Background: an optimization exercise with open tools, aiming at small area and a short achievable clock period. Do not read the settings as production practice. The RTL was checked by simulation tests, not by an equivalence proof against the original design. The series may have gaps, and a smaller design here may also do less where the tests do not look. Power figures rest on the tool's default switching activity, not on a simulated workload.

--- flow/design.v: outline only ---
// module fa_cell: 4 lines
// module ha_cell: 4 lines
// module hai_cell: 4 lines
// module ALU_TOP: 2085 lines
module ALU_TOP #(parameter width_top = 16) (A, B, ALU_FUN,
    CLK,RST,
    ARITH_OUT,
    LOGIC_OUT,
    CMP_OUT,
    SHIFT_OUT,
    CARRY_OUT,
    ARITH_FLAG_OUT,
    LOGIC_FLAG_OUT,
    CMP_FLAG_OUT,
    SHIFT_FLAG_OUT
    );
  // ...
==> flow/run.sh <==
#!/bin/bash
# synth_recipe.tcl (not shown) runs the flow's synth.tcl, then flattens the netlist and writes it again
# the make line also repeats each setting of config.mk as NAME=value (left out here)
make -C /OpenROAD-flow-scripts/flow DESIGN_CONFIG=/design/flow/config.mk WORK_HOME=/design/flow/orfs CLKGATE_MAP_FILE= SYNTH_SCRIPT=/design/flow/synth_recipe.tcl finish
==> flow/config.mk <==
export PLATFORM = sky130hd
export DESIGN_NAME = ALU_TOP
export DESIGN_NICKNAME = ALU_TOP
export VERILOG_FILES = /design/flow/design.v
export SDC_FILE = /design/flow/constraint.sdc
export NUM_CORES = 4
export LEC_CHECK = 0
export CAP_MARGIN = 20
export CORE_MARGIN = 2
export CORE_UTILIZATION = 40
export SLEW_MARGIN = 20
export SYNTH_HIERARCHICAL = 1
==> flow/constraint.sdc <==
create_clock -name core_clock -period 130.0 [get_ports {CLK}]
set_input_delay 26.0000 -clock core_clock [delete_from_list [all_inputs] [get_ports {CLK}]]
set_output_delay 26.0000 -clock core_clock [all_outputs]
set_load 0.01 [all_outputs]
==> run_1/final_ir_drop.png <==
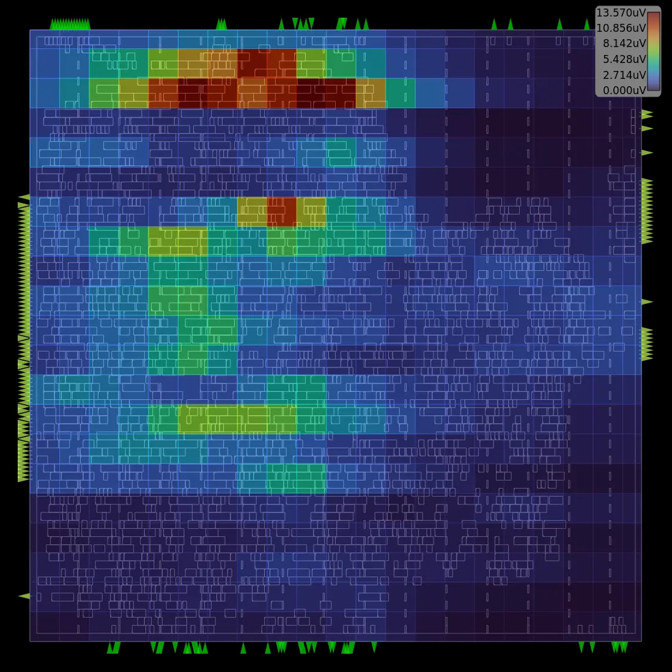
Final Power: 224 uW
NetSw: 111 uW
Pint: 113 uW
PD cells: 12.4 nW/um^2

==> run_1/gate_families.png <==
Drawn at 2 px/um.
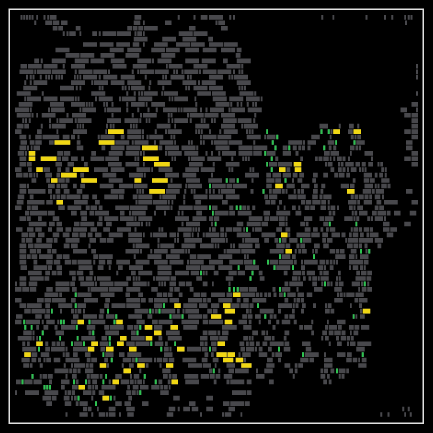
- inverters: green (cells 108)
- multiplexers: yellow (cells 63)

==> run_1/registers.png <==
Drawn at 3 px/um. Other sequential cells in the stronger grey, the rest of the logic in the fainter grey.
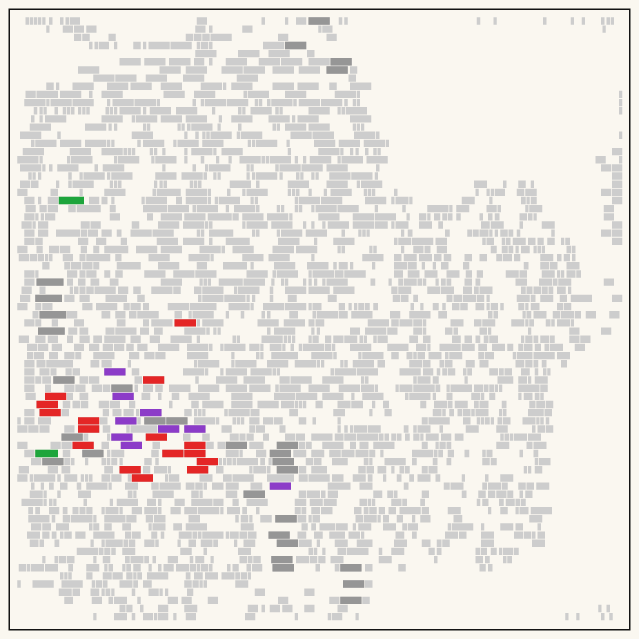
- `dq_r`: purple (placed flops 9)
- `b_r`: red (placed flops 16)
- `op_r`: green (placed flops 2)
- not coloured: 29

==> results.yml, run 1 <==
worst_setup_path:
  cpMaxStageDelayCell: "dfxtp_1"
  max_stage_delay_ps: 960
  cp-end-kind: "output pin"
  cp-start-kind: "register"
  crit_required_ps: 104000
  crit_arrival_ps: 17020
  critPathMaxFanout: 22
  crit_type: "register to output pin"
worst_hold_path:
  hold_class: "input pin to asynchronous set/reset pin"
synth:
  synth-xor-area-share_pct: 4.01
  synth_seq_cells: 56
  synth_ff_type: "dfxtp_1"
  synth_compound_area_share_pct: 12.5
  syn_inst: 1785
  yosysWarnings: 7
  synthMuxAreaShare_pct: 5.07
  synth-adder-area-share_pct: 47.3
  synth_simple_gate_area_share_pct: 16.2
  yosys.cell_types.count: 80
  synth_top_family_by_area: "adder cells"
  synth_edf_count: 0
  async_flop_share_pct: 7.14
  avgSynthCellArea_um2: 9.17
  syn_area_um2: 16400
  ys_seq_area_share_pct: 6.97
detailed_routing:
  vias: 13255
  avgRoutedWirePerCell_um: 21.0
  ant_nets: 0
  vias_per_cell: 5.57
  finalWirelength_um: 50000
  drc_errors: 0
  first_iter_violations: 893
  dr.pass1.iters: 6
flow_run:
  drv_cap: 0
layout:
  area_growth_pct: 10.4
  final_common_cell: "nand2_1"
  layout_common_cells: "316 x nand2_1, 301 x fa_1, 125 x ha_1, 125 x clkdlybuf4s50_1, 103 x inv_1"
  nets: 2312
  layout-drive-gt1-share_pct: 6.44
  fin_area_um2: 18100
  antenna_cells: 0
die:
  die_width_um: 206
  start_util_pct: 40.3
  io_pins: 171
  die_h_um: 206
  core_um2: 40600
  die_area_um2: 42600
  num_rows: 74
grt:
  globalRoute.totalOverflow: 0
  grt_pass1_wl_um: 79400
  antenna_found_initial: 0
  grt_use_total_pct: 24.4
  grt_pass1_vias: 13977
  grt_max_degree: 44
cts:
  post_cts_buffers: 0
  cts_sinks: 56
  clk_pin_slew_ps: 80
  htreeDepth: 2
  cts_tree: "done"
  cts_root_buf: "clkbuf_16"
  cts_hold_buf: 0
  ctsResizeCount: 0
  clockBufferDepth: 2
  cts_buffers: 5
power_and_ir_drop:
  p_clk_share_pct: 6.8
  seq_power_share_pct: 8.6
  vdd_drop_max_mv: 0.0131
  p_comb_share_pct: 84.7
  p_sw_share_pct: 49.5
  p_leak_nw: 7.48
sta:
  worst_pin_slew_ps: 965
  rsz0062_at_grt: "false"
  period_needed_ps: 43020
  final_max_slew_viol_count: 0
  slew_headroom_pct: 35.6
  hold_viol: 0
  setup_violations: 0
  setup_tns_ps: 0
  fin_crit_sh_pct: 33.1
  fmax_mhz: 23.2
placed_design:
  portBuffers: 125
  place.gp.congestion: 0.911
  hpwl_um: 37700
  place_area_um2: 17900
run_status:
  status: "finished clean"
==> run 1: synth_stat cells, drive strengths merged, types with 6 or more instances <==
library cell / n / area share, %
and3: 10 / 0.38
nand2b: 14 / 0.53
maj3: 16 / 0.98
dfxtp: 52 / 6.4
nand2: 316 / 7.2
nor2: 93 / 2.1
o31ai: 7 / 0.32
mux2: 25 / 1.8
xor2: 38 / 2.0
inv: 107 / 2.5
nor2b: 11 / 0.42
mux2i: 26 / 1.6
buf: 97 / 3.8
ha: 125 / 9.6
xnor2: 37 / 2.0
nor4: 14 / 0.66
o211ai: 23 / 1.1
o21a: 38 / 1.7
o21ai: 44 / 1.3
a21o: 32 / 1.5
a21oi: 51 / 1.6
clkbuf: 69 / 1.6
and2: 44 / 1.7
a211oi: 13 / 0.60
nand4: 6 / 0.23
or2: 7 / 0.27
nand3: 25 / 0.79
nor3: 28 / 0.95
mux4: 12 / 1.7
o211a: 17 / 1.0
a31oi: 12 / 0.57
fa: 301 / 37
or3: 8 / 0.31
==> run 1: stage by stage <==
step	cells	util (%)	setup slack (ps)	hold slack [ps]
finish	2381	44.5	86980	25880
global route	2381	44.5	85680	25900
CTS	2381	44.5	87100	25880
detailed placement	2373	44.1	87490	26220
global placement	2373	44.1	87970	26210
floorplan	1845	-	90030	25700
==> run 1: worst max-delay path, delay by kind of cell, from the launching register on <==
| kind | cells | cell delay, ps |
|---|---|---|
| adder cells (fa/ha/maj) | 8 | 2890 |
| buffers and inverters | 5 | 1500 |
| flip-flops | 1 | 960 |
| AO/OA/AOI/OAI | 32 | 8470 |
| multiplexers | 2 | 750 |
| AND/OR/NAND/NOR | 11 | 2070 |
==> run 1: layer usage <==
layer	part of all wire [%]	track usage, %
met5	0	0
met4	3.2	7.98
met3	7.5	4.43
met2	48	40.5
met1	42	32.3
==> run 1: cell type report <==
type                            instances  area, um^2
Tap cell                              532         666
Clock buffer                            6         139
Fill cell                            3917       22600
Multi-Input combinational cell       1515       14200
Sequential cell                        56        1150
Timing Repair Buffer                  162        1530
Inverter                              108         405
Clock inverter                          2        17.5
==> run 1: power groups by stage <==
stage | clock, mW | combinational, mW | sequential (mW)
after global routing | 0.0160 | 0.216 | 0.0193
after floorplan | 0 | 0.126 | 0.0192
after detailed placement | 0 | 0.187 | 0.0196
after global placement | 0 | 0.186 | 0.0196
after CTS | 0.0155 | 0.192 | 0.0192
final | 0.0151 | 0.190 | 0.0192
==> run_1/cts_layout.png <==
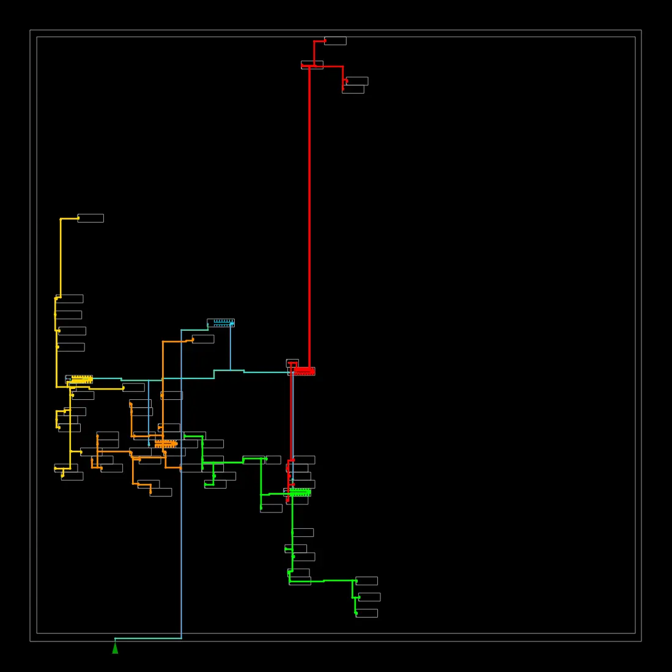

==> run 1 -> run 2 <==
==> flow/flow/run.sh (new file) <==
#!/bin/bash
# Own layout flow: the standard flow (standard.sh), except that the port
# buffers are sky130_fd_sc_hd__buf_1 instead of the flow's default choice.
# The whole make run's output goes to flow_make.log; ORFS keeps each step's
# log under orfs/logs/.
set -euo pipefail
export BUFFER_PORTS_ARGS="-buffer_cell sky130_fd_sc_hd__buf_1"
bash standard.sh > flow_make.log 2>&1
==> flow/standard.sh (new file) <==
#!/bin/bash
# synth_recipe.tcl (not shown) runs the flow's synth.tcl, then flattens the netlist and writes it again
# the make line also repeats each setting of config.mk as NAME=value (left out here)
make -C /OpenROAD-flow-scripts/flow DESIGN_CONFIG=/design/flow/config.mk WORK_HOME=/design/flow/orfs CLKGATE_MAP_FILE= SYNTH_SCRIPT=/design/flow/synth_recipe.tcl "${@:-finish}"
removed: flow/run.sh
==> run_2/cts_layout.png <==
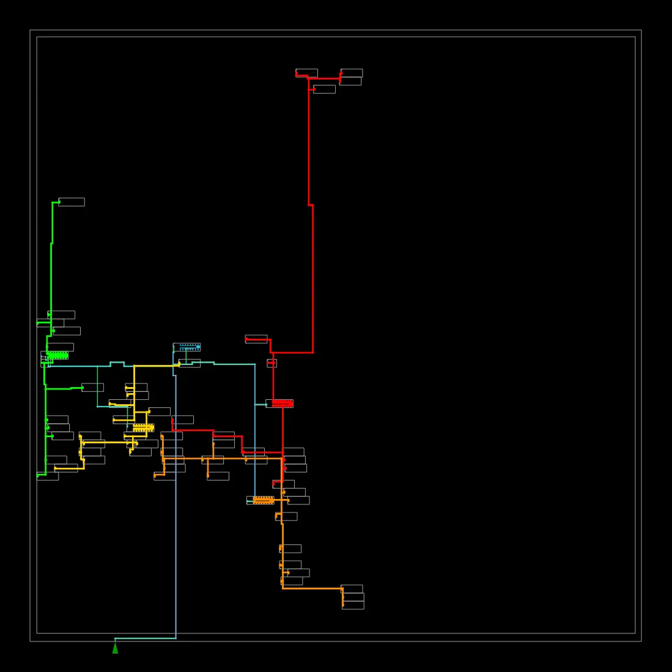
root buffer cell: clkbuf_16
sequential cell count: 56
H-tree depth reported by CTS: 2
total CTS buffers: 5
Clock Sinks: 56

==> run_2/gate_families.png <==
Drawn at 2 px/um.
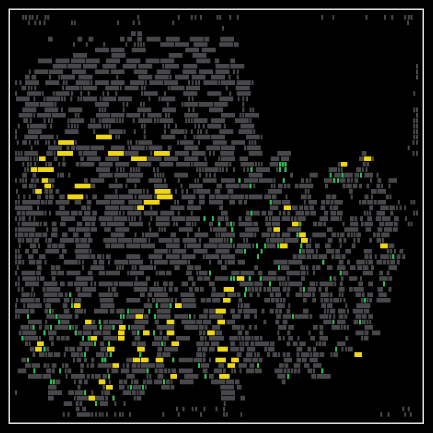
- multiplexers: yellow (cells 63)
- inverters: green (cells 108)

==> run_2/final_ir_drop.png <==
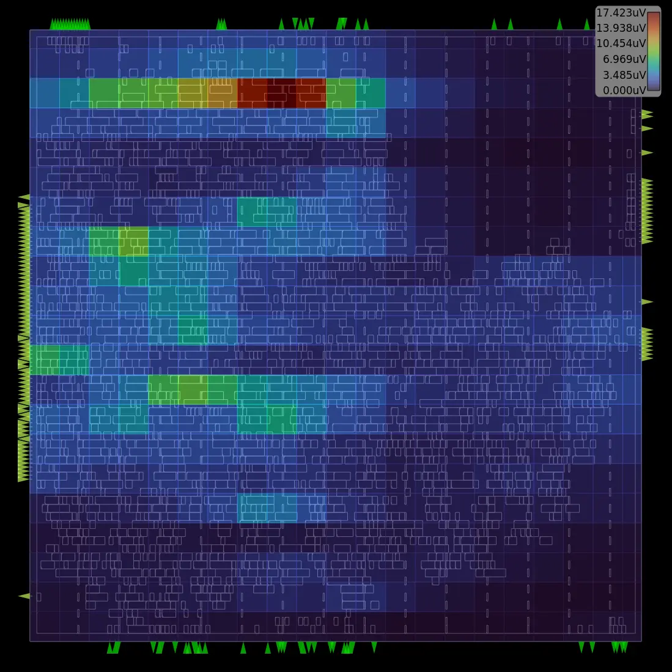
PD cells: 12.4 nW/um^2
NetSw: 108 uW

==> results.yml, run 2 <==
die:
  die_width_um: 206
  io_pins: 171
  die_h_um: 206
  num_rows: 74
  core_um2: 40600
flow_run:
  drv_cap: 0
cts:
  cts_hold_buf: 0
  clockBufferDepth: 2
  ctsResizeCount: 0
  cts_tree: "done"
layout:
  fin_cells: 2380
  antenna_cells: 0
  fill_cells: 4025
  multi_input_area_um2: 14200
  area_growth_pct: 5.54
  regArea_um2: 1150
  nets: 2311
grt:
  grt_pass1_wl_um: 77200
  grt_pass1_vias: 13859
  globalRoute.totalOverflow: 0
  antenna_found_initial: 0
  grt_max_degree: 74
power_and_ir_drop:
  p_total_uw: 214
  vdd_drop_max_mv: 0.0144
placed_design:
  hpwl_um: 36200
  portBuffers: 125
  post-place-ws_ps: 87830
  place.gp.congestion: 0.904
sta:
  hold_viol: 0
  final_max_slew_viol_count: 0
  holdWs_ps: 25500
  setup_violations: 0
  fin_crit_sh_pct: 32.9
  rsz0062_at_grt: "false"
  finalWorstSetupSlack_ps: 87240
worst_setup_path:
  cp-start-kind: "register"
  crit_arrival_ps: 16760
  max_stage_delay_ps: 850
detailed_routing:
  avgRoutedWirePerCell_um: 20.3
  vias: 13180
  first_iter_violations: 946
synth:
  ys_seq_area_share_pct: 6.97
  synth_top_area_share_pct: 36.8
  syn_area_um2: 16400
  synth_common_cells: "316 x nand2_1, 301 x fa_1, 125 x ha_1"
  synth_edf_count: 0
  synth_seq_cells: 56
  yosys.cell_types.count: 80
run_status:
  status: "finished clean"
worst_hold_path:
  hold_class: "input pin to asynchronous set/reset pin"
==> run 2: cell types whose count changed in the layout (fill, tap and decap cells not counted), sizes merged <==
cell           previous run  this run
clkdlybuf4s50           125         0
clkbuf                    6         5
buf                      37       161
clkinvlp                  0         1
==> run 2: cell type report <==
type	count	share of cell area, %
Clock buffer	5	0.724
Clock inverter	3	0.145
Inverter	108	2.35
Multi-Input combinational cell	1515	82.0
Sequential cell	56	6.63
Tap cell	532	3.85
Timing Repair Buffer	161	4.28
==> run 2: where the power goes <==
group	internal (mW)	switching, mW
registers	0.0179	0.00111
clock network	0.00732	0.00745
logic	0.0810	0.0993
total	0.106	0.108
==> run 2: stage by stage <==
step           area (um^2)  utilization (%)
6_report             17300             42.5
5_1_grt              17300             42.5
4_1_cts              17300             42.5
3_5_place_dp         17100             42.1
3_3_place_gp         17100             42.1
2_1_floorplan        16600                -
==> run 2: kinds of logic after synthesis <==
logic type	count (synthesis)	share of synthesized area, %
buffers and inverters	274	7.87
xor gates and xnor gates	75	4.01
other	2	0.0459
and+or+nand+nor	588	16.2
DFF	56	6.97
adders and majority gates	442	47.3
AOI/OAI and AO/OA	285	12.5
muxes	63	5.07
==> run 2: critical path: cells and delay by family (launching register included) <==
kind	cells	cell delay, ps
AOI/OAI and AO/OA	34	8370
and+or+nand+nor	12	2950
adders and majority gates	8	2890
buffers and inverters	4	910
DFF	1	850
muxes	1	440
==> run 2: layer usage <==
layer / up-vias / wire (um) / global-route usage [%] / part of all wire (%)
li1: 5939 / - / - / -
met1: 6658 / 20600 / 31.8 / 43
met2: 519 / 23000 / 38.7 / 48
met3: 64 / 3630 / 4.04 / 7.5
met4: 0 / 1110 / 6.99 / 2.3
met5: - / 0 / 0 / 0
==> run_2/metal_stack.png <==
Drawn at 3 px/um.
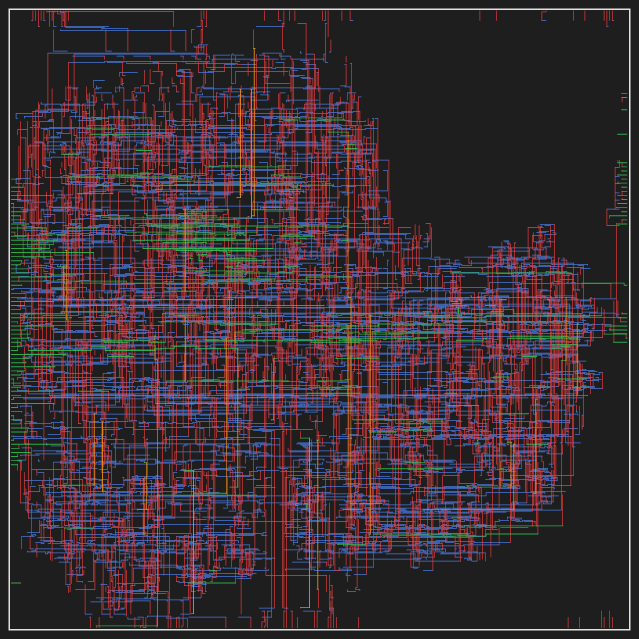

==> run 2 -> run 3 <==
--- a/flow/flow/run.sh
+++ b/flow/flow/run.sh
@@ -5,4 +5,5 @@
 # log under orfs/logs/.
 set -euo pipefail
 export BUFFER_PORTS_ARGS="-buffer_cell sky130_fd_sc_hd__buf_1"
+export SETUP_SLACK_MARGIN=89
 bash standard.sh > flow_make.log 2>&1
==> run_3/metal_stack.png <==
Drawn at 3 px/um.
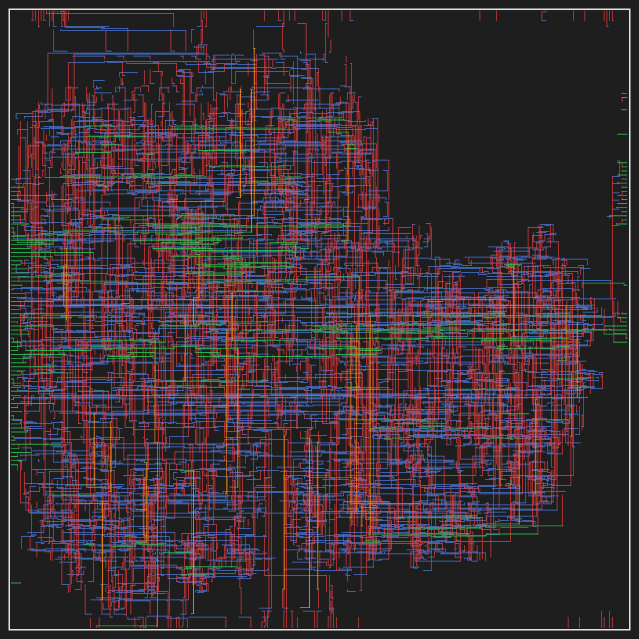
- met3: green (wire length 3,910 um)
- met2: red (wire length 23.3 mm)
- met4: orange (wire length 1,250 um)
- met1: blue (wire length 20.5 mm)

==> run_3/final_ir_drop.png <==
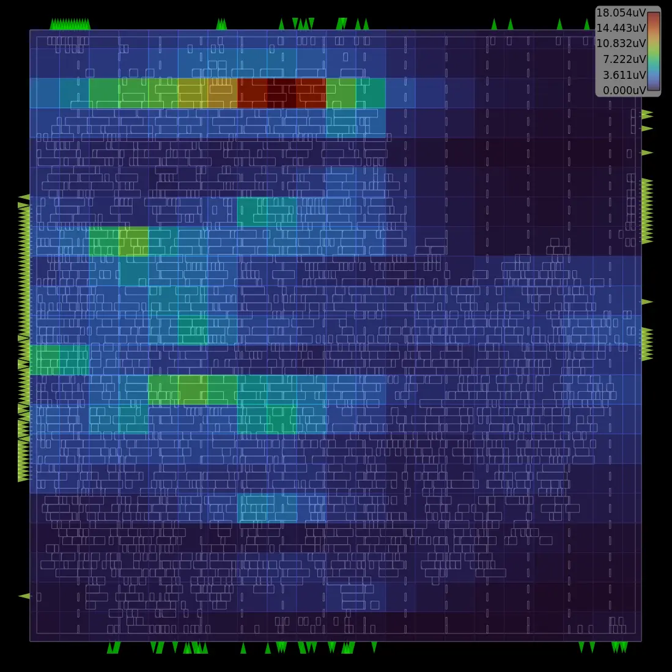
Final Power: 216 uW
PD cells: 12.2 nW/um^2
Pint: 107 uW
NetSw: 109 uW

==> results.yml, run 3 <==
run_status:
  status: "finished clean"
die:
  io_pins: 171
  die_width_um: 206
  num_rows: 74
  die_area_um2: 42600
  start_util_pct: 40.3
  die_h_um: 206
worst_setup_path:
  crit_buf_inv: 6
  crit_required_ps: 104000
  crit_arrival_ps: 14370
  crit_cells: 61
  critPathMaxFanout: 21
  cpMaxStageDelayCell: "fa_1"
  cp-start-kind: "register"
  cp-end-kind: "output pin"
  crit_family: "compound AO/OA/AOI/OAI gates"
synth:
  synth_seq_cells: 56
  synth_ff_type: "dfxtp_1"
  synthMostInstantiatedCell: "nand2_1"
  yosysWarnings: 7
  ys_seq_area_share_pct: 6.97
  synth_edf_count: 0
  yosys.area.top_type: "fa_1"
  avgSynthCellArea_um2: 9.17
  yosys-top-cells-area: "fa_1 37%, ha_1 9.6%, nand2_1 7.2%"
  synth_common_cells: "316 x nand2_1, 301 x fa_1, 125 x ha_1"
  synth_top_area_share_pct: 36.8
  yosys.cell_types.count: 80
  syn_area_um2: 16400
sta:
  slew_headroom_pct: 33.8
  fmax_mhz: 24.8
  setup_tns_ps: 0
  fin_crit_sh_pct: 31.1
  rsz0062_at_grt: "false"
  setup_violations: 0
  final_max_slew_viol_count: 0
  hold_viol: 0
  worst_pin_slew_ps: 993
grt:
  globalRoute.totalOverflow: 0
  grt_pass1_wl_um: 77400
  grt_pass1_vias: 13957
  grt_use_total_pct: 23.6
  grt_max_degree: 74
  antenna_found_initial: 0
detailed_routing:
  finalWirelength_um: 49000
  ant_nets: 0
  dr.pass1.iters: 5
  vias_per_cell: 5.59
  drc_errors: 0
  avgRoutedWirePerCell_um: 20.4
placed_design:
  hpwl_um: 36200
  place_area_um2: 17100
  portBuffers: 125
  place.gp.congestion: 0.904
layout:
  final_common_cell: "nand2_1"
  antenna_cells: 0
  fill_cells: 3993
  layout_common_cells: "313 x nand2_1, 301 x fa_1, 125 x ha_1, 124 x buf_1, 99 x inv_1"
  fin_area_um2: 17700
  fin_cells: 2401
  nets: 2332
worst_hold_path:
  hold_class: "input pin to asynchronous set/reset pin"
cts:
  cts_tree: "done"
  htreeDepth: 2
  clockBufferDepth: 2
  cts_sinks: 56
  cts_hold_buf: 0
  cts_root_buf: "clkbuf_16"
  cts_buffers: 5
power_and_ir_drop:
  p_sw_share_pct: 50.3
  seq_power_share_pct: 8.8
  vdd_drop_max_mv: 0.0143
flow_run:
  drv_cap: 0
==> run_3/cts_layout.png <==
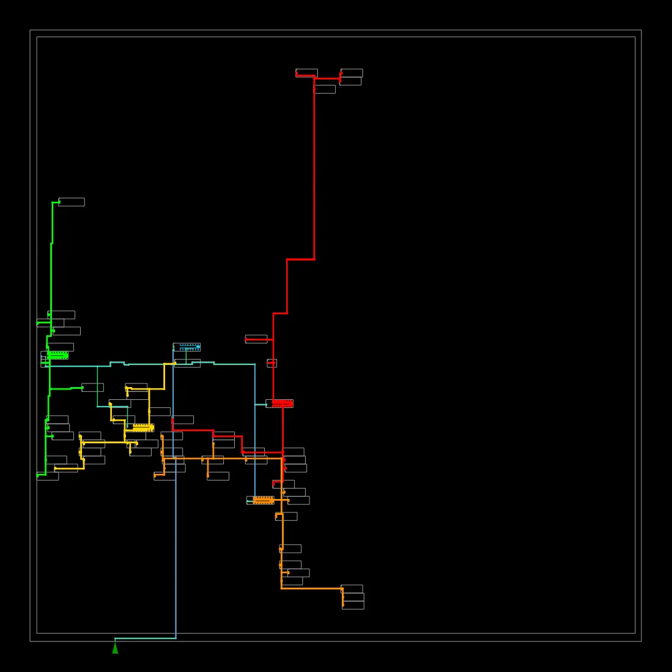

## run 3: cell families (layout without fill, tap and decap cells)
logic type | after synthesis | after routing | share of synthesized area (%)
adders and majority gates | 442 | 442 | 47.3
other | 2 | 62 | 0.0459
buffers and inverters | 274 | 298 | 7.87
xor gates and xnor gates | 75 | 75 | 4.01
DFF | 56 | 56 | 6.97
AOI/OAI and AO/OA | 285 | 285 | 12.5
and+or+nand+nor | 588 | 588 | 16.2
muxes | 63 | 63 | 5.07
## run 3: final cells by class
class                           instances  area (um^2)  share of cell area, %
Clock buffer                            5          125                  0.707
Multi-Input combinational cell       1515        14400                   81.2
Clock inverter                          3         25.0                  0.141
Tap cell                              532          666                   3.76
Sequential cell                        56         1150                   6.49
Timing Repair Buffer                  182          940                   5.31
Inverter                              108          417                   2.35
## run 3: stage by stage
step	total power, mW	utilization (%)	setup WS (ps)	hold slack [ps]
floorplan	0.145	-	90030	25700
global placement	0.195	42.1	88270	25830
detailed placement	0.196	42.1	87830	25840
CTS	0.215	42.8	89060	25500
global route	0.241	43.6	88990	25520
finish	0.216	43.6	89630	25500
## run 3: power by group through the flow
| stage | clock, mW | combinational [mW] | sequential (mW) |
|---|---|---|---|
| final | 0.0147 | 0.182 | 0.0191 |
| after global routing | 0.0157 | 0.206 | 0.0192 |
| after CTS | 0.0152 | 0.181 | 0.0191 |
| after detailed placement | 0 | 0.177 | 0.0195 |
| after global placement | 0 | 0.175 | 0.0194 |
| after floorplan | 0 | 0.126 | 0.0192 |
## run 3: metal layers
layer	vias up	wire length, um	track usage (%)
li1	5983	-	-
met1	6792	20500	31.8
met2	572	23300	38.9
met3	73	3910	3.99
met4	0	1250	7.27
met5	-	0	0
## run 3: timing repair
item	CTS	global route
buffers inserted	4	16
resized for setup	17	53
cloned	0	1
endpoints found under the setup margin	10	11
pin swaps	1	7
==> run_3/registers.png <==
Drawn at 3 px/um. Other sequential cells in the stronger grey, the rest of the logic in the fainter grey.
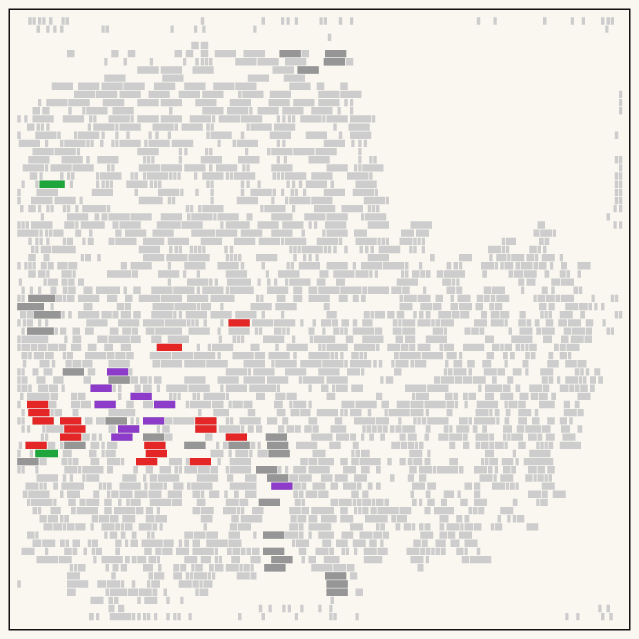

==> run 3 -> run 4 <==
--- a/flow/flow/run.sh
+++ b/flow/flow/run.sh
@@ -5,5 +5,5 @@
 # log under orfs/logs/.
 set -euo pipefail
 export BUFFER_PORTS_ARGS="-buffer_cell sky130_fd_sc_hd__buf_1"
-export SETUP_SLACK_MARGIN=89
+export SETUP_SLACK_MARGIN=91
 bash standard.sh > flow_make.log 2>&1
==> run_4/registers.png <==
Drawn at 3 px/um. Other sequential cells in the stronger grey, the rest of the logic in the fainter grey.
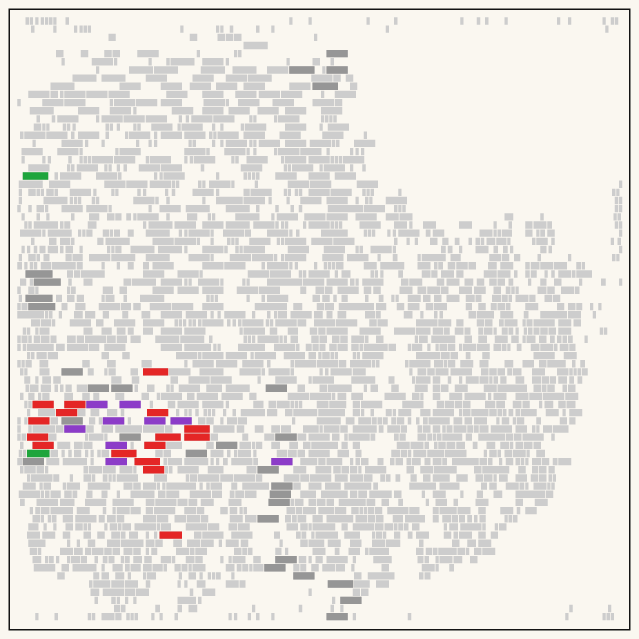
- `dq_r`: purple (placed flops 9)
- `op_r`: green (placed flops 2)
- `b_r`: red (placed flops 16)
- not coloured: 29

==> run_4/cts_layout.png <==
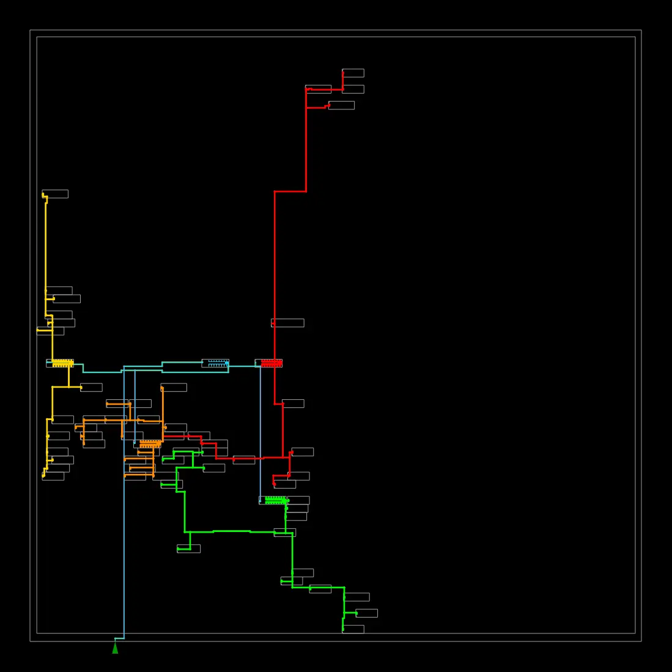

==> results.yml, run 4 <==
cts:
  cts_hold_buf: 0
  cts_buffers: 5
  clk_pin_slew_ps: 70
  clockBufferDepth: 2
  cts_sinks: 56
  htreeDepth: 2
  cts_root_buf: "clkbuf_16"
  cts_tree: "done"
synth:
  yosys.area.top_type: "fa_1"
  synth_edf_count: 0
  synthMostInstantiatedCell: "nand2_1"
  yosys-top-cells-area: "fa_1 37%, ha_1 9.6%, nand2_1 7.2%"
  async_flop_share_pct: 7.14
  syn_area_um2: 16400
  ys_seq_area_share_pct: 6.97
  synth_seq_cells: 56
  synth_ff_type: "dfxtp_1"
  synth_top_area_share_pct: 36.8
  yosys.cell_types.count: 80
  synth_common_cells: "316 x nand2_1, 301 x fa_1, 125 x ha_1"
  avgSynthCellArea_um2: 9.17
  yosysWarnings: 7
  syn_inst: 1785
placed_design:
  place.gp.congestion: 0.891
  portBuffers: 125
  placed_cells: 2369
  place_area_um2: 17200
  hpwl_um: 36400
die:
  die_width_um: 206
  core_um2: 40600
  die_h_um: 206
  io_pins: 171
  num_rows: 74
  start_util_pct: 40.3
  die_area_um2: 42600
power_and_ir_drop:
  power-per-cell-area_nw_per_um2: 12.1
  vdd_drop_max_mv: 0.0150
  p_leak_nw: 8.02
grt:
  globalRoute.totalOverflow: 0
  grt_max_degree: 74
  grt_use_total_pct: 25.3
  antenna_found_initial: 1
  grt_pass1_wl_um: 82700
  grt_pass1_vias: 14981
worst_setup_path:
  cpMaxStageDelayCell: "a2111oi_4"
  crit_cells: 58
  crit_type: "register to output pin"
  critPathMaxFanout: 11
  crit_buf_inv: 7
  crit_arrival_ps: 12940
  cp-end-kind: "output pin"
  max_stage_delay_ps: 460
  cpMostUsedCell: "ha_1"
  crit_required_ps: 104000
  cp-start-kind: "register"
  crit_family: "compound AO/OA/AOI/OAI gates"
worst_hold_path:
  hold_class: "input pin to asynchronous set/reset pin"
sta:
  setup_tns_ps: 0
  worst_pin_slew_ps: 1010
  hold_viol: 0
  fmax_mhz: 25.7
  slew_headroom_pct: 32.6
  fin_crit_sh_pct: 30.0
  period_needed_ps: 38940
  holdWs_ps: 25510
  setup_violations: 0
  rsz0062_at_grt: "true"
  final_max_slew_viol_count: 0
layout:
  final_common_cell: "nand2_1"
  area_growth_pct: 19.0
  layout-drive-gt1-share_pct: 20.8
  nets: 2439
  fin_cells: 2507
  fin_area_um2: 19500
  layout_common_cells: "313 x nand2_1, 267 x fa_1, 142 x buf_4, 118 x buf_1, 113 x ha_1"
  antenna_cells: 0
detailed_routing:
  drc_errors: 0
  first_iter_violations: 1039
  dr.pass1.iters: 5
  ant_nets: 0
  vias: 14198
  vias_per_cell: 5.66
  avgRoutedWirePerCell_um: 21.4
  finalWirelength_um: 53700
flow_run:
  drv_cap: 0
run_status:
  status: "finished clean"
==> run_4/density.png <==
Drawn at 2 px/um. 21 x 21 tiles, from dark blue (low) to red (high), 0 to 100% covered.
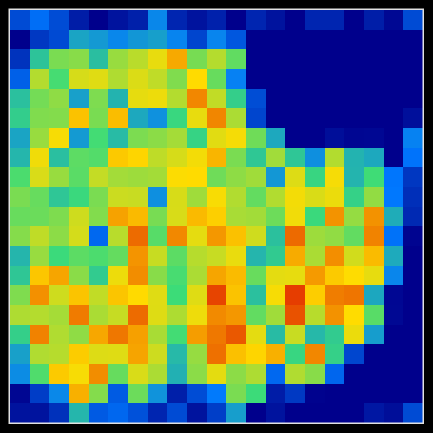
- nearly empty tiles: 19%
- fullest tile: 93%
- tiles over 75% full: 15%
- mean over tiles: 44%
- emptiest ninth of the die: upper right

==> run 4: cell counts after synthesis <==
No cell type changed its count.
==> run 4: power breakdown <==
group          switching [mW]  internal (mW)  leakage [nW]
combinational           0.106         0.0941          7.44
sequential           0.000935         0.0179         0.490
clock                 0.00678         0.0102        0.0881
==> run 4: kinds of logic after synthesis <==
| logic type | share of synthesized area (%) |
|---|---|
| AOI/OAI and AO/OA | 12.5 |
| xor gates and xnor gates | 4.01 |
| adders and majority gates | 47.3 |
| buffers and inverters | 7.87 |
| DFF | 6.97 |
| muxes | 5.07 |
| other | 0.0459 |
| and+or+nand+nor | 16.2 |
==> run 4: final cells by class <==
type,count,area (um^2)
clock buffers,6,150
clock inverters,1,30.0
fillers,3778,21200
inverters,108,450
multi-input cells,1515,15000
flip-flops and latches,56,1180
well taps,532,666
repair buffers,289,1970
==> run 4: per-stage QoR <==
| stage | setup WS, ps | utilization, % | power, mW |
|---|---|---|---|
| after floorplan | 91000 | - | 0.146 |
| after global placement | 88640 | 42.2 | 0.194 |
| after detailed placement | 88210 | 42.2 | 0.193 |
| after CTS | 90940 | 45.8 | 0.231 |
| after global routing | 90580 | 47.9 | 0.262 |
| final | 91060 | 47.9 | 0.236 |
==> run 4: routing by layer <==
metal / global-route usage [%] / wire, um
met2: 42.9 / 25800
met1: 31.5 / 20900
met4: 11.1 / 2500
met5: 0 / 0
met3: 4.76 / 4550
==> run 4: timing repair <==
item,CTS,global route
setup endpoints to repair,16,13
buffers inserted,72,52
cloned,4,3
resized for setup,158,92
pin swaps,39,71
==> run_4/gate_families.png <==
Drawn at 2 px/um.
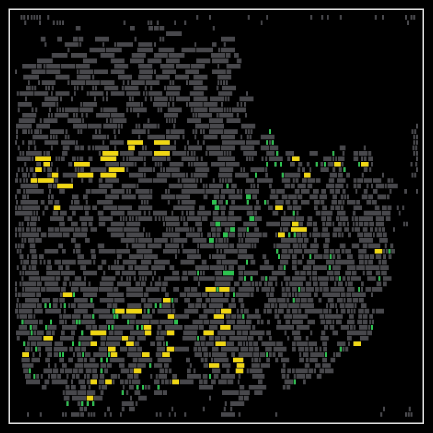

==> run 4 -> run 5 <==
--- a/flow/flow/run.sh
+++ b/flow/flow/run.sh
@@ -6,4 +6,5 @@
 set -euo pipefail
 export BUFFER_PORTS_ARGS="-buffer_cell sky130_fd_sc_hd__buf_1"
 export SETUP_SLACK_MARGIN=91
+export TNS_END_PERCENT=0
 bash standard.sh > flow_make.log 2>&1
==> run_5/gate_families.png <==
Drawn at 2 px/um.
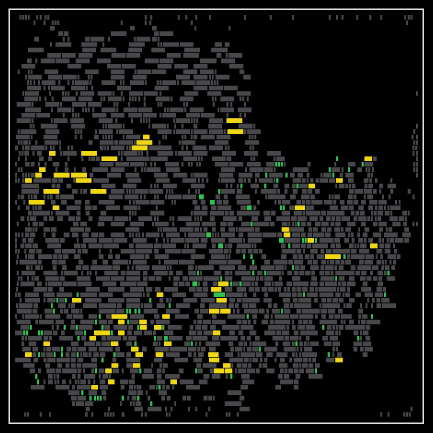
Layout Cells excl Fill: 2,524
fraction of area in multi-input gates: 77.0%

==> run_5/cts_layout.png <==
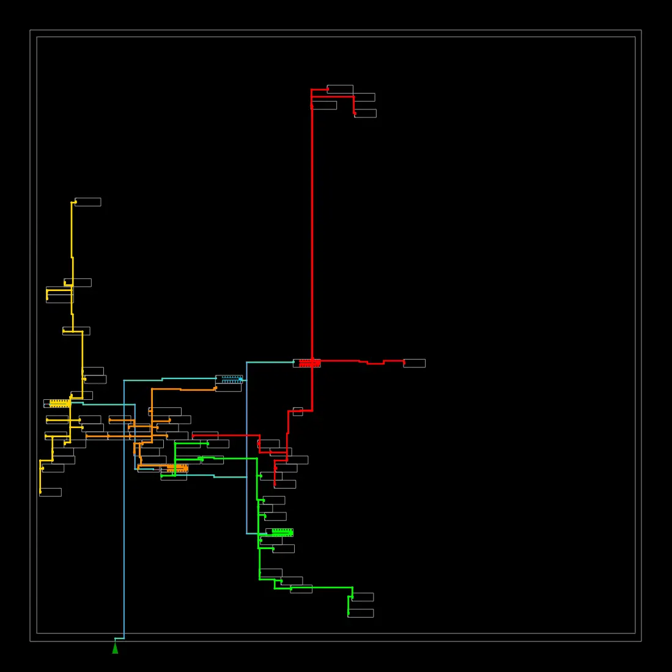

==> run_5/metal_stack.png <==
Drawn at 3 px/um.
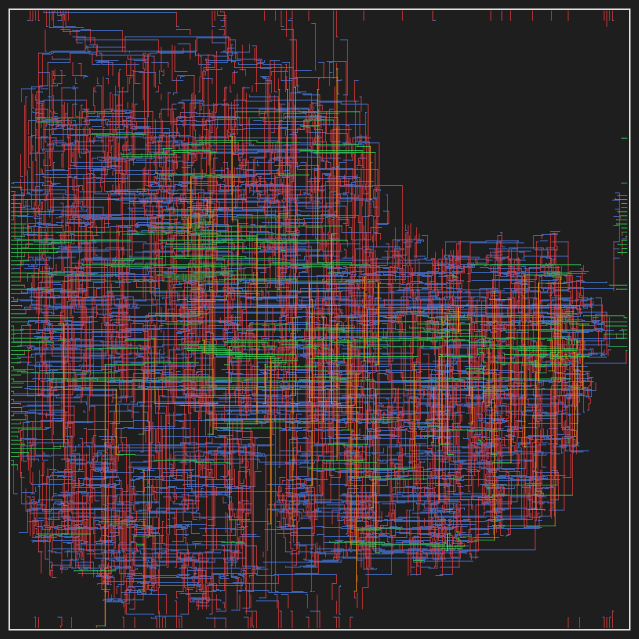
overall routed net length: 55,200 um
drt wl/cell: 21.9 um
routed vias: 14.4k

==> results.yml, run 5 <==
worst_setup_path:
  cpMaxStageDelayCell: "fa_1"
  crit_family: "compound AO/OA/AOI/OAI gates"
  crit_cells: 61
  crit_buf_inv: 7
  crit_required_ps: 104000
  cp-end-kind: "output pin"
  cpMostUsedCell: "a21o_1"
  critPathMaxFanout: 8
  crit_arrival_ps: 12910
  crit_type: "register to output pin"
  max_stage_delay_ps: 500
  cp-start-kind: "register"
detailed_routing:
  routed.top_layer: "met4"
  drc_errors: 0
  wl_met2_um: 26400
  dr.pass1.iters: 6
  ant_nets: 0
  first_iter_violations: 1037
  vias_per_cell: 5.71
flow_run:
  drv_cap: 0
synth:
  synth_common_cells: "316 x nand2_1, 301 x fa_1, 125 x ha_1"
  synth_top_area_share_pct: 36.8
  syn_inst: 1785
  yosys.area.top_type: "fa_1"
  synth_edf_count: 0
  yosys-top-cells-area: "fa_1 37%, ha_1 9.6%, nand2_1 7.2%"
  avgSynthCellArea_um2: 9.17
  yosys.cell_types.count: 80
  synth_ff_type: "dfxtp_1"
  async_flop_share_pct: 7.14
  yosysWarnings: 7
  synthMostInstantiatedCell: "nand2_1"
  ys_seq_area_share_pct: 6.97
  syn_area_um2: 16400
  synth_seq_cells: 56
sta:
  period_needed_ps: 38910
  hold_viol: 0
  slew_headroom_pct: 34.9
  final_max_slew_viol_count: 0
  fin_crit_sh_pct: 29.9
  rsz0062_at_grt: "true"
  setup_violations: 0
  worst_pin_slew_ps: 966
  setup_tns_ps: 0
  fmax_mhz: 25.7
die:
  start_util_pct: 40.3
  die_area_um2: 42600
  io_pins: 171
  num_rows: 74
  die_h_um: 206
cts:
  cts_root_buf: "clkbuf_16"
  cts_tree: "done"
  cts_sinks: 56
  htreeDepth: 2
  cts_buffers: 5
layout:
  layout-drive-gt1-share_pct: 22.5
  area_growth_pct: 21.2
  nets: 2455
  final_common_cell: "nand2_1"
  antenna_cells: 0
  layout_common_cells: "310 x nand2_1, 268 x fa_1, 150 x buf_4, 119 x buf_1, 107 x ha_1"
grt:
  grt_pass1_wl_um: 83600
  grt_max_degree: 60
  antenna_found_initial: 1
placed_design:
  hpwl_um: 36700
run_status:
  status: "finished clean"
power_and_ir_drop:
  vdd_drop_max_mv: 0.0138
  power-per-cell-area_nw_per_um2: 12.2
  p_leak_nw: 8.12
[run 5: metrics by stage]
step	area, um^2	cells	hold slack (ps)	util [%]	power [mW]
3_5_place_dp	17200	2368	25840	42.2	0.196
4_1_cts	18800	2469	25500	46.2	0.233
3_3_place_gp	17200	2368	25840	42.2	0.196
5_1_grt	19800	2524	25510	48.8	0.265
2_1_floorplan	16700	1845	25700	-	0.146
6_report	19800	2524	25510	48.8	0.241
[run 5: final cells by class]
cell class	count	area [um^2]
clock inverter	2	38.8
clock buffer	6	139
timing repair buffer	304	2090
fill	3772	20800
sequential	56	1180
multi-input combinational	1516	15300
tap	532	666
inverter	108	447
[run 5: routing by layer]
metal | up-vias | GRT usage [%]
met5 | - | 0
met4 | 0 | 10.6
met3 | 159 | 4.78
met2 | 756 | 43.0
met1 | 7260 | 33.1
li1 | 6244 | -
[run 5: cell families after synthesis]
family | synth area share, %
compound gates | 12.5
simple gates | 16.2
flops | 6.97
buf+inv | 7.87
xor+xnor | 4.01
mux | 5.07
other cells | 0.0459
fa+ha+maj | 47.3
[run 5: report_power, final]
part | switching (mW) | internal (mW) | leakage, nW | total [mW]
registers | 0.00109 | 0.0179 | 0.491 | 0.0190
clock network | 0.00734 | 0.00969 | 0.0871 | 0.0170
logic | 0.109 | 0.0962 | 7.54 | 0.205
[run 5: timing repair]
item	CTS	global route
cloned	4	2
endpoints found under the setup margin	17	12
hold buffers	0	0
setup buffers	89	53
pin swaps	45	83
gates resized for setup	166	128
==> run_5/registers.png <==
Drawn at 3 px/um. Other sequential cells in the stronger grey, the rest of the logic in the fainter grey.
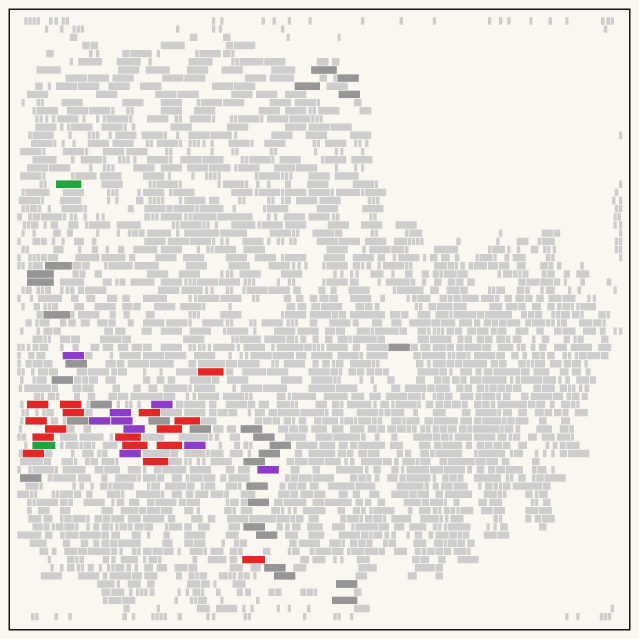

==> run 5 -> run 6 <==
--- a/flow/flow/run.sh
+++ b/flow/flow/run.sh
@@ -5,6 +5,4 @@
 # log under orfs/logs/.
 set -euo pipefail
 export BUFFER_PORTS_ARGS="-buffer_cell sky130_fd_sc_hd__buf_1"
-export SETUP_SLACK_MARGIN=91
-export TNS_END_PERCENT=0
 bash standard.sh > flow_make.log 2>&1
--- a/flow/config.mk
+++ b/flow/config.mk
@@ -7,6 +7,7 @@
 export LEC_CHECK = 0
 export CAP_MARGIN = 20
 export CORE_MARGIN = 2
-export CORE_UTILIZATION = 40
+export CORE_UTILIZATION = 60
+export PLACE_DENSITY = 0.72
 export SLEW_MARGIN = 20
 export SYNTH_HIERARCHICAL = 1
==> run_6/registers.png <==
Drawn at 3 px/um. Other sequential cells in the stronger grey, the rest of the logic in the fainter grey.
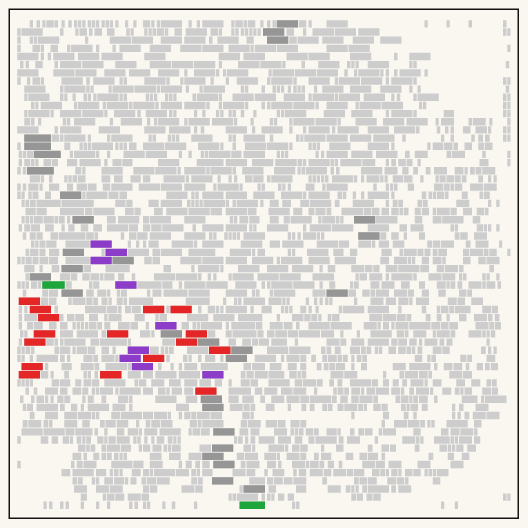
- `op_r`: green (placed flops 2)
- `dq_r`: purple (placed flops 9)
- `b_r`: red (placed flops 16)

==> run_6/metal_stack.png <==
Drawn at 3 px/um.
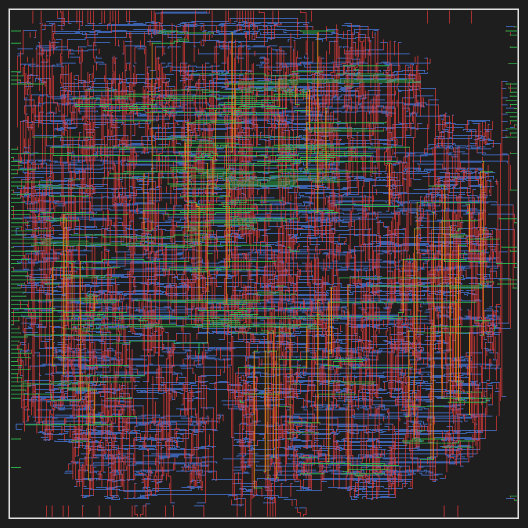
routed vias: 13.4k
drt wl/cell: 21.4 um
GRT Util Overall: 34.1%
overall routed net length: 46,900 um

==> run_6/density.png <==
Drawn at 2 px/um. 17 x 17 tiles, from dark blue (low) to red (high), 0 to 100% covered.
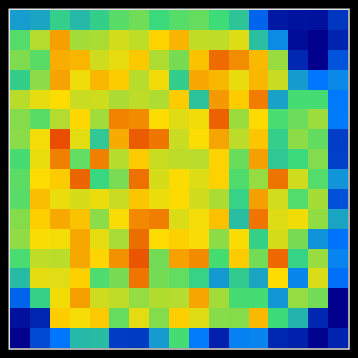
- nearly empty tiles: 2.1%
- tiles over 75% full: 25%
- mean over tiles: 58%
- fullest tile: 91%

==> results.yml, run 6 <==
power_and_ir_drop:
  p_clk_share_pct: 7.7
  p_int_uw: 108
  seq_power_share_pct: 8.8
  power-per-cell-area_nw_per_um2: 12.6
  vdd_drop_max_mv: 0.0124
  p_leak_nw: 7.18
detailed_routing:
  dr.pass1.iters: 5
  ant_nets: 0
  first_iter_violations: 1158
  vias_per_cell: 6.14
cts:
  cts_root_buf: "clkbuf_16"
  cts_tree: "done"
  clk_pin_slew_ps: 90
  ctsResizeCount: 0
  clockBufferDepth: 2
  cts_sinks: 56
  cts_hold_buf: 0
  htreeDepth: 2
  cts_buffers: 5
worst_setup_path:
  crit_cells: 56
  max_stage_delay_ps: 900
  cp-end-kind: "output pin"
  crit_buf_inv: 4
  crit_type: "register to output pin"
  crit_family: "compound AO/OA/AOI/OAI gates"
  cpMaxStageDelayCell: "dfxtp_1"
  crit_required_ps: 104000
  crit_arrival_ps: 16500
  cp-start-kind: "register"
sta:
  rsz0062_at_grt: "false"
  setup_violations: 0
  period_needed_ps: 42500
  hold_viol: 0
  final_max_slew_viol_count: 0
  slew_headroom_pct: 30.4
  fmax_mhz: 23.5
  worst_pin_slew_ps: 1040
  fin_crit_sh_pct: 32.7
  setup_tns_ps: 0
die:
  core_um2: 26900
  io_pins: 171
  start_util_pct: 60.9
  die_area_um2: 28600
  num_rows: 60
synth:
  yosysWarnings: 7
  yosys.cell_types.count: 80
  synth_ff_type: "dfxtp_1"
  synth_edf_count: 0
  synth_seq_cells: 56
  synth_top_area_share_pct: 36.8
  yosys.area.top_type: "fa_1"
  async_flop_share_pct: 7.14
  avgSynthCellArea_um2: 9.17
layout:
  layout_common_cells: "316 x nand2_1, 301 x fa_1, 125 x ha_1, 125 x buf_1, 103 x inv_1"
  final_common_cell: "nand2_1"
  antenna_cells: 0
  layout-drive-gt1-share_pct: 6.38
  nets: 2312
run_status:
  status: "finished clean"
worst_hold_path:
  hold_class: "input pin to asynchronous set/reset pin"
grt:
  grt_pass1_wl_um: 75100
  antenna_found_initial: 0
  grt_max_degree: 68
placed_design:
  hpwl_um: 35400
  portBuffers: 125
  place.gp.congestion: 0.947
[run 6: layout make-up]
type | instances | area (um^2) | share of cell area, %
inverters | 108 | 405 | 2.38
flip-flops and latches | 56 | 1150 | 6.72
clock buffers | 5 | 125 | 0.733
repair buffers | 162 | 747 | 4.38
well taps | 341 | 427 | 2.50
clock inverters | 3 | 46.3 | 0.271
multi-input cells | 1515 | 14200 | 83.0
[run 6: logic make-up after synthesis]
family	after synthesis	synth area share, %
AND/OR/NAND/NOR	588	16.2
adder cells (fa/ha/maj)	442	47.3
AO/OA/AOI/OAI	285	12.5
buffers and inverters	274	7.87
XOR/XNOR	75	4.01
multiplexers	63	5.07
flip-flops	56	6.97
other	2	0.0459
[run 6: stage by stage]
step	cell area [um^2]	hold slack [ps]	worst slack [ps]
2_1_floorplan	16600	25700	90030
3_3_place_gp	16900	25830	88580
3_5_place_dp	16900	25830	88100
4_1_cts	17100	25500	87680
5_1_grt	17100	25500	86170
6_report	17100	25500	87500
[run 6: per-layer routing]
layer  part of all wire, %  global-route usage, %  vias to the layer above
li1                      -                      -                     5951
met1                    39                   44.8                     6643
met2                    47                   54.9                      721
met3                    10                   8.33                      123
met4                   4.0                   13.1                        0
met5                     0                      0                        -
[run 6: power groups by stage]
stage	clock network, mW	logic, mW	registers, mW
2_1_floorplan	0	0.126	0.0192
3_3_place_gp	0	0.173	0.0193
3_5_place_dp	0	0.175	0.0193
4_1_cts	0.0169	0.179	0.0189
5_1_grt	0.0174	0.203	0.0191
6_report	0.0167	0.180	0.0190
==> run_6/cts_layout.png <==
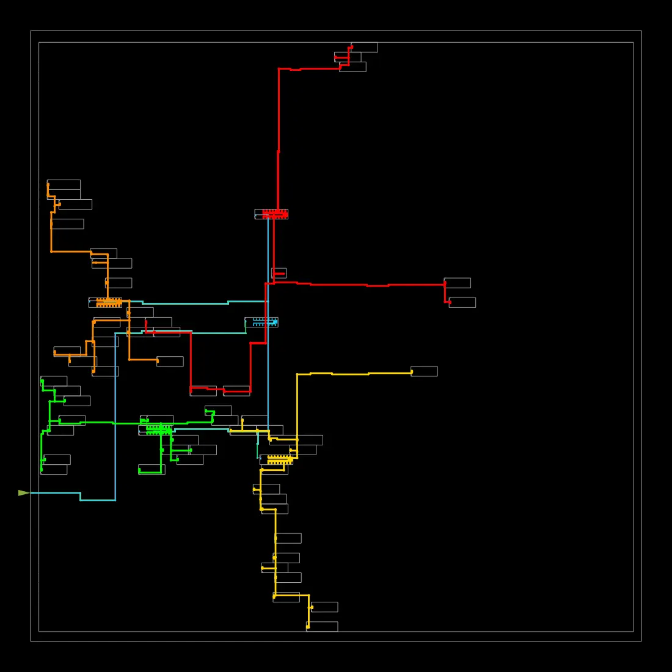

==> run 6 -> run 7 <==
--- a/flow/flow/run.sh
+++ b/flow/flow/run.sh
@@ -5,4 +5,5 @@
 # log under orfs/logs/.
 set -euo pipefail
 export BUFFER_PORTS_ARGS="-buffer_cell sky130_fd_sc_hd__buf_1"
+export SETUP_SLACK_MARGIN=90
 bash standard.sh > flow_make.log 2>&1
==> run_7/cts_layout.png <==
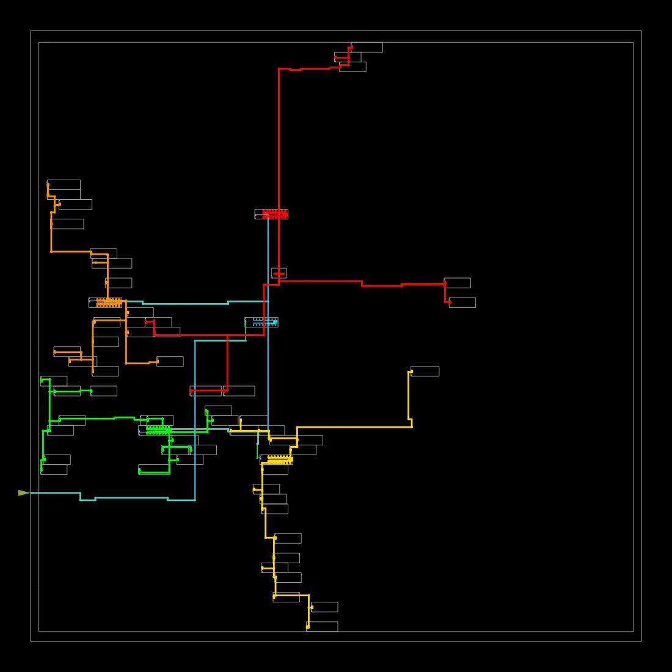

==> run_7/final_ir_drop.png <==
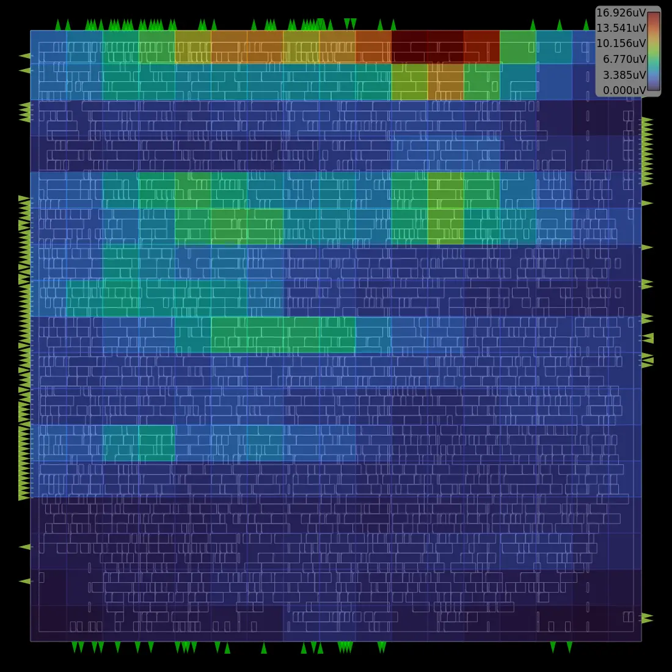
PD cells: 12.5 nW/um^2
Final Power: 229 uW

==> run_7/metal_stack.png <==
Drawn at 3 px/um.
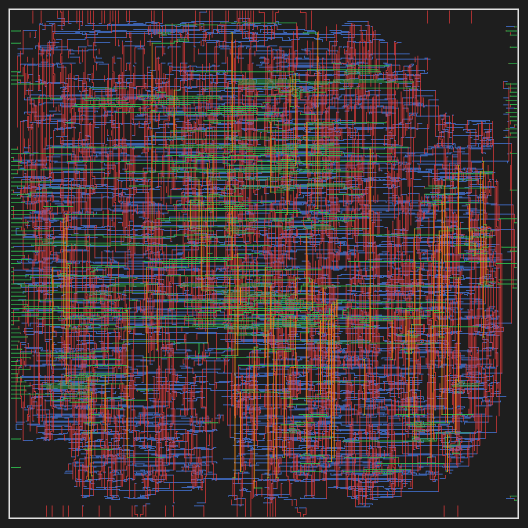
- met1: blue (wire length 18,700 um)
- met2: red (wire length 23.8 mm)
- met3: green (wire length 5,560 um)
- met4: orange (wire length 2,280 um)

==> results.yml, run 7 <==
detailed_routing:
  avgRoutedWirePerCell_um: 22.4
  finalWirelength_um: 50300
  ant_nets: 0
  vias: 14119
  dr.pass1.iters: 7
  drc_errors: 0
  first_iter_violations: 1303
  vias_per_cell: 6.28
layout:
  nets: 2372
  layout_common_cells: "313 x nand2_1, 289 x fa_1, 124 x buf_1, 119 x ha_1, 94 x inv_1"
  multi_input_area_um2: 14700
  fill_cells: 2100
  fin_cells: 2250
  regArea_um2: 1160
  final_common_cell: "nand2_1"
  area_growth_pct: 12.0
  fin_util_pct: 68.2
  antenna_cells: 0
  fin_area_um2: 18300
  layout-drive-gt1-share_pct: 14.4
synth:
  yosys-top-cells-area: "fa_1 37%, ha_1 9.6%, nand2_1 7.2%"
  yosys.area.top_type: "fa_1"
  synth_ff_type: "dfxtp_1"
  yosysWarnings: 7
  async_flop_share_pct: 7.14
  syn_area_um2: 16400
  avgSynthCellArea_um2: 9.17
  syn_inst: 1785
  synth_edf_count: 0
  synth_seq_cells: 56
  synth_common_cells: "316 x nand2_1, 301 x fa_1, 125 x ha_1"
  synthMostInstantiatedCell: "nand2_1"
  ys_seq_area_share_pct: 6.97
  synth_top_area_share_pct: 36.8
  yosys.cell_types.count: 80
run_status:
  status: "finished clean"
sta:
  fin_crit_sh_pct: 30.5
  fmax_mhz: 25.2
  final_max_slew_viol_count: 0
  rsz0062_at_grt: "false"
  hold_viol: 0
  setup_tns_ps: 0
  setup_violations: 0
  slew_headroom_pct: 28.5
  period_needed_ps: 39710
  worst_pin_slew_ps: 1070
cts:
  clk_pin_slew_ps: 80
  htreeDepth: 2
  cts_sinks: 56
  cts_buffers: 5
  cts_tree: "done"
  clockBufferDepth: 2
  cts_hold_buf: 0
  cts_root_buf: "clkbuf_16"
die:
  die_h_um: 169
  num_rows: 60
  core_um2: 26900
  die_width_um: 169
  io_pins: 171
  start_util_pct: 60.9
  die_area_um2: 28600
placed_design:
  place_area_um2: 16900
  hpwl_um: 35400
  place.gp.congestion: 0.947
  placed_cells: 2182
  portBuffers: 125
worst_hold_path:
  hold_class: "input pin to asynchronous set/reset pin"
worst_setup_path:
  critPathMaxFanout: 11
  cpMaxStageDelayCell: "fa_1"
  max_stage_delay_ps: 590
  cpMostUsedCell: "fa_1"
  cp-end-kind: "output pin"
  crit_arrival_ps: 13710
  crit_required_ps: 104000
  cp-start-kind: "register"
  crit_type: "register to output pin"
grt:
  grt_max_degree: 68
  grt_pass1_vias: 14232
  grt_pass1_wl_um: 77100
  grt_use_total_pct: 35.1
  antenna_found_initial: 1
  globalRoute.totalOverflow: 0
flow_run:
  drv_cap: 0
power_and_ir_drop:
  vdd_drop_max_mv: 0.0143
  p_leak_nw: 7.61
[run 7: cell counts after synthesis]
Identical to the previous run, type by type.
[run 7: repair_timing]
action,4_1_cts,5_1_grt
buffers inserted,14,40
pin swaps,10,36
gates resized for setup,79,94
endpoints found under the setup margin,14,12
cloned,3,3
[run 7: worst max-delay path, delay by kind of cell, from the launching register on]
family / cells / cell delay [ps]
adder cells (fa/ha/maj): 31 / 12370
AND/OR/NAND/NOR: 2 / 200
AO/OA/AOI/OAI: 1 / 130
buffers and inverters: 2 / 300
flip-flops: 1 / 370
[run 7: final cells by class]
| type | instances | share of cell area, % |
|---|---|---|
| multi-input combinational | 1516 | 80.4 |
| timing repair buffer | 221 | 7.65 |
| sequential | 56 | 6.36 |
| inverter | 108 | 2.36 |
| tap | 341 | 2.33 |
| clock buffer | 5 | 0.683 |
| clock inverter | 3 | 0.253 |
[run 7: kinds of logic (layout without fill, tap and decap cells)]
logic type,Yosys count,in the layout,synth area share [%]
buffers and inverters,274,337,7.87
and+or+nand+nor,588,588,16.2
AOI/OAI and AO/OA,285,286,12.5
xor gates and xnor gates,75,75,4.01
DFF,56,56,6.97
other,2,62,0.0459
adders and majority gates,442,442,47.3
muxes,63,63,5.07
[run 7: power breakdown]
group / internal, mW / switching, mW / total, mW
combinational: 0.0881 / 0.105 / 0.193
sequential: 0.0179 / 0.00115 / 0.0191
clock: 0.00924 / 0.00741 / 0.0166
[run 7: per-layer routing]
layer / share of wire (%) / vias up / wire, um / track usage [%]
li1: - / 6070 / - / -
met1: 37 / 7002 / 18700 / 46.0
met2: 47 / 881 / 23800 / 57.0
met3: 11 / 166 / 5560 / 8.42
met4: 4.5 / 0 / 2280 / 13.2
met5: 0 / - / 0 / 0
[run 7: per-stage QoR]
stage	hold WS, ps	worst slack, ps
after floorplan	25700	90030
after global placement	25830	88580
after detailed placement	25830	88100
after CTS	25500	89990
after global routing	25500	89910
final	25500	90290
==> run_7/gate_families.png <==
Drawn at 3 px/um.
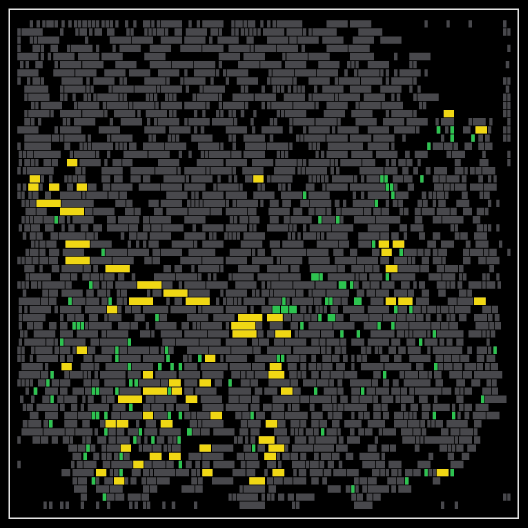

==> run 7 -> run 8 <==
--- a/flow/flow/run.sh
+++ b/flow/flow/run.sh
@@ -5,5 +5,5 @@
 # log under orfs/logs/.
 set -euo pipefail
 export BUFFER_PORTS_ARGS="-buffer_cell sky130_fd_sc_hd__buf_1"
-export SETUP_SLACK_MARGIN=90
+export SETUP_SLACK_MARGIN=88
 bash standard.sh > flow_make.log 2>&1
==> run_8/gate_families.png <==
Drawn at 3 px/um.
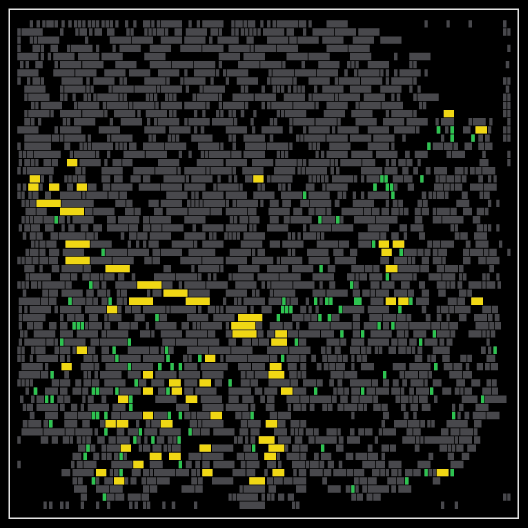
fraction of area in multi-input gates: 82.7%
commonest non-fill, non-tap cell in the layout: nand2_1
Layout Cells excl Fill: 2,200

==> run_8/final_ir_drop.png <==
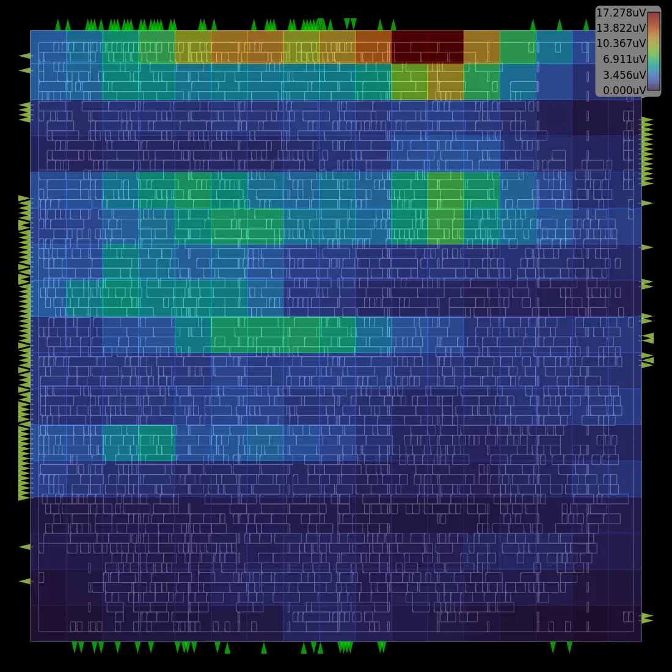
NetSw: 109 uW
PD cells: 12.6 nW/um^2
Pint: 108 uW

==> results.yml, run 8 <==
sta:
  fmax_mhz: 24.3
  rsz0062_at_grt: "true"
  setup_violations: 0
  setup_tns_ps: 0
  fin_crit_sh_pct: 31.6
  hold_viol: 0
  period_needed_ps: 41140
  finalWorstSetupSlack_ps: 88860
  worst_pin_slew_ps: 1060
  slew_headroom_pct: 29.1
worst_setup_path:
  max_stage_delay_ps: 490
  cp-start-kind: "register"
  cpMaxStageDelayCell: "a2111oi_4"
  crit_type: "register to output pin"
  cp-end-kind: "output pin"
  critPathMaxFanout: 26
  crit_arrival_ps: 15140
  cpMostUsedCell: "o21ai_0"
  crit_required_ps: 104000
grt:
  grt_pass1_wl_um: 75200
  antenna_found_initial: 0
  grt_pass1_vias: 13980
  grt_max_degree: 68
synth:
  yosysWarnings: 7
  synthMostInstantiatedCell: "nand2_1"
  async_flop_share_pct: 7.14
  yosys.area.top_type: "fa_1"
  synth_edf_count: 0
  synth_ff_type: "dfxtp_1"
  synth_top_area_share_pct: 36.8
  syn_inst: 1785
  yosys-top-cells-area: "fa_1 37%, ha_1 9.6%, nand2_1 7.2%"
  synth_common_cells: "316 x nand2_1, 301 x fa_1, 125 x ha_1"
  syn_area_um2: 16400
  ys_seq_area_share_pct: 6.97
  synth_seq_cells: 56
die:
  die_width_um: 169
  die_h_um: 169
  num_rows: 60
  start_util_pct: 60.9
  core_um2: 26900
  die_area_um2: 28600
  io_pins: 171
cts:
  cts_root_buf: "clkbuf_16"
  htreeDepth: 2
  clockBufferDepth: 2
  cts_buffers: 5
  cts_hold_buf: 0
  cts_sinks: 56
  clk_pin_slew_ps: 70
  cts_tree: "done"
placed_design:
  post-place-ws_ps: 88100
  hpwl_um: 35400
  place.gp.congestion: 0.947
  place_area_um2: 16900
  portBuffers: 125
layout:
  layout-drive-gt1-share_pct: 7.53
  nets: 2322
  antenna_cells: 0
  layout_common_cells: "316 x nand2_1, 301 x fa_1, 125 x ha_1, 125 x buf_1, 101 x inv_1"
  fin_area_um2: 17200
detailed_routing:
  finalWirelength_um: 47400
  vias_per_cell: 6.18
  first_iter_violations: 1209
  dr.pass1.iters: 5
  drc_errors: 0
power_and_ir_drop:
  p_leak_nw: 7.24
  vdd_drop_max_mv: 0.0126
worst_hold_path:
  hold_class: "input pin to asynchronous set/reset pin"
run_status:
  status: "finished clean"
flow_run:
  drv_cap: 0
==> run_8/registers.png <==
Drawn at 3 px/um. Other sequential cells in the stronger grey, the rest of the logic in the fainter grey.
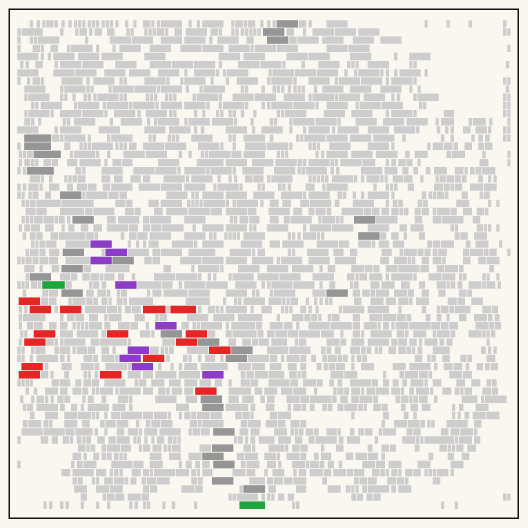
- `dq_r`: purple (placed flops 9)
- `b_r`: red (placed flops 16)
- `op_r`: green (placed flops 2)
- not coloured: 29

## run 8: cell counts after synthesis
Identical to the previous run, type by type.
## run 8: kinds of logic after synthesis
| group | share of synthesized area (%) |
|---|---|
| fa+ha+maj | 47.3 |
| buf+inv | 7.87 |
| xor+xnor | 4.01 |
| flops | 6.97 |
| mux | 5.07 |
| simple gates | 16.2 |
| other cells | 0.0459 |
| compound gates | 12.5 |
## run 8: worst max-delay path, delay by kind of cell, from the launching register on
family                     cells  cell delay, ps
AOI/OAI and AO/OA             31            7590
adders and majority gates      7            2560
and+or+nand+nor               11            1990
buffers and inverters          6            1480
muxes                          2             800
DFF                            1             320
## run 8: final cells by class
cell class              count  area [um^2]
clock buffers               5          125
clock inverters             3         46.3
fillers                  2226         9660
inverters                 108          409
multi-input cells        1515        14200
flip-flops and latches     56         1150
well taps                 341          427
repair buffers            172          822
## run 8: through the flow
| stage | cells | hold WS [ps] | power [mW] |
|---|---|---|---|
| final | 2200 | 25500 | 0.217 |
| after global routing | 2200 | 25500 | 0.240 |
| after CTS | 2190 | 25500 | 0.215 |
| after detailed placement | 2182 | 25830 | 0.195 |
| after global placement | 2182 | 25830 | 0.192 |
| after floorplan | 1845 | 25700 | 0.145 |
## run 8: repair_timing
action / in CTS / in global routing
endpoints found under the setup margin: 1 / 11
pin swaps: 0 / 1
setup buffers: 0 / 10
gates resized for setup: 3 / 17
## run 8: routing by layer
metal	track usage (%)	vias to the layer above	part of all wire, %	routed length (um)
met3	8.35	130	10	4850
met2	54.9	761	47	22200
li1	-	5977	-	-
met1	44.8	6720	39	18300
met5	0	-	0	0
met4	13.2	0	4.2	2010
## run 8: where the power goes
group,switching [mW],total (mW),internal [mW]
registers,0.00101,0.0190,0.0179
clock network,0.00743,0.0167,0.00924
logic,0.101,0.182,0.0809
==> run_8/cts_layout.png <==
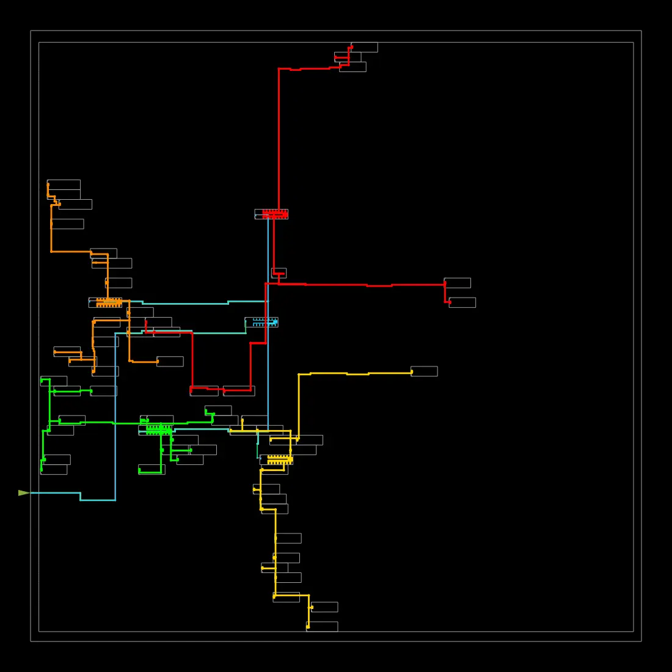

==> run 8 -> run 9 <==
==> flow/flow/run.sh (replaced) <==
#!/bin/bash
# Own layout flow: the standard flow (standard.sh) with two changes made
# through the environment the ORFS scripts read:
#  - the port buffers are sky130_fd_sc_hd__buf_1 instead of the flow's
#    default choice (every input and output port still gets its buffer);
#  - repair_timing aims for 89 ns of setup slack instead of 0, so that it
#    sizes up and buffers the longest paths (the SDC is unchanged).
# The make run's whole output goes to flow_make.log in this folder; ORFS keeps
# each step's full log under orfs/logs/.
set -euo pipefail
export BUFFER_PORTS_ARGS="-buffer_cell sky130_fd_sc_hd__buf_1"
export SETUP_SLACK_MARGIN=89
export RECOVER_POWER=80
bash standard.sh > flow_make.log 2>&1
==> run_9/cts_layout.png <==
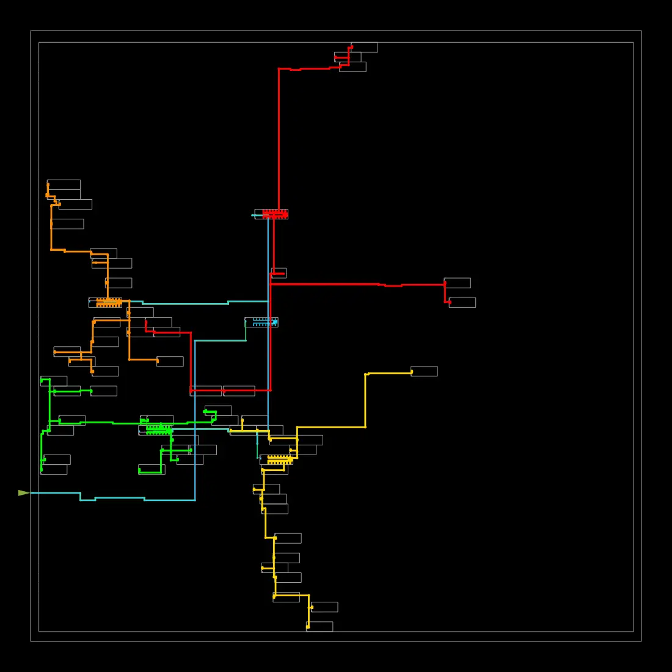

==> run_9/registers.png <==
Drawn at 3 px/um. Other sequential cells in the stronger grey, the rest of the logic in the fainter grey.
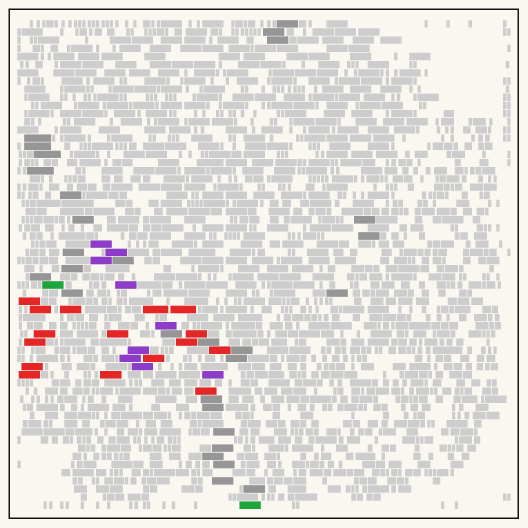
- `op_r`: green (placed flops 2)
- `b_r`: red (placed flops 16)
- `dq_r`: purple (placed flops 9)
- not coloured: 29

==> results.yml, run 9 <==
run_status:
  status: "complete, but fails checks"
  violatedChecks: "max-capacitance violations, max-slew violations"
cts:
  htreeDepth: 2
  cts_buffers: 5
  cts_hold_buf: 0
  cts_root_buf: "clkbuf_16"
  clk_pin_slew_ps: 70
  clockBufferDepth: 2
  cts_tree: "done"
worst_setup_path:
  crit_type: "register to output pin"
  max_stage_delay_ps: 1410
  critPathMaxFanout: 26
  crit_cells: 59
  crit_buf_inv: 6
synth:
  ys_seq_area_share_pct: 6.97
  yosysWarnings: 7
  synth_edf_count: 0
  avgSynthCellArea_um2: 9.17
  synth_common_cells: "316 x nand2_1, 301 x fa_1, 125 x ha_1"
  yosys.area.top_type: "fa_1"
  syn_inst: 1785
  synth_seq_cells: 56
  yosys.cell_types.count: 80
detailed_routing:
  drc_errors: 0
  first_iter_violations: 1046
  avgRoutedWirePerCell_um: 21.6
  finalWirelength_um: 47600
  vias: 13610
  vias_per_cell: 6.16
grt:
  grt_pass1_vias: 14046
  globalRoute.totalOverflow: 0
  grt_max_degree: 68
  antenna_found_initial: 0
  grtUsageMet1_pct: 44.9
  grt_util_met3_pct: 8.37
layout:
  area_growth_pct: 6.15
  final_common_cell: "nand2_1"
  layout_common_cells: "313 x nand2_1, 301 x fa_1, 125 x ha_1, 117 x buf_1, 100 x inv_1"
  layout-drive-gt1-share_pct: 8.61
  nets: 2332
sta:
  setup_tns_ps: 0
  fin_crit_sh_pct: 32.9
  rsz0062_at_grt: "true"
  hold_viol: 0
  setup_violations: 0
  worst_pin_slew_ps: 3690
  period_needed_ps: 42740
  final_max_slew_viol_count: 189
power_and_ir_drop:
  vdd_drop_max_mv: 0.0125
flow_run:
  drv_cap: 4
die:
  die_h_um: 169
  io_pins: 171
  start_util_pct: 60.9
worst_hold_path:
  hold_class: "input pin to asynchronous set/reset pin"
placed_design:
  portBuffers: 125
==> run_9/metal_stack.png <==
Drawn at 3 px/um.
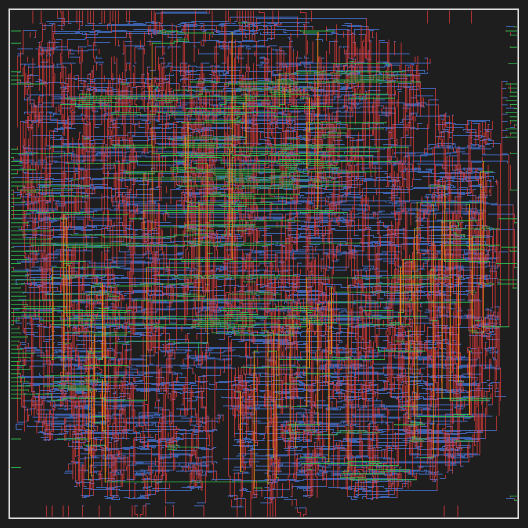
- met3: green (wire length 5,060 um)
- met2: red (wire length 22.3 mm)
- met4: orange (wire length 2,020 um)
- met1: blue (wire length 18,200 um)

run 9: kinds of logic after synthesis:
logic type / Yosys count / synth area share, %
AOI/OAI and AO/OA: 285 / 12.5
DFF: 56 / 6.97
and+or+nand+nor: 588 / 16.2
buffers and inverters: 274 / 7.87
xor gates and xnor gates: 75 / 4.01
adders and majority gates: 442 / 47.3
other: 2 / 0.0459
muxes: 63 / 5.07
run 9: where the power goes:
| part | internal, mW | switching, mW | total, mW |
|---|---|---|---|
| combinational | 0.0812 | 0.101 | 0.182 |
| clock | 0.00924 | 0.00744 | 0.0167 |
| sequential | 0.0179 | 0.00102 | 0.0190 |
| total | 0.108 | 0.109 | 0.218 |
run 9: metal layers:
layer  vias up  part of all wire (%)
met3       140                    11
met4         0                   4.2
met1      6713                    38
met5         -                     0
li1       5992                     -
met2       765                    47
run 9: through the flow:
step	worst slack (ps)	cell area, um^2
global route	86340	17400
detailed placement	88100	16900
finish	87260	17400
CTS	89050	17200
global placement	88580	16900
floorplan	90030	16600
run 9: timing repair:
item | 4_1_cts | 5_1_grt
pin swaps | 1 | 4
gates resized for setup | 14 | 51
gates cloned | 0 | 0
setup buffers | 4 | 16
endpoints found under the setup margin | 7 | 11
run 9: final cells by class:
| class | count | area, um^2 |
|---|---|---|
| clock buffer | 5 | 125 |
| clock inverter | 3 | 46.3 |
| fill | 2242 | 9500 |
| inverter | 108 | 410 |
| multi-input combinational | 1515 | 14300 |
| sequential | 56 | 1150 |
| tap | 341 | 427 |
| timing repair buffer | 182 | 893 |
==> run_9/gate_families.png <==
Drawn at 3 px/um.
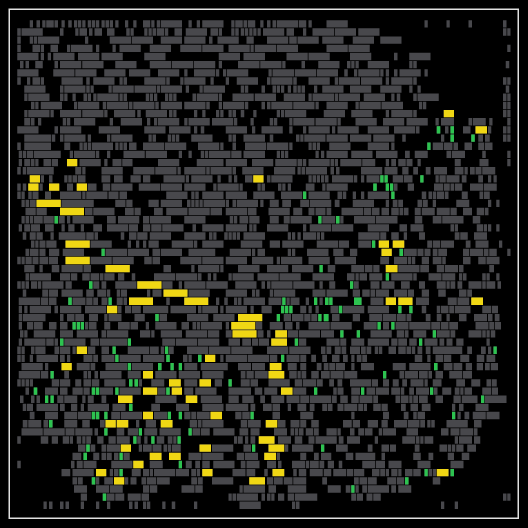

==> run 9 -> run 10 <==
--- a/flow/flow/run.sh
+++ b/flow/flow/run.sh
@@ -10,5 +10,4 @@
 set -euo pipefail
 export BUFFER_PORTS_ARGS="-buffer_cell sky130_fd_sc_hd__buf_1"
 export SETUP_SLACK_MARGIN=89
-export RECOVER_POWER=80
 bash standard.sh > flow_make.log 2>&1
==> run_10/gate_families.png <==
Drawn at 3 px/um.
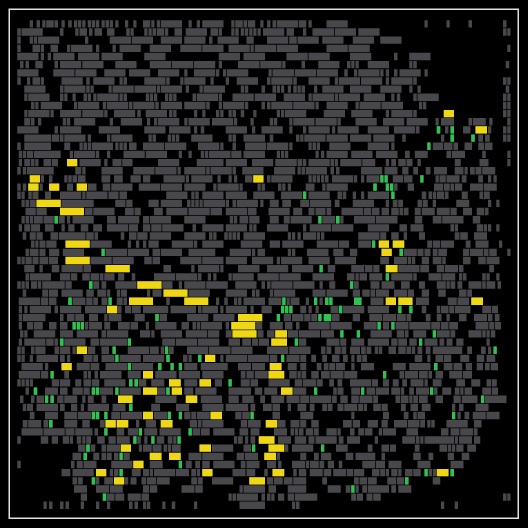
fraction of area in multi-input gates: 82.3%
Layout Cells excl Fill: 2,210

==> run_10/registers.png <==
Drawn at 3 px/um. Other sequential cells in the stronger grey, the rest of the logic in the fainter grey.
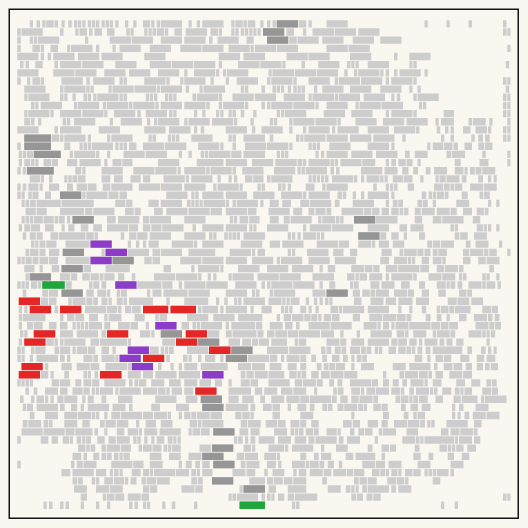
Seq. cell area: 1150 um^2
seq pwr: 19.0 uW
Core Util, Final: 64.9%
Seq/total area: 6.62%

==> run_10/metal_stack.png <==
Drawn at 3 px/um.
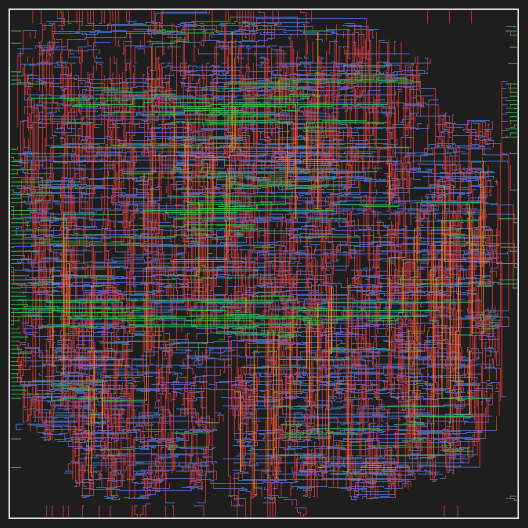
- met1: blue (wire length 18,400 um)
- met3: green (wire length 4,850 um)
- met4: orange (wire length 2,030 um)
- met2: red (wire length 22.4 mm)

==> results.yml, run 10 <==
run_status:
  status: "finished clean"
synth:
  synth_common_cells: "316 x nand2_1, 301 x fa_1, 125 x ha_1"
  yosys.cell_types.count: 80
  synthMostInstantiatedCell: "nand2_1"
  syn_inst: 1785
  synth_ff_type: "dfxtp_1"
  yosysWarnings: 7
  synth_edf_count: 0
  ys_seq_area_share_pct: 6.97
  yosys-top-cells-area: "fa_1 37%, ha_1 9.6%, nand2_1 7.2%"
  synth_top_area_share_pct: 36.8
  yosys.area.top_type: "fa_1"
  syn_area_um2: 16400
  avgSynthCellArea_um2: 9.17
  synth_seq_cells: 56
power_and_ir_drop:
  p_total_uw: 218
  p_leak_nw: 7.29
  power-per-cell-area_nw_per_um2: 12.5
  vdd_drop_max_mv: 0.0125
worst_setup_path:
  cpMaxStageDelayCell: "fa_1"
  crit_required_ps: 104000
  cp-start-kind: "register"
  crit_type: "register to output pin"
  crit_arrival_ps: 14520
  cp-end-kind: "output pin"
  critPathMaxFanout: 26
  max_stage_delay_ps: 590
grt:
  grt_max_degree: 68
  grt_pass1_vias: 14046
  grt_pass1_wl_um: 75400
  antenna_found_initial: 0
cts:
  clk_pin_slew_ps: 70
  cts_buffers: 5
  clockBufferDepth: 2
  cts_hold_buf: 0
  cts_tree: "done"
  cts_sinks: 56
  cts_root_buf: "clkbuf_16"
die:
  num_rows: 60
  die_width_um: 169
  io_pins: 171
  die_h_um: 169
sta:
  final_max_slew_viol_count: 0
  period_needed_ps: 40520
  rsz0062_at_grt: "true"
  hold_viol: 0
  fmax_mhz: 24.7
  slew_headroom_pct: 29.8
  setup_tns_ps: 0
  fin_crit_sh_pct: 31.2
  holdWs_ps: 25500
  setup_violations: 0
  worst_pin_slew_ps: 1050
detailed_routing:
  first_iter_violations: 1060
  finalWirelength_um: 47600
  dr.pass1.iters: 8
  avgRoutedWirePerCell_um: 21.6
  ant_nets: 0
  vias: 13622
placed_design:
  place.gp.congestion: 0.947
  portBuffers: 125
  hpwl_um: 35400
layout:
  layout_common_cells: "313 x nand2_1, 301 x fa_1, 125 x ha_1, 125 x buf_1, 100 x inv_1"
  area_growth_pct: 6.53
  antenna_cells: 0
  layout-drive-gt1-share_pct: 9.31
  nets: 2332
worst_hold_path:
  hold_class: "input pin to asynchronous set/reset pin"
flow_run:
  drv_cap: 0
run 10: cells by family (layout without fill, tap and decap cells):
group           count (synthesis)  after routing  synth area share, %
compound gates                285            285                 12.5
xor+xnor                       75             75                 4.01
fa+ha+maj                     442            442                 47.3
buf+inv                       274            298                 7.87
flops                          56             56                 6.97
mux                            63             63                 5.07
other cells                     2             62               0.0459
simple gates                  588            588                 16.2
run 10: repair_timing:
item                       4_1_cts  5_1_grt
setup endpoints to repair        7       11
gates cloned                     0        0
resized for setup               14       51
setup buffers                    4       16
pin swaps                        1        4
run 10: power breakdown:
group / leakage, nW / switching [mW] / total (mW) / internal (mW)
logic: 6.71 / 0.101 / 0.183 / 0.0815
clock network: 0.0857 / 0.00743 / 0.0167 / 0.00924
registers: 0.488 / 0.00102 / 0.0190 / 0.0179
total: 7.29 / 0.110 / 0.218 / 0.109
run 10: stage by stage:
step                      util, %  cell area, um^2  setup slack (ps)  std cells
after floorplan                 -            16600             90030       1845
after global placement       62.9            16900             88580       2182
after detailed placement     62.9            16900             88100       2182
after CTS                    63.8            17200             89050       2194
after global routing         64.9            17400             88970       2210
final                        64.9            17400             89480       2210
run 10: routing by layer:
metal / share of wire [%] / track usage (%) / up-vias / routed length, um
met4: 4.3 / 13.1 / 0 / 2030
met3: 10 / 8.37 / 135 / 4850
li1: - / - / 5985 / -
met5: 0 / 0 / - / 0
met1: 39 / 44.9 / 6743 / 18400
met2: 47 / 55.1 / 759 / 22400
run 10: cell type report:
class / count / area (um^2)
Sequential cell: 56 / 1150
Multi-Input combinational cell: 1515 / 14400
Fill cell: 2220 / 9440
Tap cell: 341 / 427
Inverter: 108 / 413
Clock inverter: 3 / 46.3
Clock buffer: 5 / 125
Timing Repair Buffer: 182 / 916
run 10: critical path: cells and delay by family, from the launching register on:
| family | cells | cell delay (ps) |
|---|---|---|
| buffers and inverters | 2 | 610 |
| and+or+nand+nor | 2 | 270 |
| adders and majority gates | 31 | 12870 |
| DFF | 1 | 320 |
| AOI/OAI and AO/OA | 1 | 140 |
==> run_10/final_ir_drop.png <==
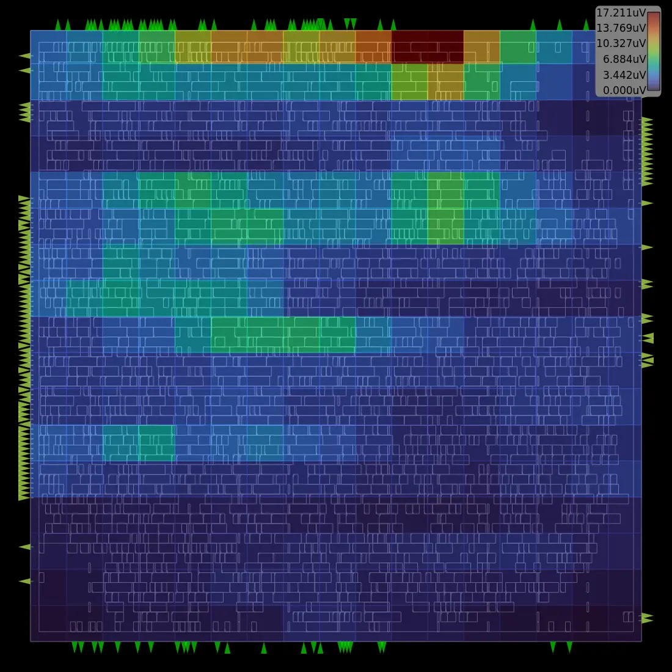

==> run 10 -> run 11 <==
--- a/flow/config.mk
+++ b/flow/config.mk
@@ -7,7 +7,7 @@
 export LEC_CHECK = 0
 export CAP_MARGIN = 20
 export CORE_MARGIN = 2
-export CORE_UTILIZATION = 60
-export PLACE_DENSITY = 0.72
+export CORE_UTILIZATION = 75
+export PLACE_DENSITY = 0.85
 export SLEW_MARGIN = 20
 export SYNTH_HIERARCHICAL = 1
==> run_11/final_ir_drop.png <==
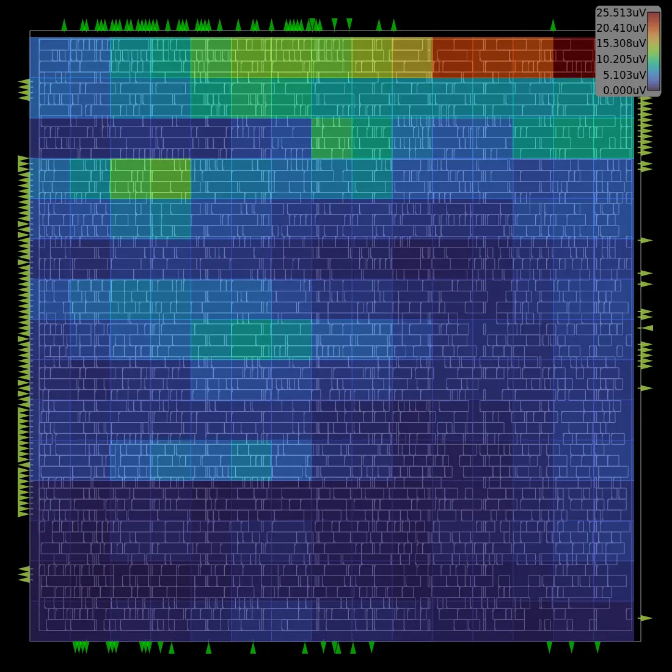
PD cells: 13.0 nW/um^2
Final Power: 227 uW
Pint: 110 uW
NetSw: 117 uW

==> run_11/cts_layout.png <==
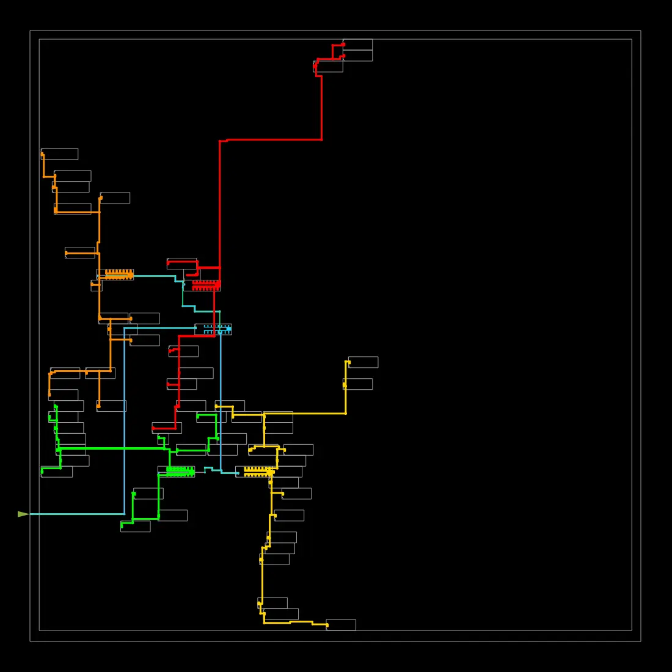

==> results.yml, run 11 <==
run_status:
  status: "finished clean"
die:
  die_width_um: 152
  num_rows: 54
  core_um2: 21600
  die_area_um2: 23000
  start_util_pct: 75.7
placed_design:
  place.gp.congestion: 0.998
  post-place-ws_ps: 88220
  portBuffers: 125
  hpwl_um: 36000
sta:
  fmax_mhz: 24.6
  finalWorstSetupSlack_ps: 89430
  worst_pin_slew_ps: 1030
  final_max_slew_viol_count: 0
  setup_tns_ps: 0
  fin_crit_sh_pct: 31.2
  setup_violations: 0
detailed_routing:
  avgRoutedWirePerCell_um: 22.7
  ant_nets: 0
  vias_per_cell: 6.62
  first_iter_violations: 1491
  finalWirelength_um: 48800
  drc_errors: 0
worst_setup_path:
  crit_cells: 36
  crit_buf_inv: 2
  cpMaxStageDelayCell: "fa_1"
  cpMostUsedCell: "fa_1"
  crit_required_ps: 104000
  crit_family: "adder cells"
  max_stage_delay_ps: 570
  critPathMaxFanout: 26
  cp-start-kind: "register"
layout:
  fin_util_pct: 80.4
  area_growth_pct: 6.21
  antenna_cells: 0
  layout-drive-gt1-share_pct: 9.61
  layout_common_cells: "313 x nand2_1, 300 x fa_1, 125 x ha_1, 125 x buf_1, 97 x inv_1"
flow_run:
  drv_cap: 0
synth:
  async_flop_share_pct: 7.14
  avgSynthCellArea_um2: 9.17
  synth_top_area_share_pct: 36.8
  yosys-top-cells-area: "fa_1 37%, ha_1 9.6%, nand2_1 7.2%"
  yosys.area.top_type: "fa_1"
  synth_common_cells: "316 x nand2_1, 301 x fa_1, 125 x ha_1"
  synth_edf_count: 0
  yosys.cell_types.count: 80
  synth_ff_type: "dfxtp_1"
cts:
  cts_sinks: 56
  clk_pin_slew_ps: 80
  cts_hold_buf: 0
  cts_tree: "done"
  clockBufferDepth: 2
  cts_root_buf: "clkbuf_16"
grt:
  grt_pass1_vias: 14570
  grt_max_degree: 74
  globalRoute.totalOverflow: 0
  grt_pass1_wl_um: 75500
  grt_use_total_pct: 43.4
  antenna_found_initial: 0
worst_hold_path:
  hold_class: "input pin to asynchronous set/reset pin"
power_and_ir_drop:
  p_leak_nw: 7.28
  vdd_drop_max_mv: 0.0223
==> run_11/density.png <==
Drawn at 2 px/um. 15 x 15 tiles, from dark blue (low) to red (high), 0 to 100% covered.
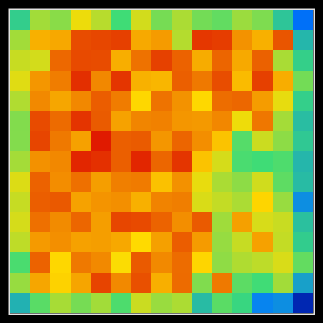
- mean over tiles: 74%
- fullest tile: 97%
- tiles over 75% full: 59%

-- run 11: area by class of cell --
class | count | area, um^2
timing repair buffer | 186 | 947
sequential | 56 | 1150
inverter | 108 | 424
fill | 1432 | 4230
clock inverter | 3 | 26.3
tap | 280 | 350
multi-input combinational | 1515 | 14400
clock buffer | 5 | 125
-- run 11: repair_timing --
item	in CTS	in global routing
gates cloned	0	1
setup buffers	3	20
endpoints found under the setup margin	1	12
gates resized for setup	9	56
pin swaps	1	4
endpoints found under the hold margin	0	0
-- run 11: power breakdown --
group | leakage (nW) | internal [mW] | total (mW) | switching [mW]
Clock | 0.0680 | 0.00732 | 0.0146 | 0.00730
Sequential | 0.488 | 0.0179 | 0.0195 | 0.00151
Combinational | 6.73 | 0.0846 | 0.192 | 0.108
Total | 7.28 | 0.110 | 0.227 | 0.117
-- run 11: cells by family (layout without fill, tap and decap cells) --
kind of cell	after synthesis	after routing	share of synthesized area, %
DFF	56	56	6.97
xor gates and xnor gates	75	75	4.01
and+or+nand+nor	588	588	16.2
buffers and inverters	274	302	7.87
muxes	63	63	5.07
AOI/OAI and AO/OA	285	285	12.5
adders and majority gates	442	442	47.3
other	2	62	0.0459
-- run 11: stage by stage --
| stage | instance area, um^2 | hold WS (ps) | instances |
|---|---|---|---|
| 5_1_grt | 17400 | 25530 | 2153 |
| 3_5_place_dp | 16800 | 25840 | 2121 |
| 6_report | 17400 | 25520 | 2153 |
| 3_3_place_gp | 16800 | 25830 | 2121 |
| 2_1_floorplan | 16600 | 25700 | 1845 |
| 4_1_cts | 17000 | 25510 | 2132 |
-- run 11: routing by layer --
layer  up-vias  wire (um)  GRT usage [%]
li1       5988          -              -
met5         -          0              0
met4         0       2570           20.6
met1      6910      17300           54.6
met2      1121      22400           66.9
met3       242       6580           15.7
==> run_11/gate_families.png <==
Drawn at 3 px/um.
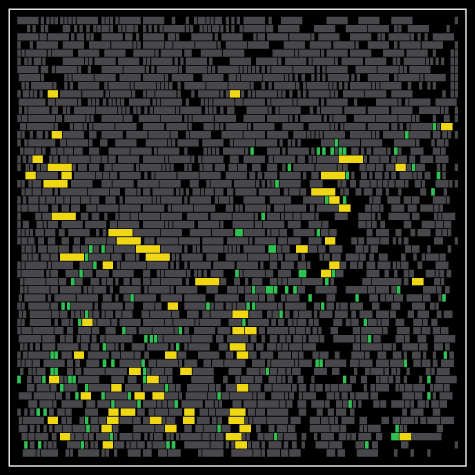

--- run 12: outline of the changes from run 11 ---
flow/design.v: 2097 -> 2119 lines; modules unchanged: 3
  xnor_cell: new, 3 lines
  or_cell: new, 3 lines
  ALU_TOP: edited, 2085 -> 2101 lines
==> module xnor_cell as of run 12 <==
module xnor_cell (input a, input b, output y);
    assign y = ~(a ^ b);
endmodule
==> module or_cell as of run 12 <==
module or_cell (input a, input b, output y);
    assign y = a | b;
endmodule
--- a/flow/config.mk
+++ b/flow/config.mk
@@ -8,6 +8,9 @@
 export CAP_MARGIN = 20
 export CORE_MARGIN = 2
-export CORE_UTILIZATION = 75
-export PLACE_DENSITY = 0.85
+export CORE_UTILIZATION = 60
+export CTS_BUF_LIST = sky130_fd_sc_hd__clkbuf_8
+export CTS_CLUSTER_DIAMETER = 60
+export CTS_CLUSTER_SIZE = 12
+export PLACE_DENSITY = 0.72
 export SLEW_MARGIN = 20
 export SYNTH_HIERARCHICAL = 1
==> run_12/gate_families.png <==
Drawn at 3 px/um.
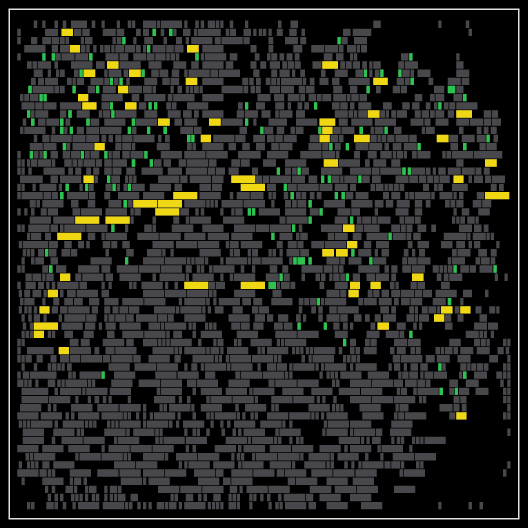
- multiplexers: yellow (cells 59)
- inverters: green (cells 116)

==> run_12/metal_stack.png <==
Drawn at 3 px/um.
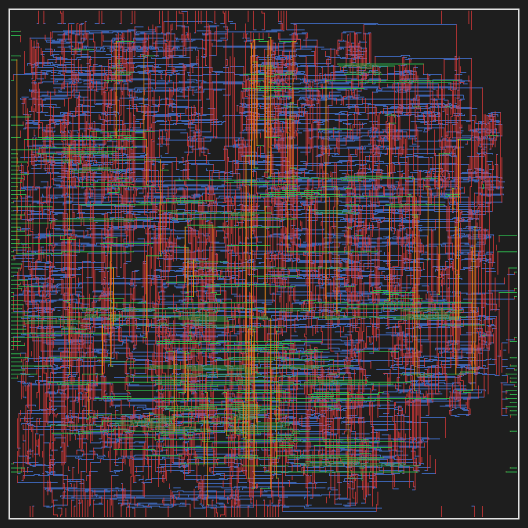
- met2: red (wire length 22.0 mm)
- met4: orange (wire length 1,990 um)
- met1: blue (wire length 18,500 um)
- met3: green (wire length 4,830 um)

==> run_12/cts_layout.png <==
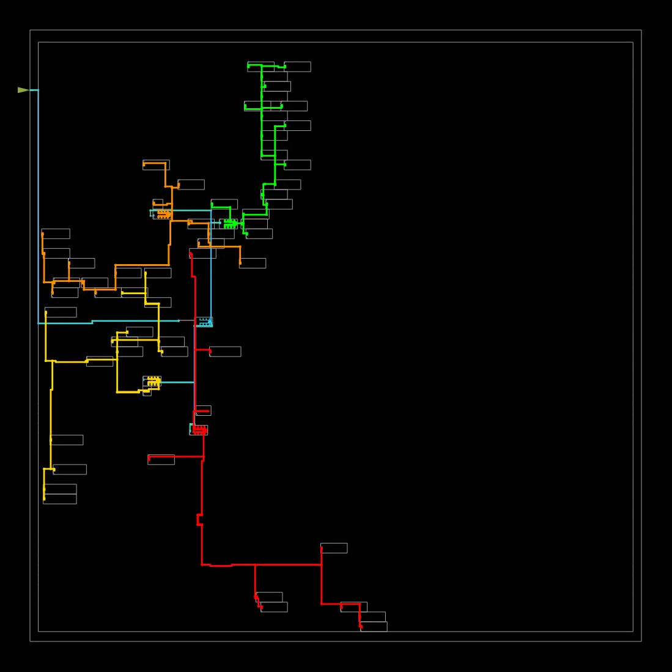
root buffer cell: clkbuf_8

==> results.yml, run 12 <==
run_status:
  status: "finished clean"
sta:
  period_needed_ps: 40300
  setup_tns_ps: 0
  worst_pin_slew_ps: 1010
  finalWorstSetupSlack_ps: 89700
  final_max_slew_viol_count: 0
  hold_viol: 0
  setup_violations: 0
  holdWs_ps: 25470
  slew_headroom_pct: 32.4
  fin_crit_sh_pct: 31.0
  rsz0062_at_grt: "true"
synth:
  ys_seq_area_share_pct: 6.96
  syn_inst: 1828
  synthMostInstantiatedCell: "nand2_1"
  synth_seq_cells: 56
  avgSynthCellArea_um2: 8.97
  yosys-top-cells-area: "fa_1 35%, ha_1 9.5%, nand2_1 7.1%"
  yosysWarnings: 7
  syn_area_um2: 16400
  synth_common_cells: "312 x nand2_1, 286 x fa_1, 124 x ha_1"
  synth_top_area_share_pct: 34.9
  synth_edf_count: 0
  async_flop_share_pct: 7.14
worst_setup_path:
  crit_arrival_ps: 14300
  max_stage_delay_ps: 820
  crit_required_ps: 104000
  crit_type: "register to output pin"
  cpMaxStageDelayCell: "nor4_4"
  cp-start-kind: "register"
grt:
  grt_pass1_wl_um: 75300
layout:
  area_growth_pct: 5.85
  fin_cells: 2245
  antenna_cells: 0
  fill_cells: 2243
  fin_util_pct: 64.6
  layout_common_cells: "309 x nand2_1, 286 x fa_1, 125 x buf_1, 124 x ha_1, 111 x inv_1"
  final_common_cell: "nand2_1"
  layout-drive-gt1-share_pct: 8.93
  fin_area_um2: 17400
worst_hold_path:
  hold_class: "input pin to asynchronous set/reset pin"
die:
  die_area_um2: 28700
  core_um2: 26900
  io_pins: 171
  die_width_um: 169
  start_util_pct: 61.0
detailed_routing:
  vias_per_cell: 6.17
  finalWirelength_um: 47300
  drc_errors: 0
  avgRoutedWirePerCell_um: 21.1
placed_design:
  place.gp.congestion: 0.943
  placed_cells: 2212
  hpwl_um: 35800
power_and_ir_drop:
  power-per-cell-area_nw_per_um2: 11.9
  p_total_uw: 206
  vdd_drop_max_mv: 0.0136
cts:
  cts_buffers: 5
  htreeDepth: 2
  clockBufferDepth: 2
  cts_hold_buf: 0
  cts_tree: "done"
  clk_pin_slew_ps: 110
flow_run:
  drv_cap: 0
-- run 12: changes by cell type after synthesis, sizes merged, moves of 9 or more --
cell   delta
or2      +16
a21oi    +14
xnor2    +21
o21a     -13
o21ai    +18
fa       -15
inv       +9
-- run 12: per-layer routing --
layer  global-route usage (%)  routed length, um  vias up
met1                     45.3              18500     6812
met4                     13.5               1990        0
met5                        0                  0        -
met3                     6.79               4830      125
li1                         -                  -     6142
met2                     54.0              22000      764
-- run 12: where the power goes --
group	switching (mW)	internal [mW]	leakage [nW]	total [mW]
Sequential	0.000912	0.0180	0.488	0.0189
Clock	0.00683	0.00397	0.0466	0.0108
Combinational	0.0983	0.0782	6.69	0.176
-- run 12: critical path, delay by kind of cell, from the launching register on --
family | cells | cell delay, ps
and+or+nand+nor | 17 | 5170
DFF | 1 | 330
AOI/OAI and AO/OA | 23 | 5310
buffers and inverters | 6 | 830
adders and majority gates | 6 | 1720
muxes | 2 | 570
-- run 12: cell type report --
| class | instances | area [um^2] | share of cell area [%] |
|---|---|---|---|
| sequential | 56 | 1150 | 6.63 |
| timing repair buffer | 189 | 957 | 5.52 |
| multi-input combinational | 1535 | 14300 | 82.3 |
| inverter | 116 | 447 | 2.57 |
| clock buffer | 5 | 68.8 | 0.397 |
| tap | 341 | 427 | 2.46 |
| clock inverter | 3 | 25.0 | 0.144 |
-- run 12: timing repair --
item                       CTS  global route
gates cloned                 0             0
gates resized for setup     12            41
setup endpoints to repair    4            11
setup buffers                1            24
pin swaps                    0             6
-- run 12: cells by family (layout without fill, tap and decap cells) --
| logic type | count (synthesis) | in the layout | synth area share [%] |
|---|---|---|---|
| and+or+nand+nor | 605 | 605 | 17.0 |
| adders and majority gates | 419 | 419 | 44.9 |
| AOI/OAI and AO/OA | 305 | 305 | 12.9 |
| buffers and inverters | 282 | 313 | 8.03 |
| xor gates and xnor gates | 100 | 100 | 5.34 |
| muxes | 59 | 59 | 4.88 |
| DFF | 56 | 56 | 6.96 |
| other | 2 | 47 | 0.0458 |
==> run_12/final_ir_drop.png <==
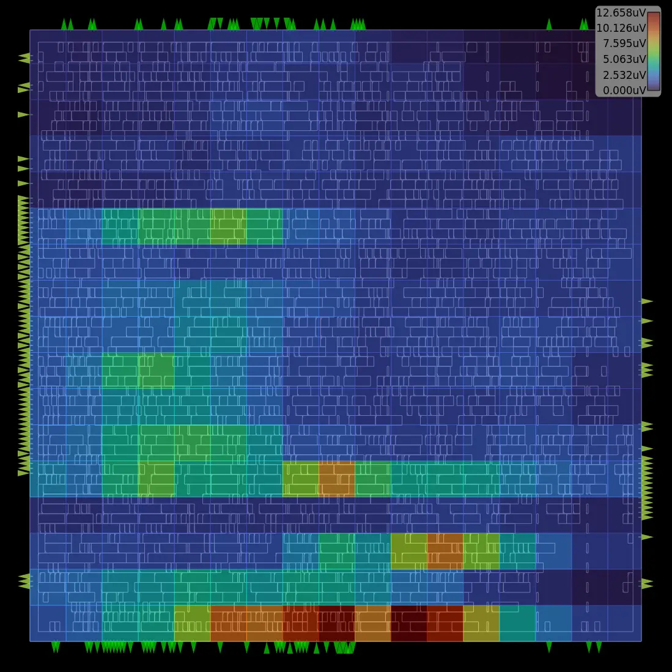

==> run 12 -> run 13 <==
--- a/flow/config.mk
+++ b/flow/config.mk
@@ -8,9 +8,7 @@
 export CAP_MARGIN = 20
 export CORE_MARGIN = 2
 export CORE_UTILIZATION = 60
-export CTS_BUF_LIST = sky130_fd_sc_hd__clkbuf_8
-export CTS_CLUSTER_DIAMETER = 60
-export CTS_CLUSTER_SIZE = 12
+export GPL_TIMING_DRIVEN = 1
 export PLACE_DENSITY = 0.72
 export SLEW_MARGIN = 20
 export SYNTH_HIERARCHICAL = 1
==> run_13/final_ir_drop.png <==
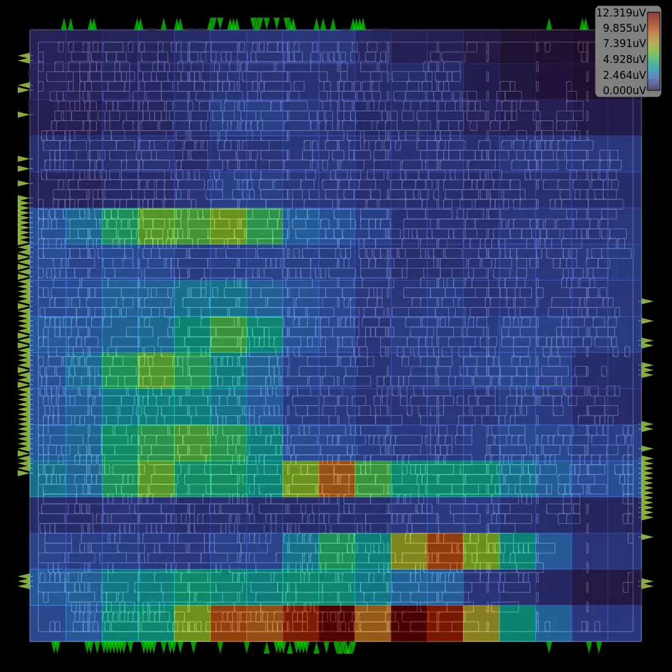
PD cells: 12.1 nW/um^2
Pint: 104 uW
Final Power: 211 uW
NetSw: 107 uW

==> run_13/cts_layout.png <==
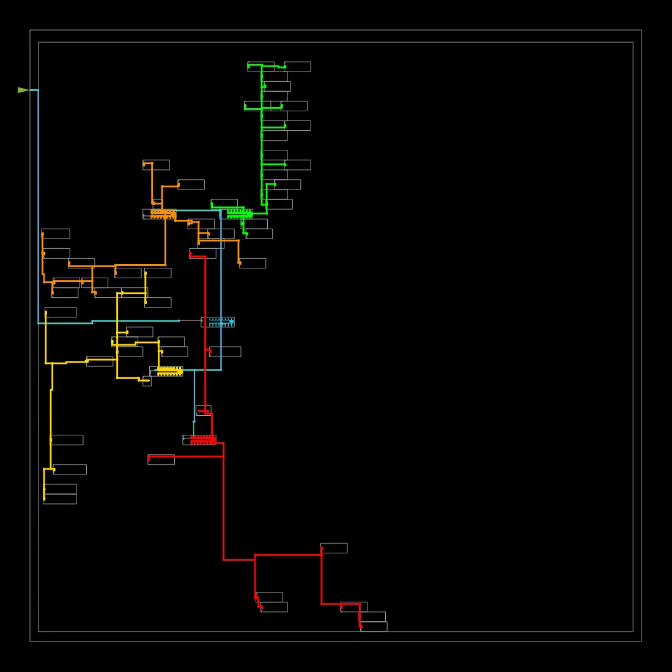
root buffer cell: clkbuf_16

==> results.yml, run 13 <==
die:
  io_pins: 171
  start_util_pct: 61.0
  die_h_um: 169
  die_area_um2: 28700
worst_setup_path:
  cpMaxStageDelayCell: "nor4_4"
  cp-end-kind: "output pin"
  cpMostUsedCell: "a21o_1"
sta:
  fmax_mhz: 24.9
  setup_violations: 0
  final_max_slew_viol_count: 0
  slew_headroom_pct: 33.0
detailed_routing:
  dr.pass1.iters: 5
  vias_per_cell: 6.17
  drc_errors: 0
  finalWirelength_um: 47400
  ant_nets: 0
  vias: 13872
  avgRoutedWirePerCell_um: 21.1
  first_iter_violations: 1110
flow_run:
  drv_cap: 0
synth:
  ys_seq_area_share_pct: 6.96
  yosys.area.top_type: "fa_1"
  synth_edf_count: 0
  synth_top_area_share_pct: 34.9
  synth_ff_type: "dfxtp_1"
  yosys.cell_types.count: 85
  yosys-top-cells-area: "fa_1 35%, ha_1 9.5%, nand2_1 7.1%"
power_and_ir_drop:
  p_clk_share_pct: 6.9
  seq_power_share_pct: 8.9
  p_leak_nw: 7.26
placed_design:
  portBuffers: 125
  post-place-ws_ps: 88100
  place.gp.congestion: 0.943
  place_area_um2: 16900
  placed_cells: 2212
grt:
  grt_use_total_pct: 33.7
  grt_max_degree: 61
  grt_pass1_vias: 14103
  globalRoute.totalOverflow: 0
  antenna_found_initial: 1
layout:
  layout_common_cells: "308 x nand2_1, 286 x fa_1, 125 x buf_1, 124 x ha_1, 111 x inv_1"
  nets: 2353
worst_hold_path:
  hold_class: "input pin to asynchronous set/reset pin"
cts:
  clockBufferDepth: 2
  htreeDepth: 2
  cts_hold_buf: 0
  cts_buffers: 5
run_status:
  status: "finished clean"
==> run_13/density.png <==
Drawn at 2 px/um. 17 x 17 tiles, from dark blue (low) to red (high), 0 to 100% covered.
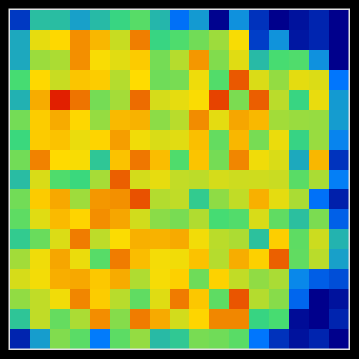
- tiles over 75% full: 27%
- mean over tiles: 59%
- nearly empty tiles: 2.8%
- fullest tile: 97%

## run 13: area by class of cell
type / count / area [um^2]
inverters: 116 / 447
diodes: 1 / 2.50
fillers: 2233 / 9440
multi-input cells: 1535 / 14300
well taps: 341 / 427
clock inverters: 3 / 25.0
repair buffers: 191 / 976
flip-flops and latches: 56 / 1150
clock buffers: 5 / 125
## run 13: what timing repair did
action	4_1_cts	5_1_grt
pin swaps	0	6
resized for setup	11	44
endpoints found under the setup margin	3	11
setup buffers	0	27
## run 13: cells by family (layout without fill, tap and decap cells)
kind of cell / after synthesis / after routing / synth area share [%]
AO/OA/AOI/OAI: 305 / 305 / 12.9
XOR/XNOR: 100 / 100 / 5.34
adder cells (fa/ha/maj): 419 / 419 / 44.9
buffers and inverters: 282 / 315 / 8.03
flip-flops: 56 / 56 / 6.96
multiplexers: 59 / 59 / 4.88
other: 2 / 48 / 0.0458
AND/OR/NAND/NOR: 605 / 605 / 17.0
## run 13: layer usage
| metal | wire length [um] | track usage, % | up-vias |
|---|---|---|---|
| met5 | 0 | 0 | - |
| met1 | 18700 | 45.1 | 6818 |
| met4 | 1900 | 13.3 | 0 |
| met2 | 22100 | 54.0 | 796 |
| met3 | 4750 | 7.04 | 117 |
| li1 | - | - | 6141 |
## run 13: power groups by stage
stage | sequential, mW | combinational (mW) | clock (mW)
floorplan | 0.0193 | 0.120 | 0
global placement | 0.0192 | 0.166 | 0
detailed placement | 0.0192 | 0.170 | 0
CTS | 0.0188 | 0.174 | 0.0147
global route | 0.0190 | 0.198 | 0.0154
finish | 0.0189 | 0.178 | 0.0146
## run 13: metrics by stage
stage	power (mW)	utilization, %
after global routing	0.232	64.9
after global placement	0.185	62.8
after CTS	0.207	63.5
final	0.211	64.9
after detailed placement	0.190	62.8
after floorplan	0.140	-
==> run_13/registers.png <==
Drawn at 3 px/um. Other sequential cells in the stronger grey, the rest of the logic in the fainter grey.
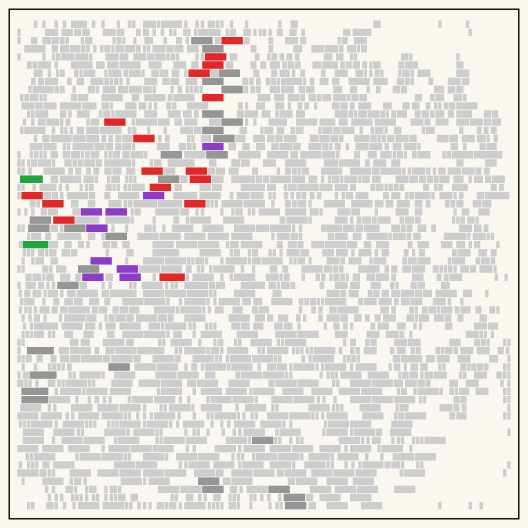

==> run 13 -> run 14 <==
--- a/flow/flow/run.sh
+++ b/flow/flow/run.sh
@@ -10,4 +10,5 @@
 set -euo pipefail
 export BUFFER_PORTS_ARGS="-buffer_cell sky130_fd_sc_hd__buf_1"
 export SETUP_SLACK_MARGIN=89
+export REMOVE_ABC_BUFFERS=1
 bash standard.sh > flow_make.log 2>&1
--- a/flow/config.mk
+++ b/flow/config.mk
@@ -8,7 +8,6 @@
 export CAP_MARGIN = 20
 export CORE_MARGIN = 2
 export CORE_UTILIZATION = 60
-export GPL_TIMING_DRIVEN = 1
 export PLACE_DENSITY = 0.72
 export SLEW_MARGIN = 20
 export SYNTH_HIERARCHICAL = 1
==> run_14/registers.png <==
Drawn at 3 px/um. Other sequential cells in the stronger grey, the rest of the logic in the fainter grey.
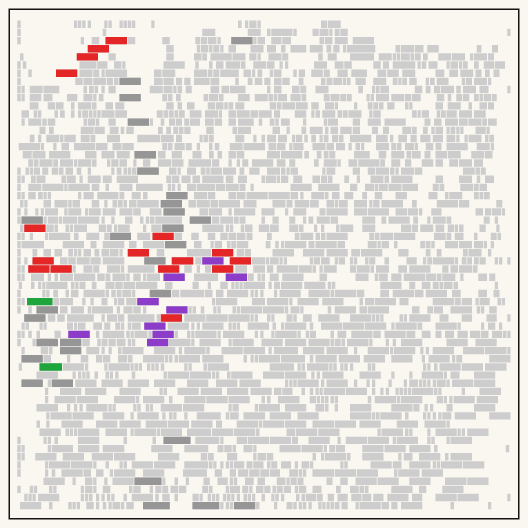
- `b_r`: red (placed flops 16)
- `dq_r`: purple (placed flops 9)
- `op_r`: green (placed flops 2)
- not coloured: 29

==> run_14/metal_stack.png <==
Drawn at 3 px/um.
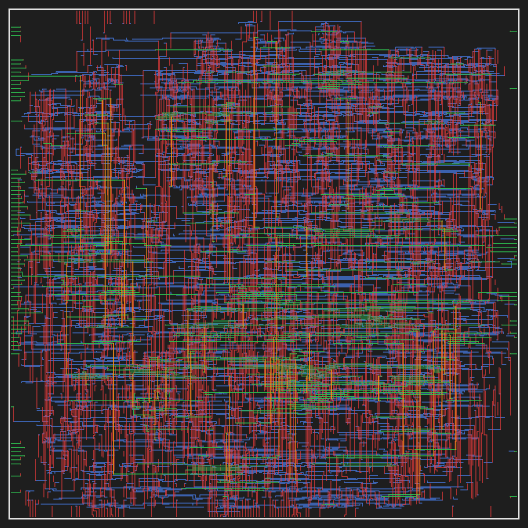
- met2: red (wire length 22.5 mm)
- met3: green (wire length 5,180 um)
- met4: orange (wire length 1,560 um)
- met1: blue (wire length 18,900 um)

==> run_14/cts_layout.png <==
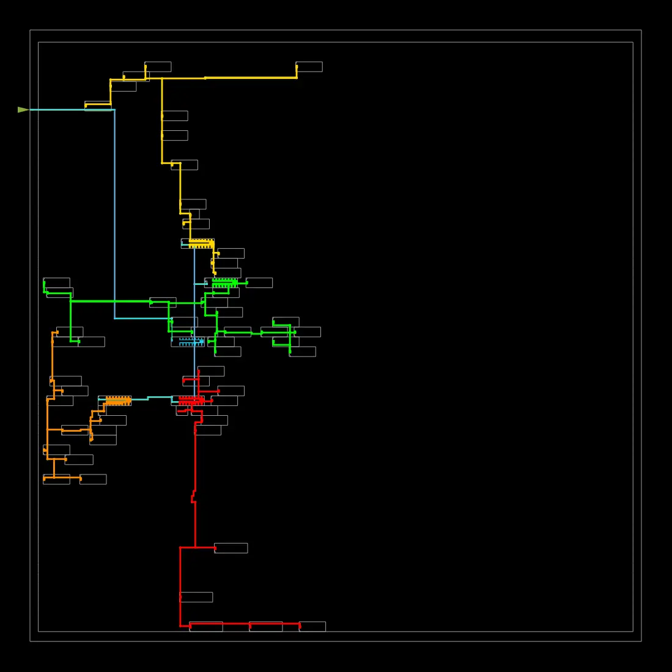

==> results.yml, run 14 <==
synth:
  yosys-top-cells-area: "fa_1 35%, ha_1 9.5%, nand2_1 7.1%"
  synth_seq_cells: 56
  syn_area_um2: 16400
  synth_top_area_share_pct: 34.9
  yosysWarnings: 7
  async_flop_share_pct: 7.14
  synth_ff_type: "dfxtp_1"
  synth_edf_count: 0
  avgSynthCellArea_um2: 8.97
  synthMostInstantiatedCell: "nand2_1"
  syn_inst: 1828
  yosys.cell_types.count: 85
  ys_seq_area_share_pct: 6.96
sta:
  period_needed_ps: 40240
  final_max_slew_viol_count: 0
  finalWorstSetupSlack_ps: 89760
  setup_tns_ps: 0
  fmax_mhz: 24.8
  holdWs_ps: 25530
  setup_violations: 0
  rsz0062_at_grt: "false"
  worst_pin_slew_ps: 1020
  slew_headroom_pct: 31.9
  fin_crit_sh_pct: 31.0
placed_design:
  portBuffers: 125
  post-place-ws_ps: 88110
  place.gp.congestion: 0.940
  place_area_um2: 16900
die:
  die_area_um2: 28700
  die_width_um: 169
  num_rows: 60
  die_h_um: 169
  io_pins: 171
  core_um2: 26900
  start_util_pct: 61.0
layout:
  fill_cells: 2308
  area_growth_pct: 6.83
  layout_common_cells: "309 x nand2_1, 286 x fa_1, 125 x buf_1, 124 x ha_1, 109 x inv_1"
  fin_util_pct: 65.2
  antenna_cells: 0
  fin_area_um2: 17500
cts:
  cts_buffers: 5
  clockBufferDepth: 2
  htreeDepth: 2
  cts_sinks: 56
  cts_hold_buf: 0
  clk_pin_slew_ps: 70
  cts_tree: "done"
  cts_root_buf: "clkbuf_16"
detailed_routing:
  ant_nets: 0
  first_iter_violations: 1319
  finalWirelength_um: 48200
  drc_errors: 0
  vias_per_cell: 6.19
  vias: 13958
  dr.pass1.iters: 7
power_and_ir_drop:
  power-per-cell-area_nw_per_um2: 11.1
  p_int_uw: 98.8
  p_leak_nw: 7.29
  p_comb_share_pct: 83.3
  seq_power_share_pct: 9.7
  vdd_drop_max_mv: 0.0102
  p_sw_share_pct: 49.3
  switching_power_uw: 96.1
grt:
  grt_pass1_vias: 14244
  grt_max_degree: 53
  grt_pass1_wl_um: 76100
  antenna_found_initial: 0
  globalRoute.totalOverflow: 0
  grt_use_total_pct: 34.0
worst_setup_path:
  crit_type: "register to output pin"
  crit_required_ps: 104000
  cpMaxStageDelayCell: "or4_1"
  max_stage_delay_ps: 570
  crit_arrival_ps: 14240
  cp-start-kind: "register"
  cp-end-kind: "output pin"
  critPathMaxFanout: 21
flow_run:
  drv_cap: 0
run_status:
  status: "finished clean"
worst_hold_path:
  hold_class: "input pin to asynchronous set/reset pin"
run 14: changes by cell type in the layout (fill, tap and decap cells not counted), sizes merged:
cell	change
clkinvlp	+2
inv	-3
diode	-1
clkinv	+1
buf	+7
run 14: layer usage:
| metal | track usage, % | part of all wire (%) | wire, um |
|---|---|---|---|
| met1 | 47.0 | 39 | 18900 |
| met2 | 55.1 | 47 | 22500 |
| met3 | 5.74 | 11 | 5180 |
| met4 | 11.0 | 3.2 | 1560 |
| met5 | 0 | 0 | 0 |
run 14: cells by family after synthesis:
group | Yosys count | synth area share [%]
multiplexers | 59 | 4.88
adder cells (fa/ha/maj) | 419 | 44.9
AO/OA/AOI/OAI | 305 | 12.9
other | 2 | 0.0458
flip-flops | 56 | 6.96
AND/OR/NAND/NOR | 605 | 17.0
buffers and inverters | 282 | 8.03
XOR/XNOR | 100 | 5.34
run 14: cell type report:
| class | instances | area, um^2 | share of cell area [%] |
|---|---|---|---|
| sequential | 56 | 1150 | 6.54 |
| clock buffer | 5 | 125 | 0.714 |
| timing repair buffer | 198 | 1030 | 5.87 |
| inverter | 116 | 454 | 2.59 |
| clock inverter | 3 | 22.5 | 0.129 |
| tap | 341 | 427 | 2.44 |
| multi-input combinational | 1535 | 14300 | 81.7 |
run 14: stage by stage:
step                power (mW)  cells
floorplan                0.137   1707
global placement         0.176   2214
detailed placement       0.179   2214
CTS                      0.194   2222
global route             0.219   2254
finish                   0.195   2254
run 14: what timing repair did:
action,4_1_cts,5_1_grt
cloned,0,0
pin swaps,0,5
setup buffers,0,32
resized for setup,13,49
endpoints found under the setup margin,7,11
run 14: critical path, delay by kind of cell, from the launching register on:
family	cells	cell delay, ps
mux	1	330
fa+ha+maj	9	3140
buf+inv	5	630
simple gates	16	3410
flops	1	300
compound gates	29	6140
run 14: power by group through the flow:
stage	Clock [mW]	Combinational, mW	Sequential, mW
6_report	0.0138	0.162	0.0188
5_1_grt	0.0147	0.186	0.0189
4_1_cts	0.0140	0.161	0.0188
3_5_place_dp	0	0.159	0.0192
3_3_place_gp	0	0.157	0.0192
2_1_floorplan	0	0.116	0.0216

-- re-timing with driven ports --
The flow's constraints put no driver on any port. The routed layouts listed below were extracted and timed again, unchanged, in two steps.
Step 1 (the two cells are an assumption about what drives the block):
set clk [get_ports {CLK}]
set_driving_cell -lib_cell sky130_fd_sc_hd__clkbuf_16 $clk
set_driving_cell -lib_cell sky130_fd_sc_hd__buf_2 [delete_from_list [all_inputs] $clk]
Step 2 also shifts input and output timing later by t, the mid clock arrival at the registers, as if the neighbouring blocks saw the same clock.
Slacks: no drivers / after step 1 / after step 2; pairs: no drivers / after step 1.
run | t, ns | setup WS [ns] | worst data-port slew with drivers (ns)
run 1 | 0.360 | 86.983 / 86.936 / 87.296 | 0.04
run 2 | 0.359 | 87.244 / 87.200 / 87.559 | 0.05
run 3 | 0.359 | 89.632 / 89.588 / 89.874 | 0.05
run 4 | 0.352 | 91.063 / 91.016 / 91.317 | 0.04
run 5 | 0.360 | 91.086 / 91.039 / 91.270 | 0.04
run 6 | 0.357 | 87.503 / 87.459 / 87.816 | 0.04
run 7 | 0.356 | 90.286 / 90.241 / 90.535 | 0.04
run 8 | 0.358 | 88.858 / 88.813 / 88.907 | 0.04
run 9 | 0.358 | 87.259 / 87.214 / 87.572 | 0.04
run 10 | 0.358 | 89.482 / 89.437 / 89.720 | 0.04
run 11 | 0.343 | 89.428 / 89.389 / 89.732 | 0.04
run 12 | 0.364 | 89.697 / 89.660 / 89.718 | 0.04
run 13 | 0.343 | 89.799 / 89.758 / 89.803 | 0.04
run 14 | 0.335 | 89.756 / 89.714 / 89.675 | 0.04
For run 14, which loses most, drivers alone change the setup slack by -0.042 ns; drivers and shift together by -0.081 ns.
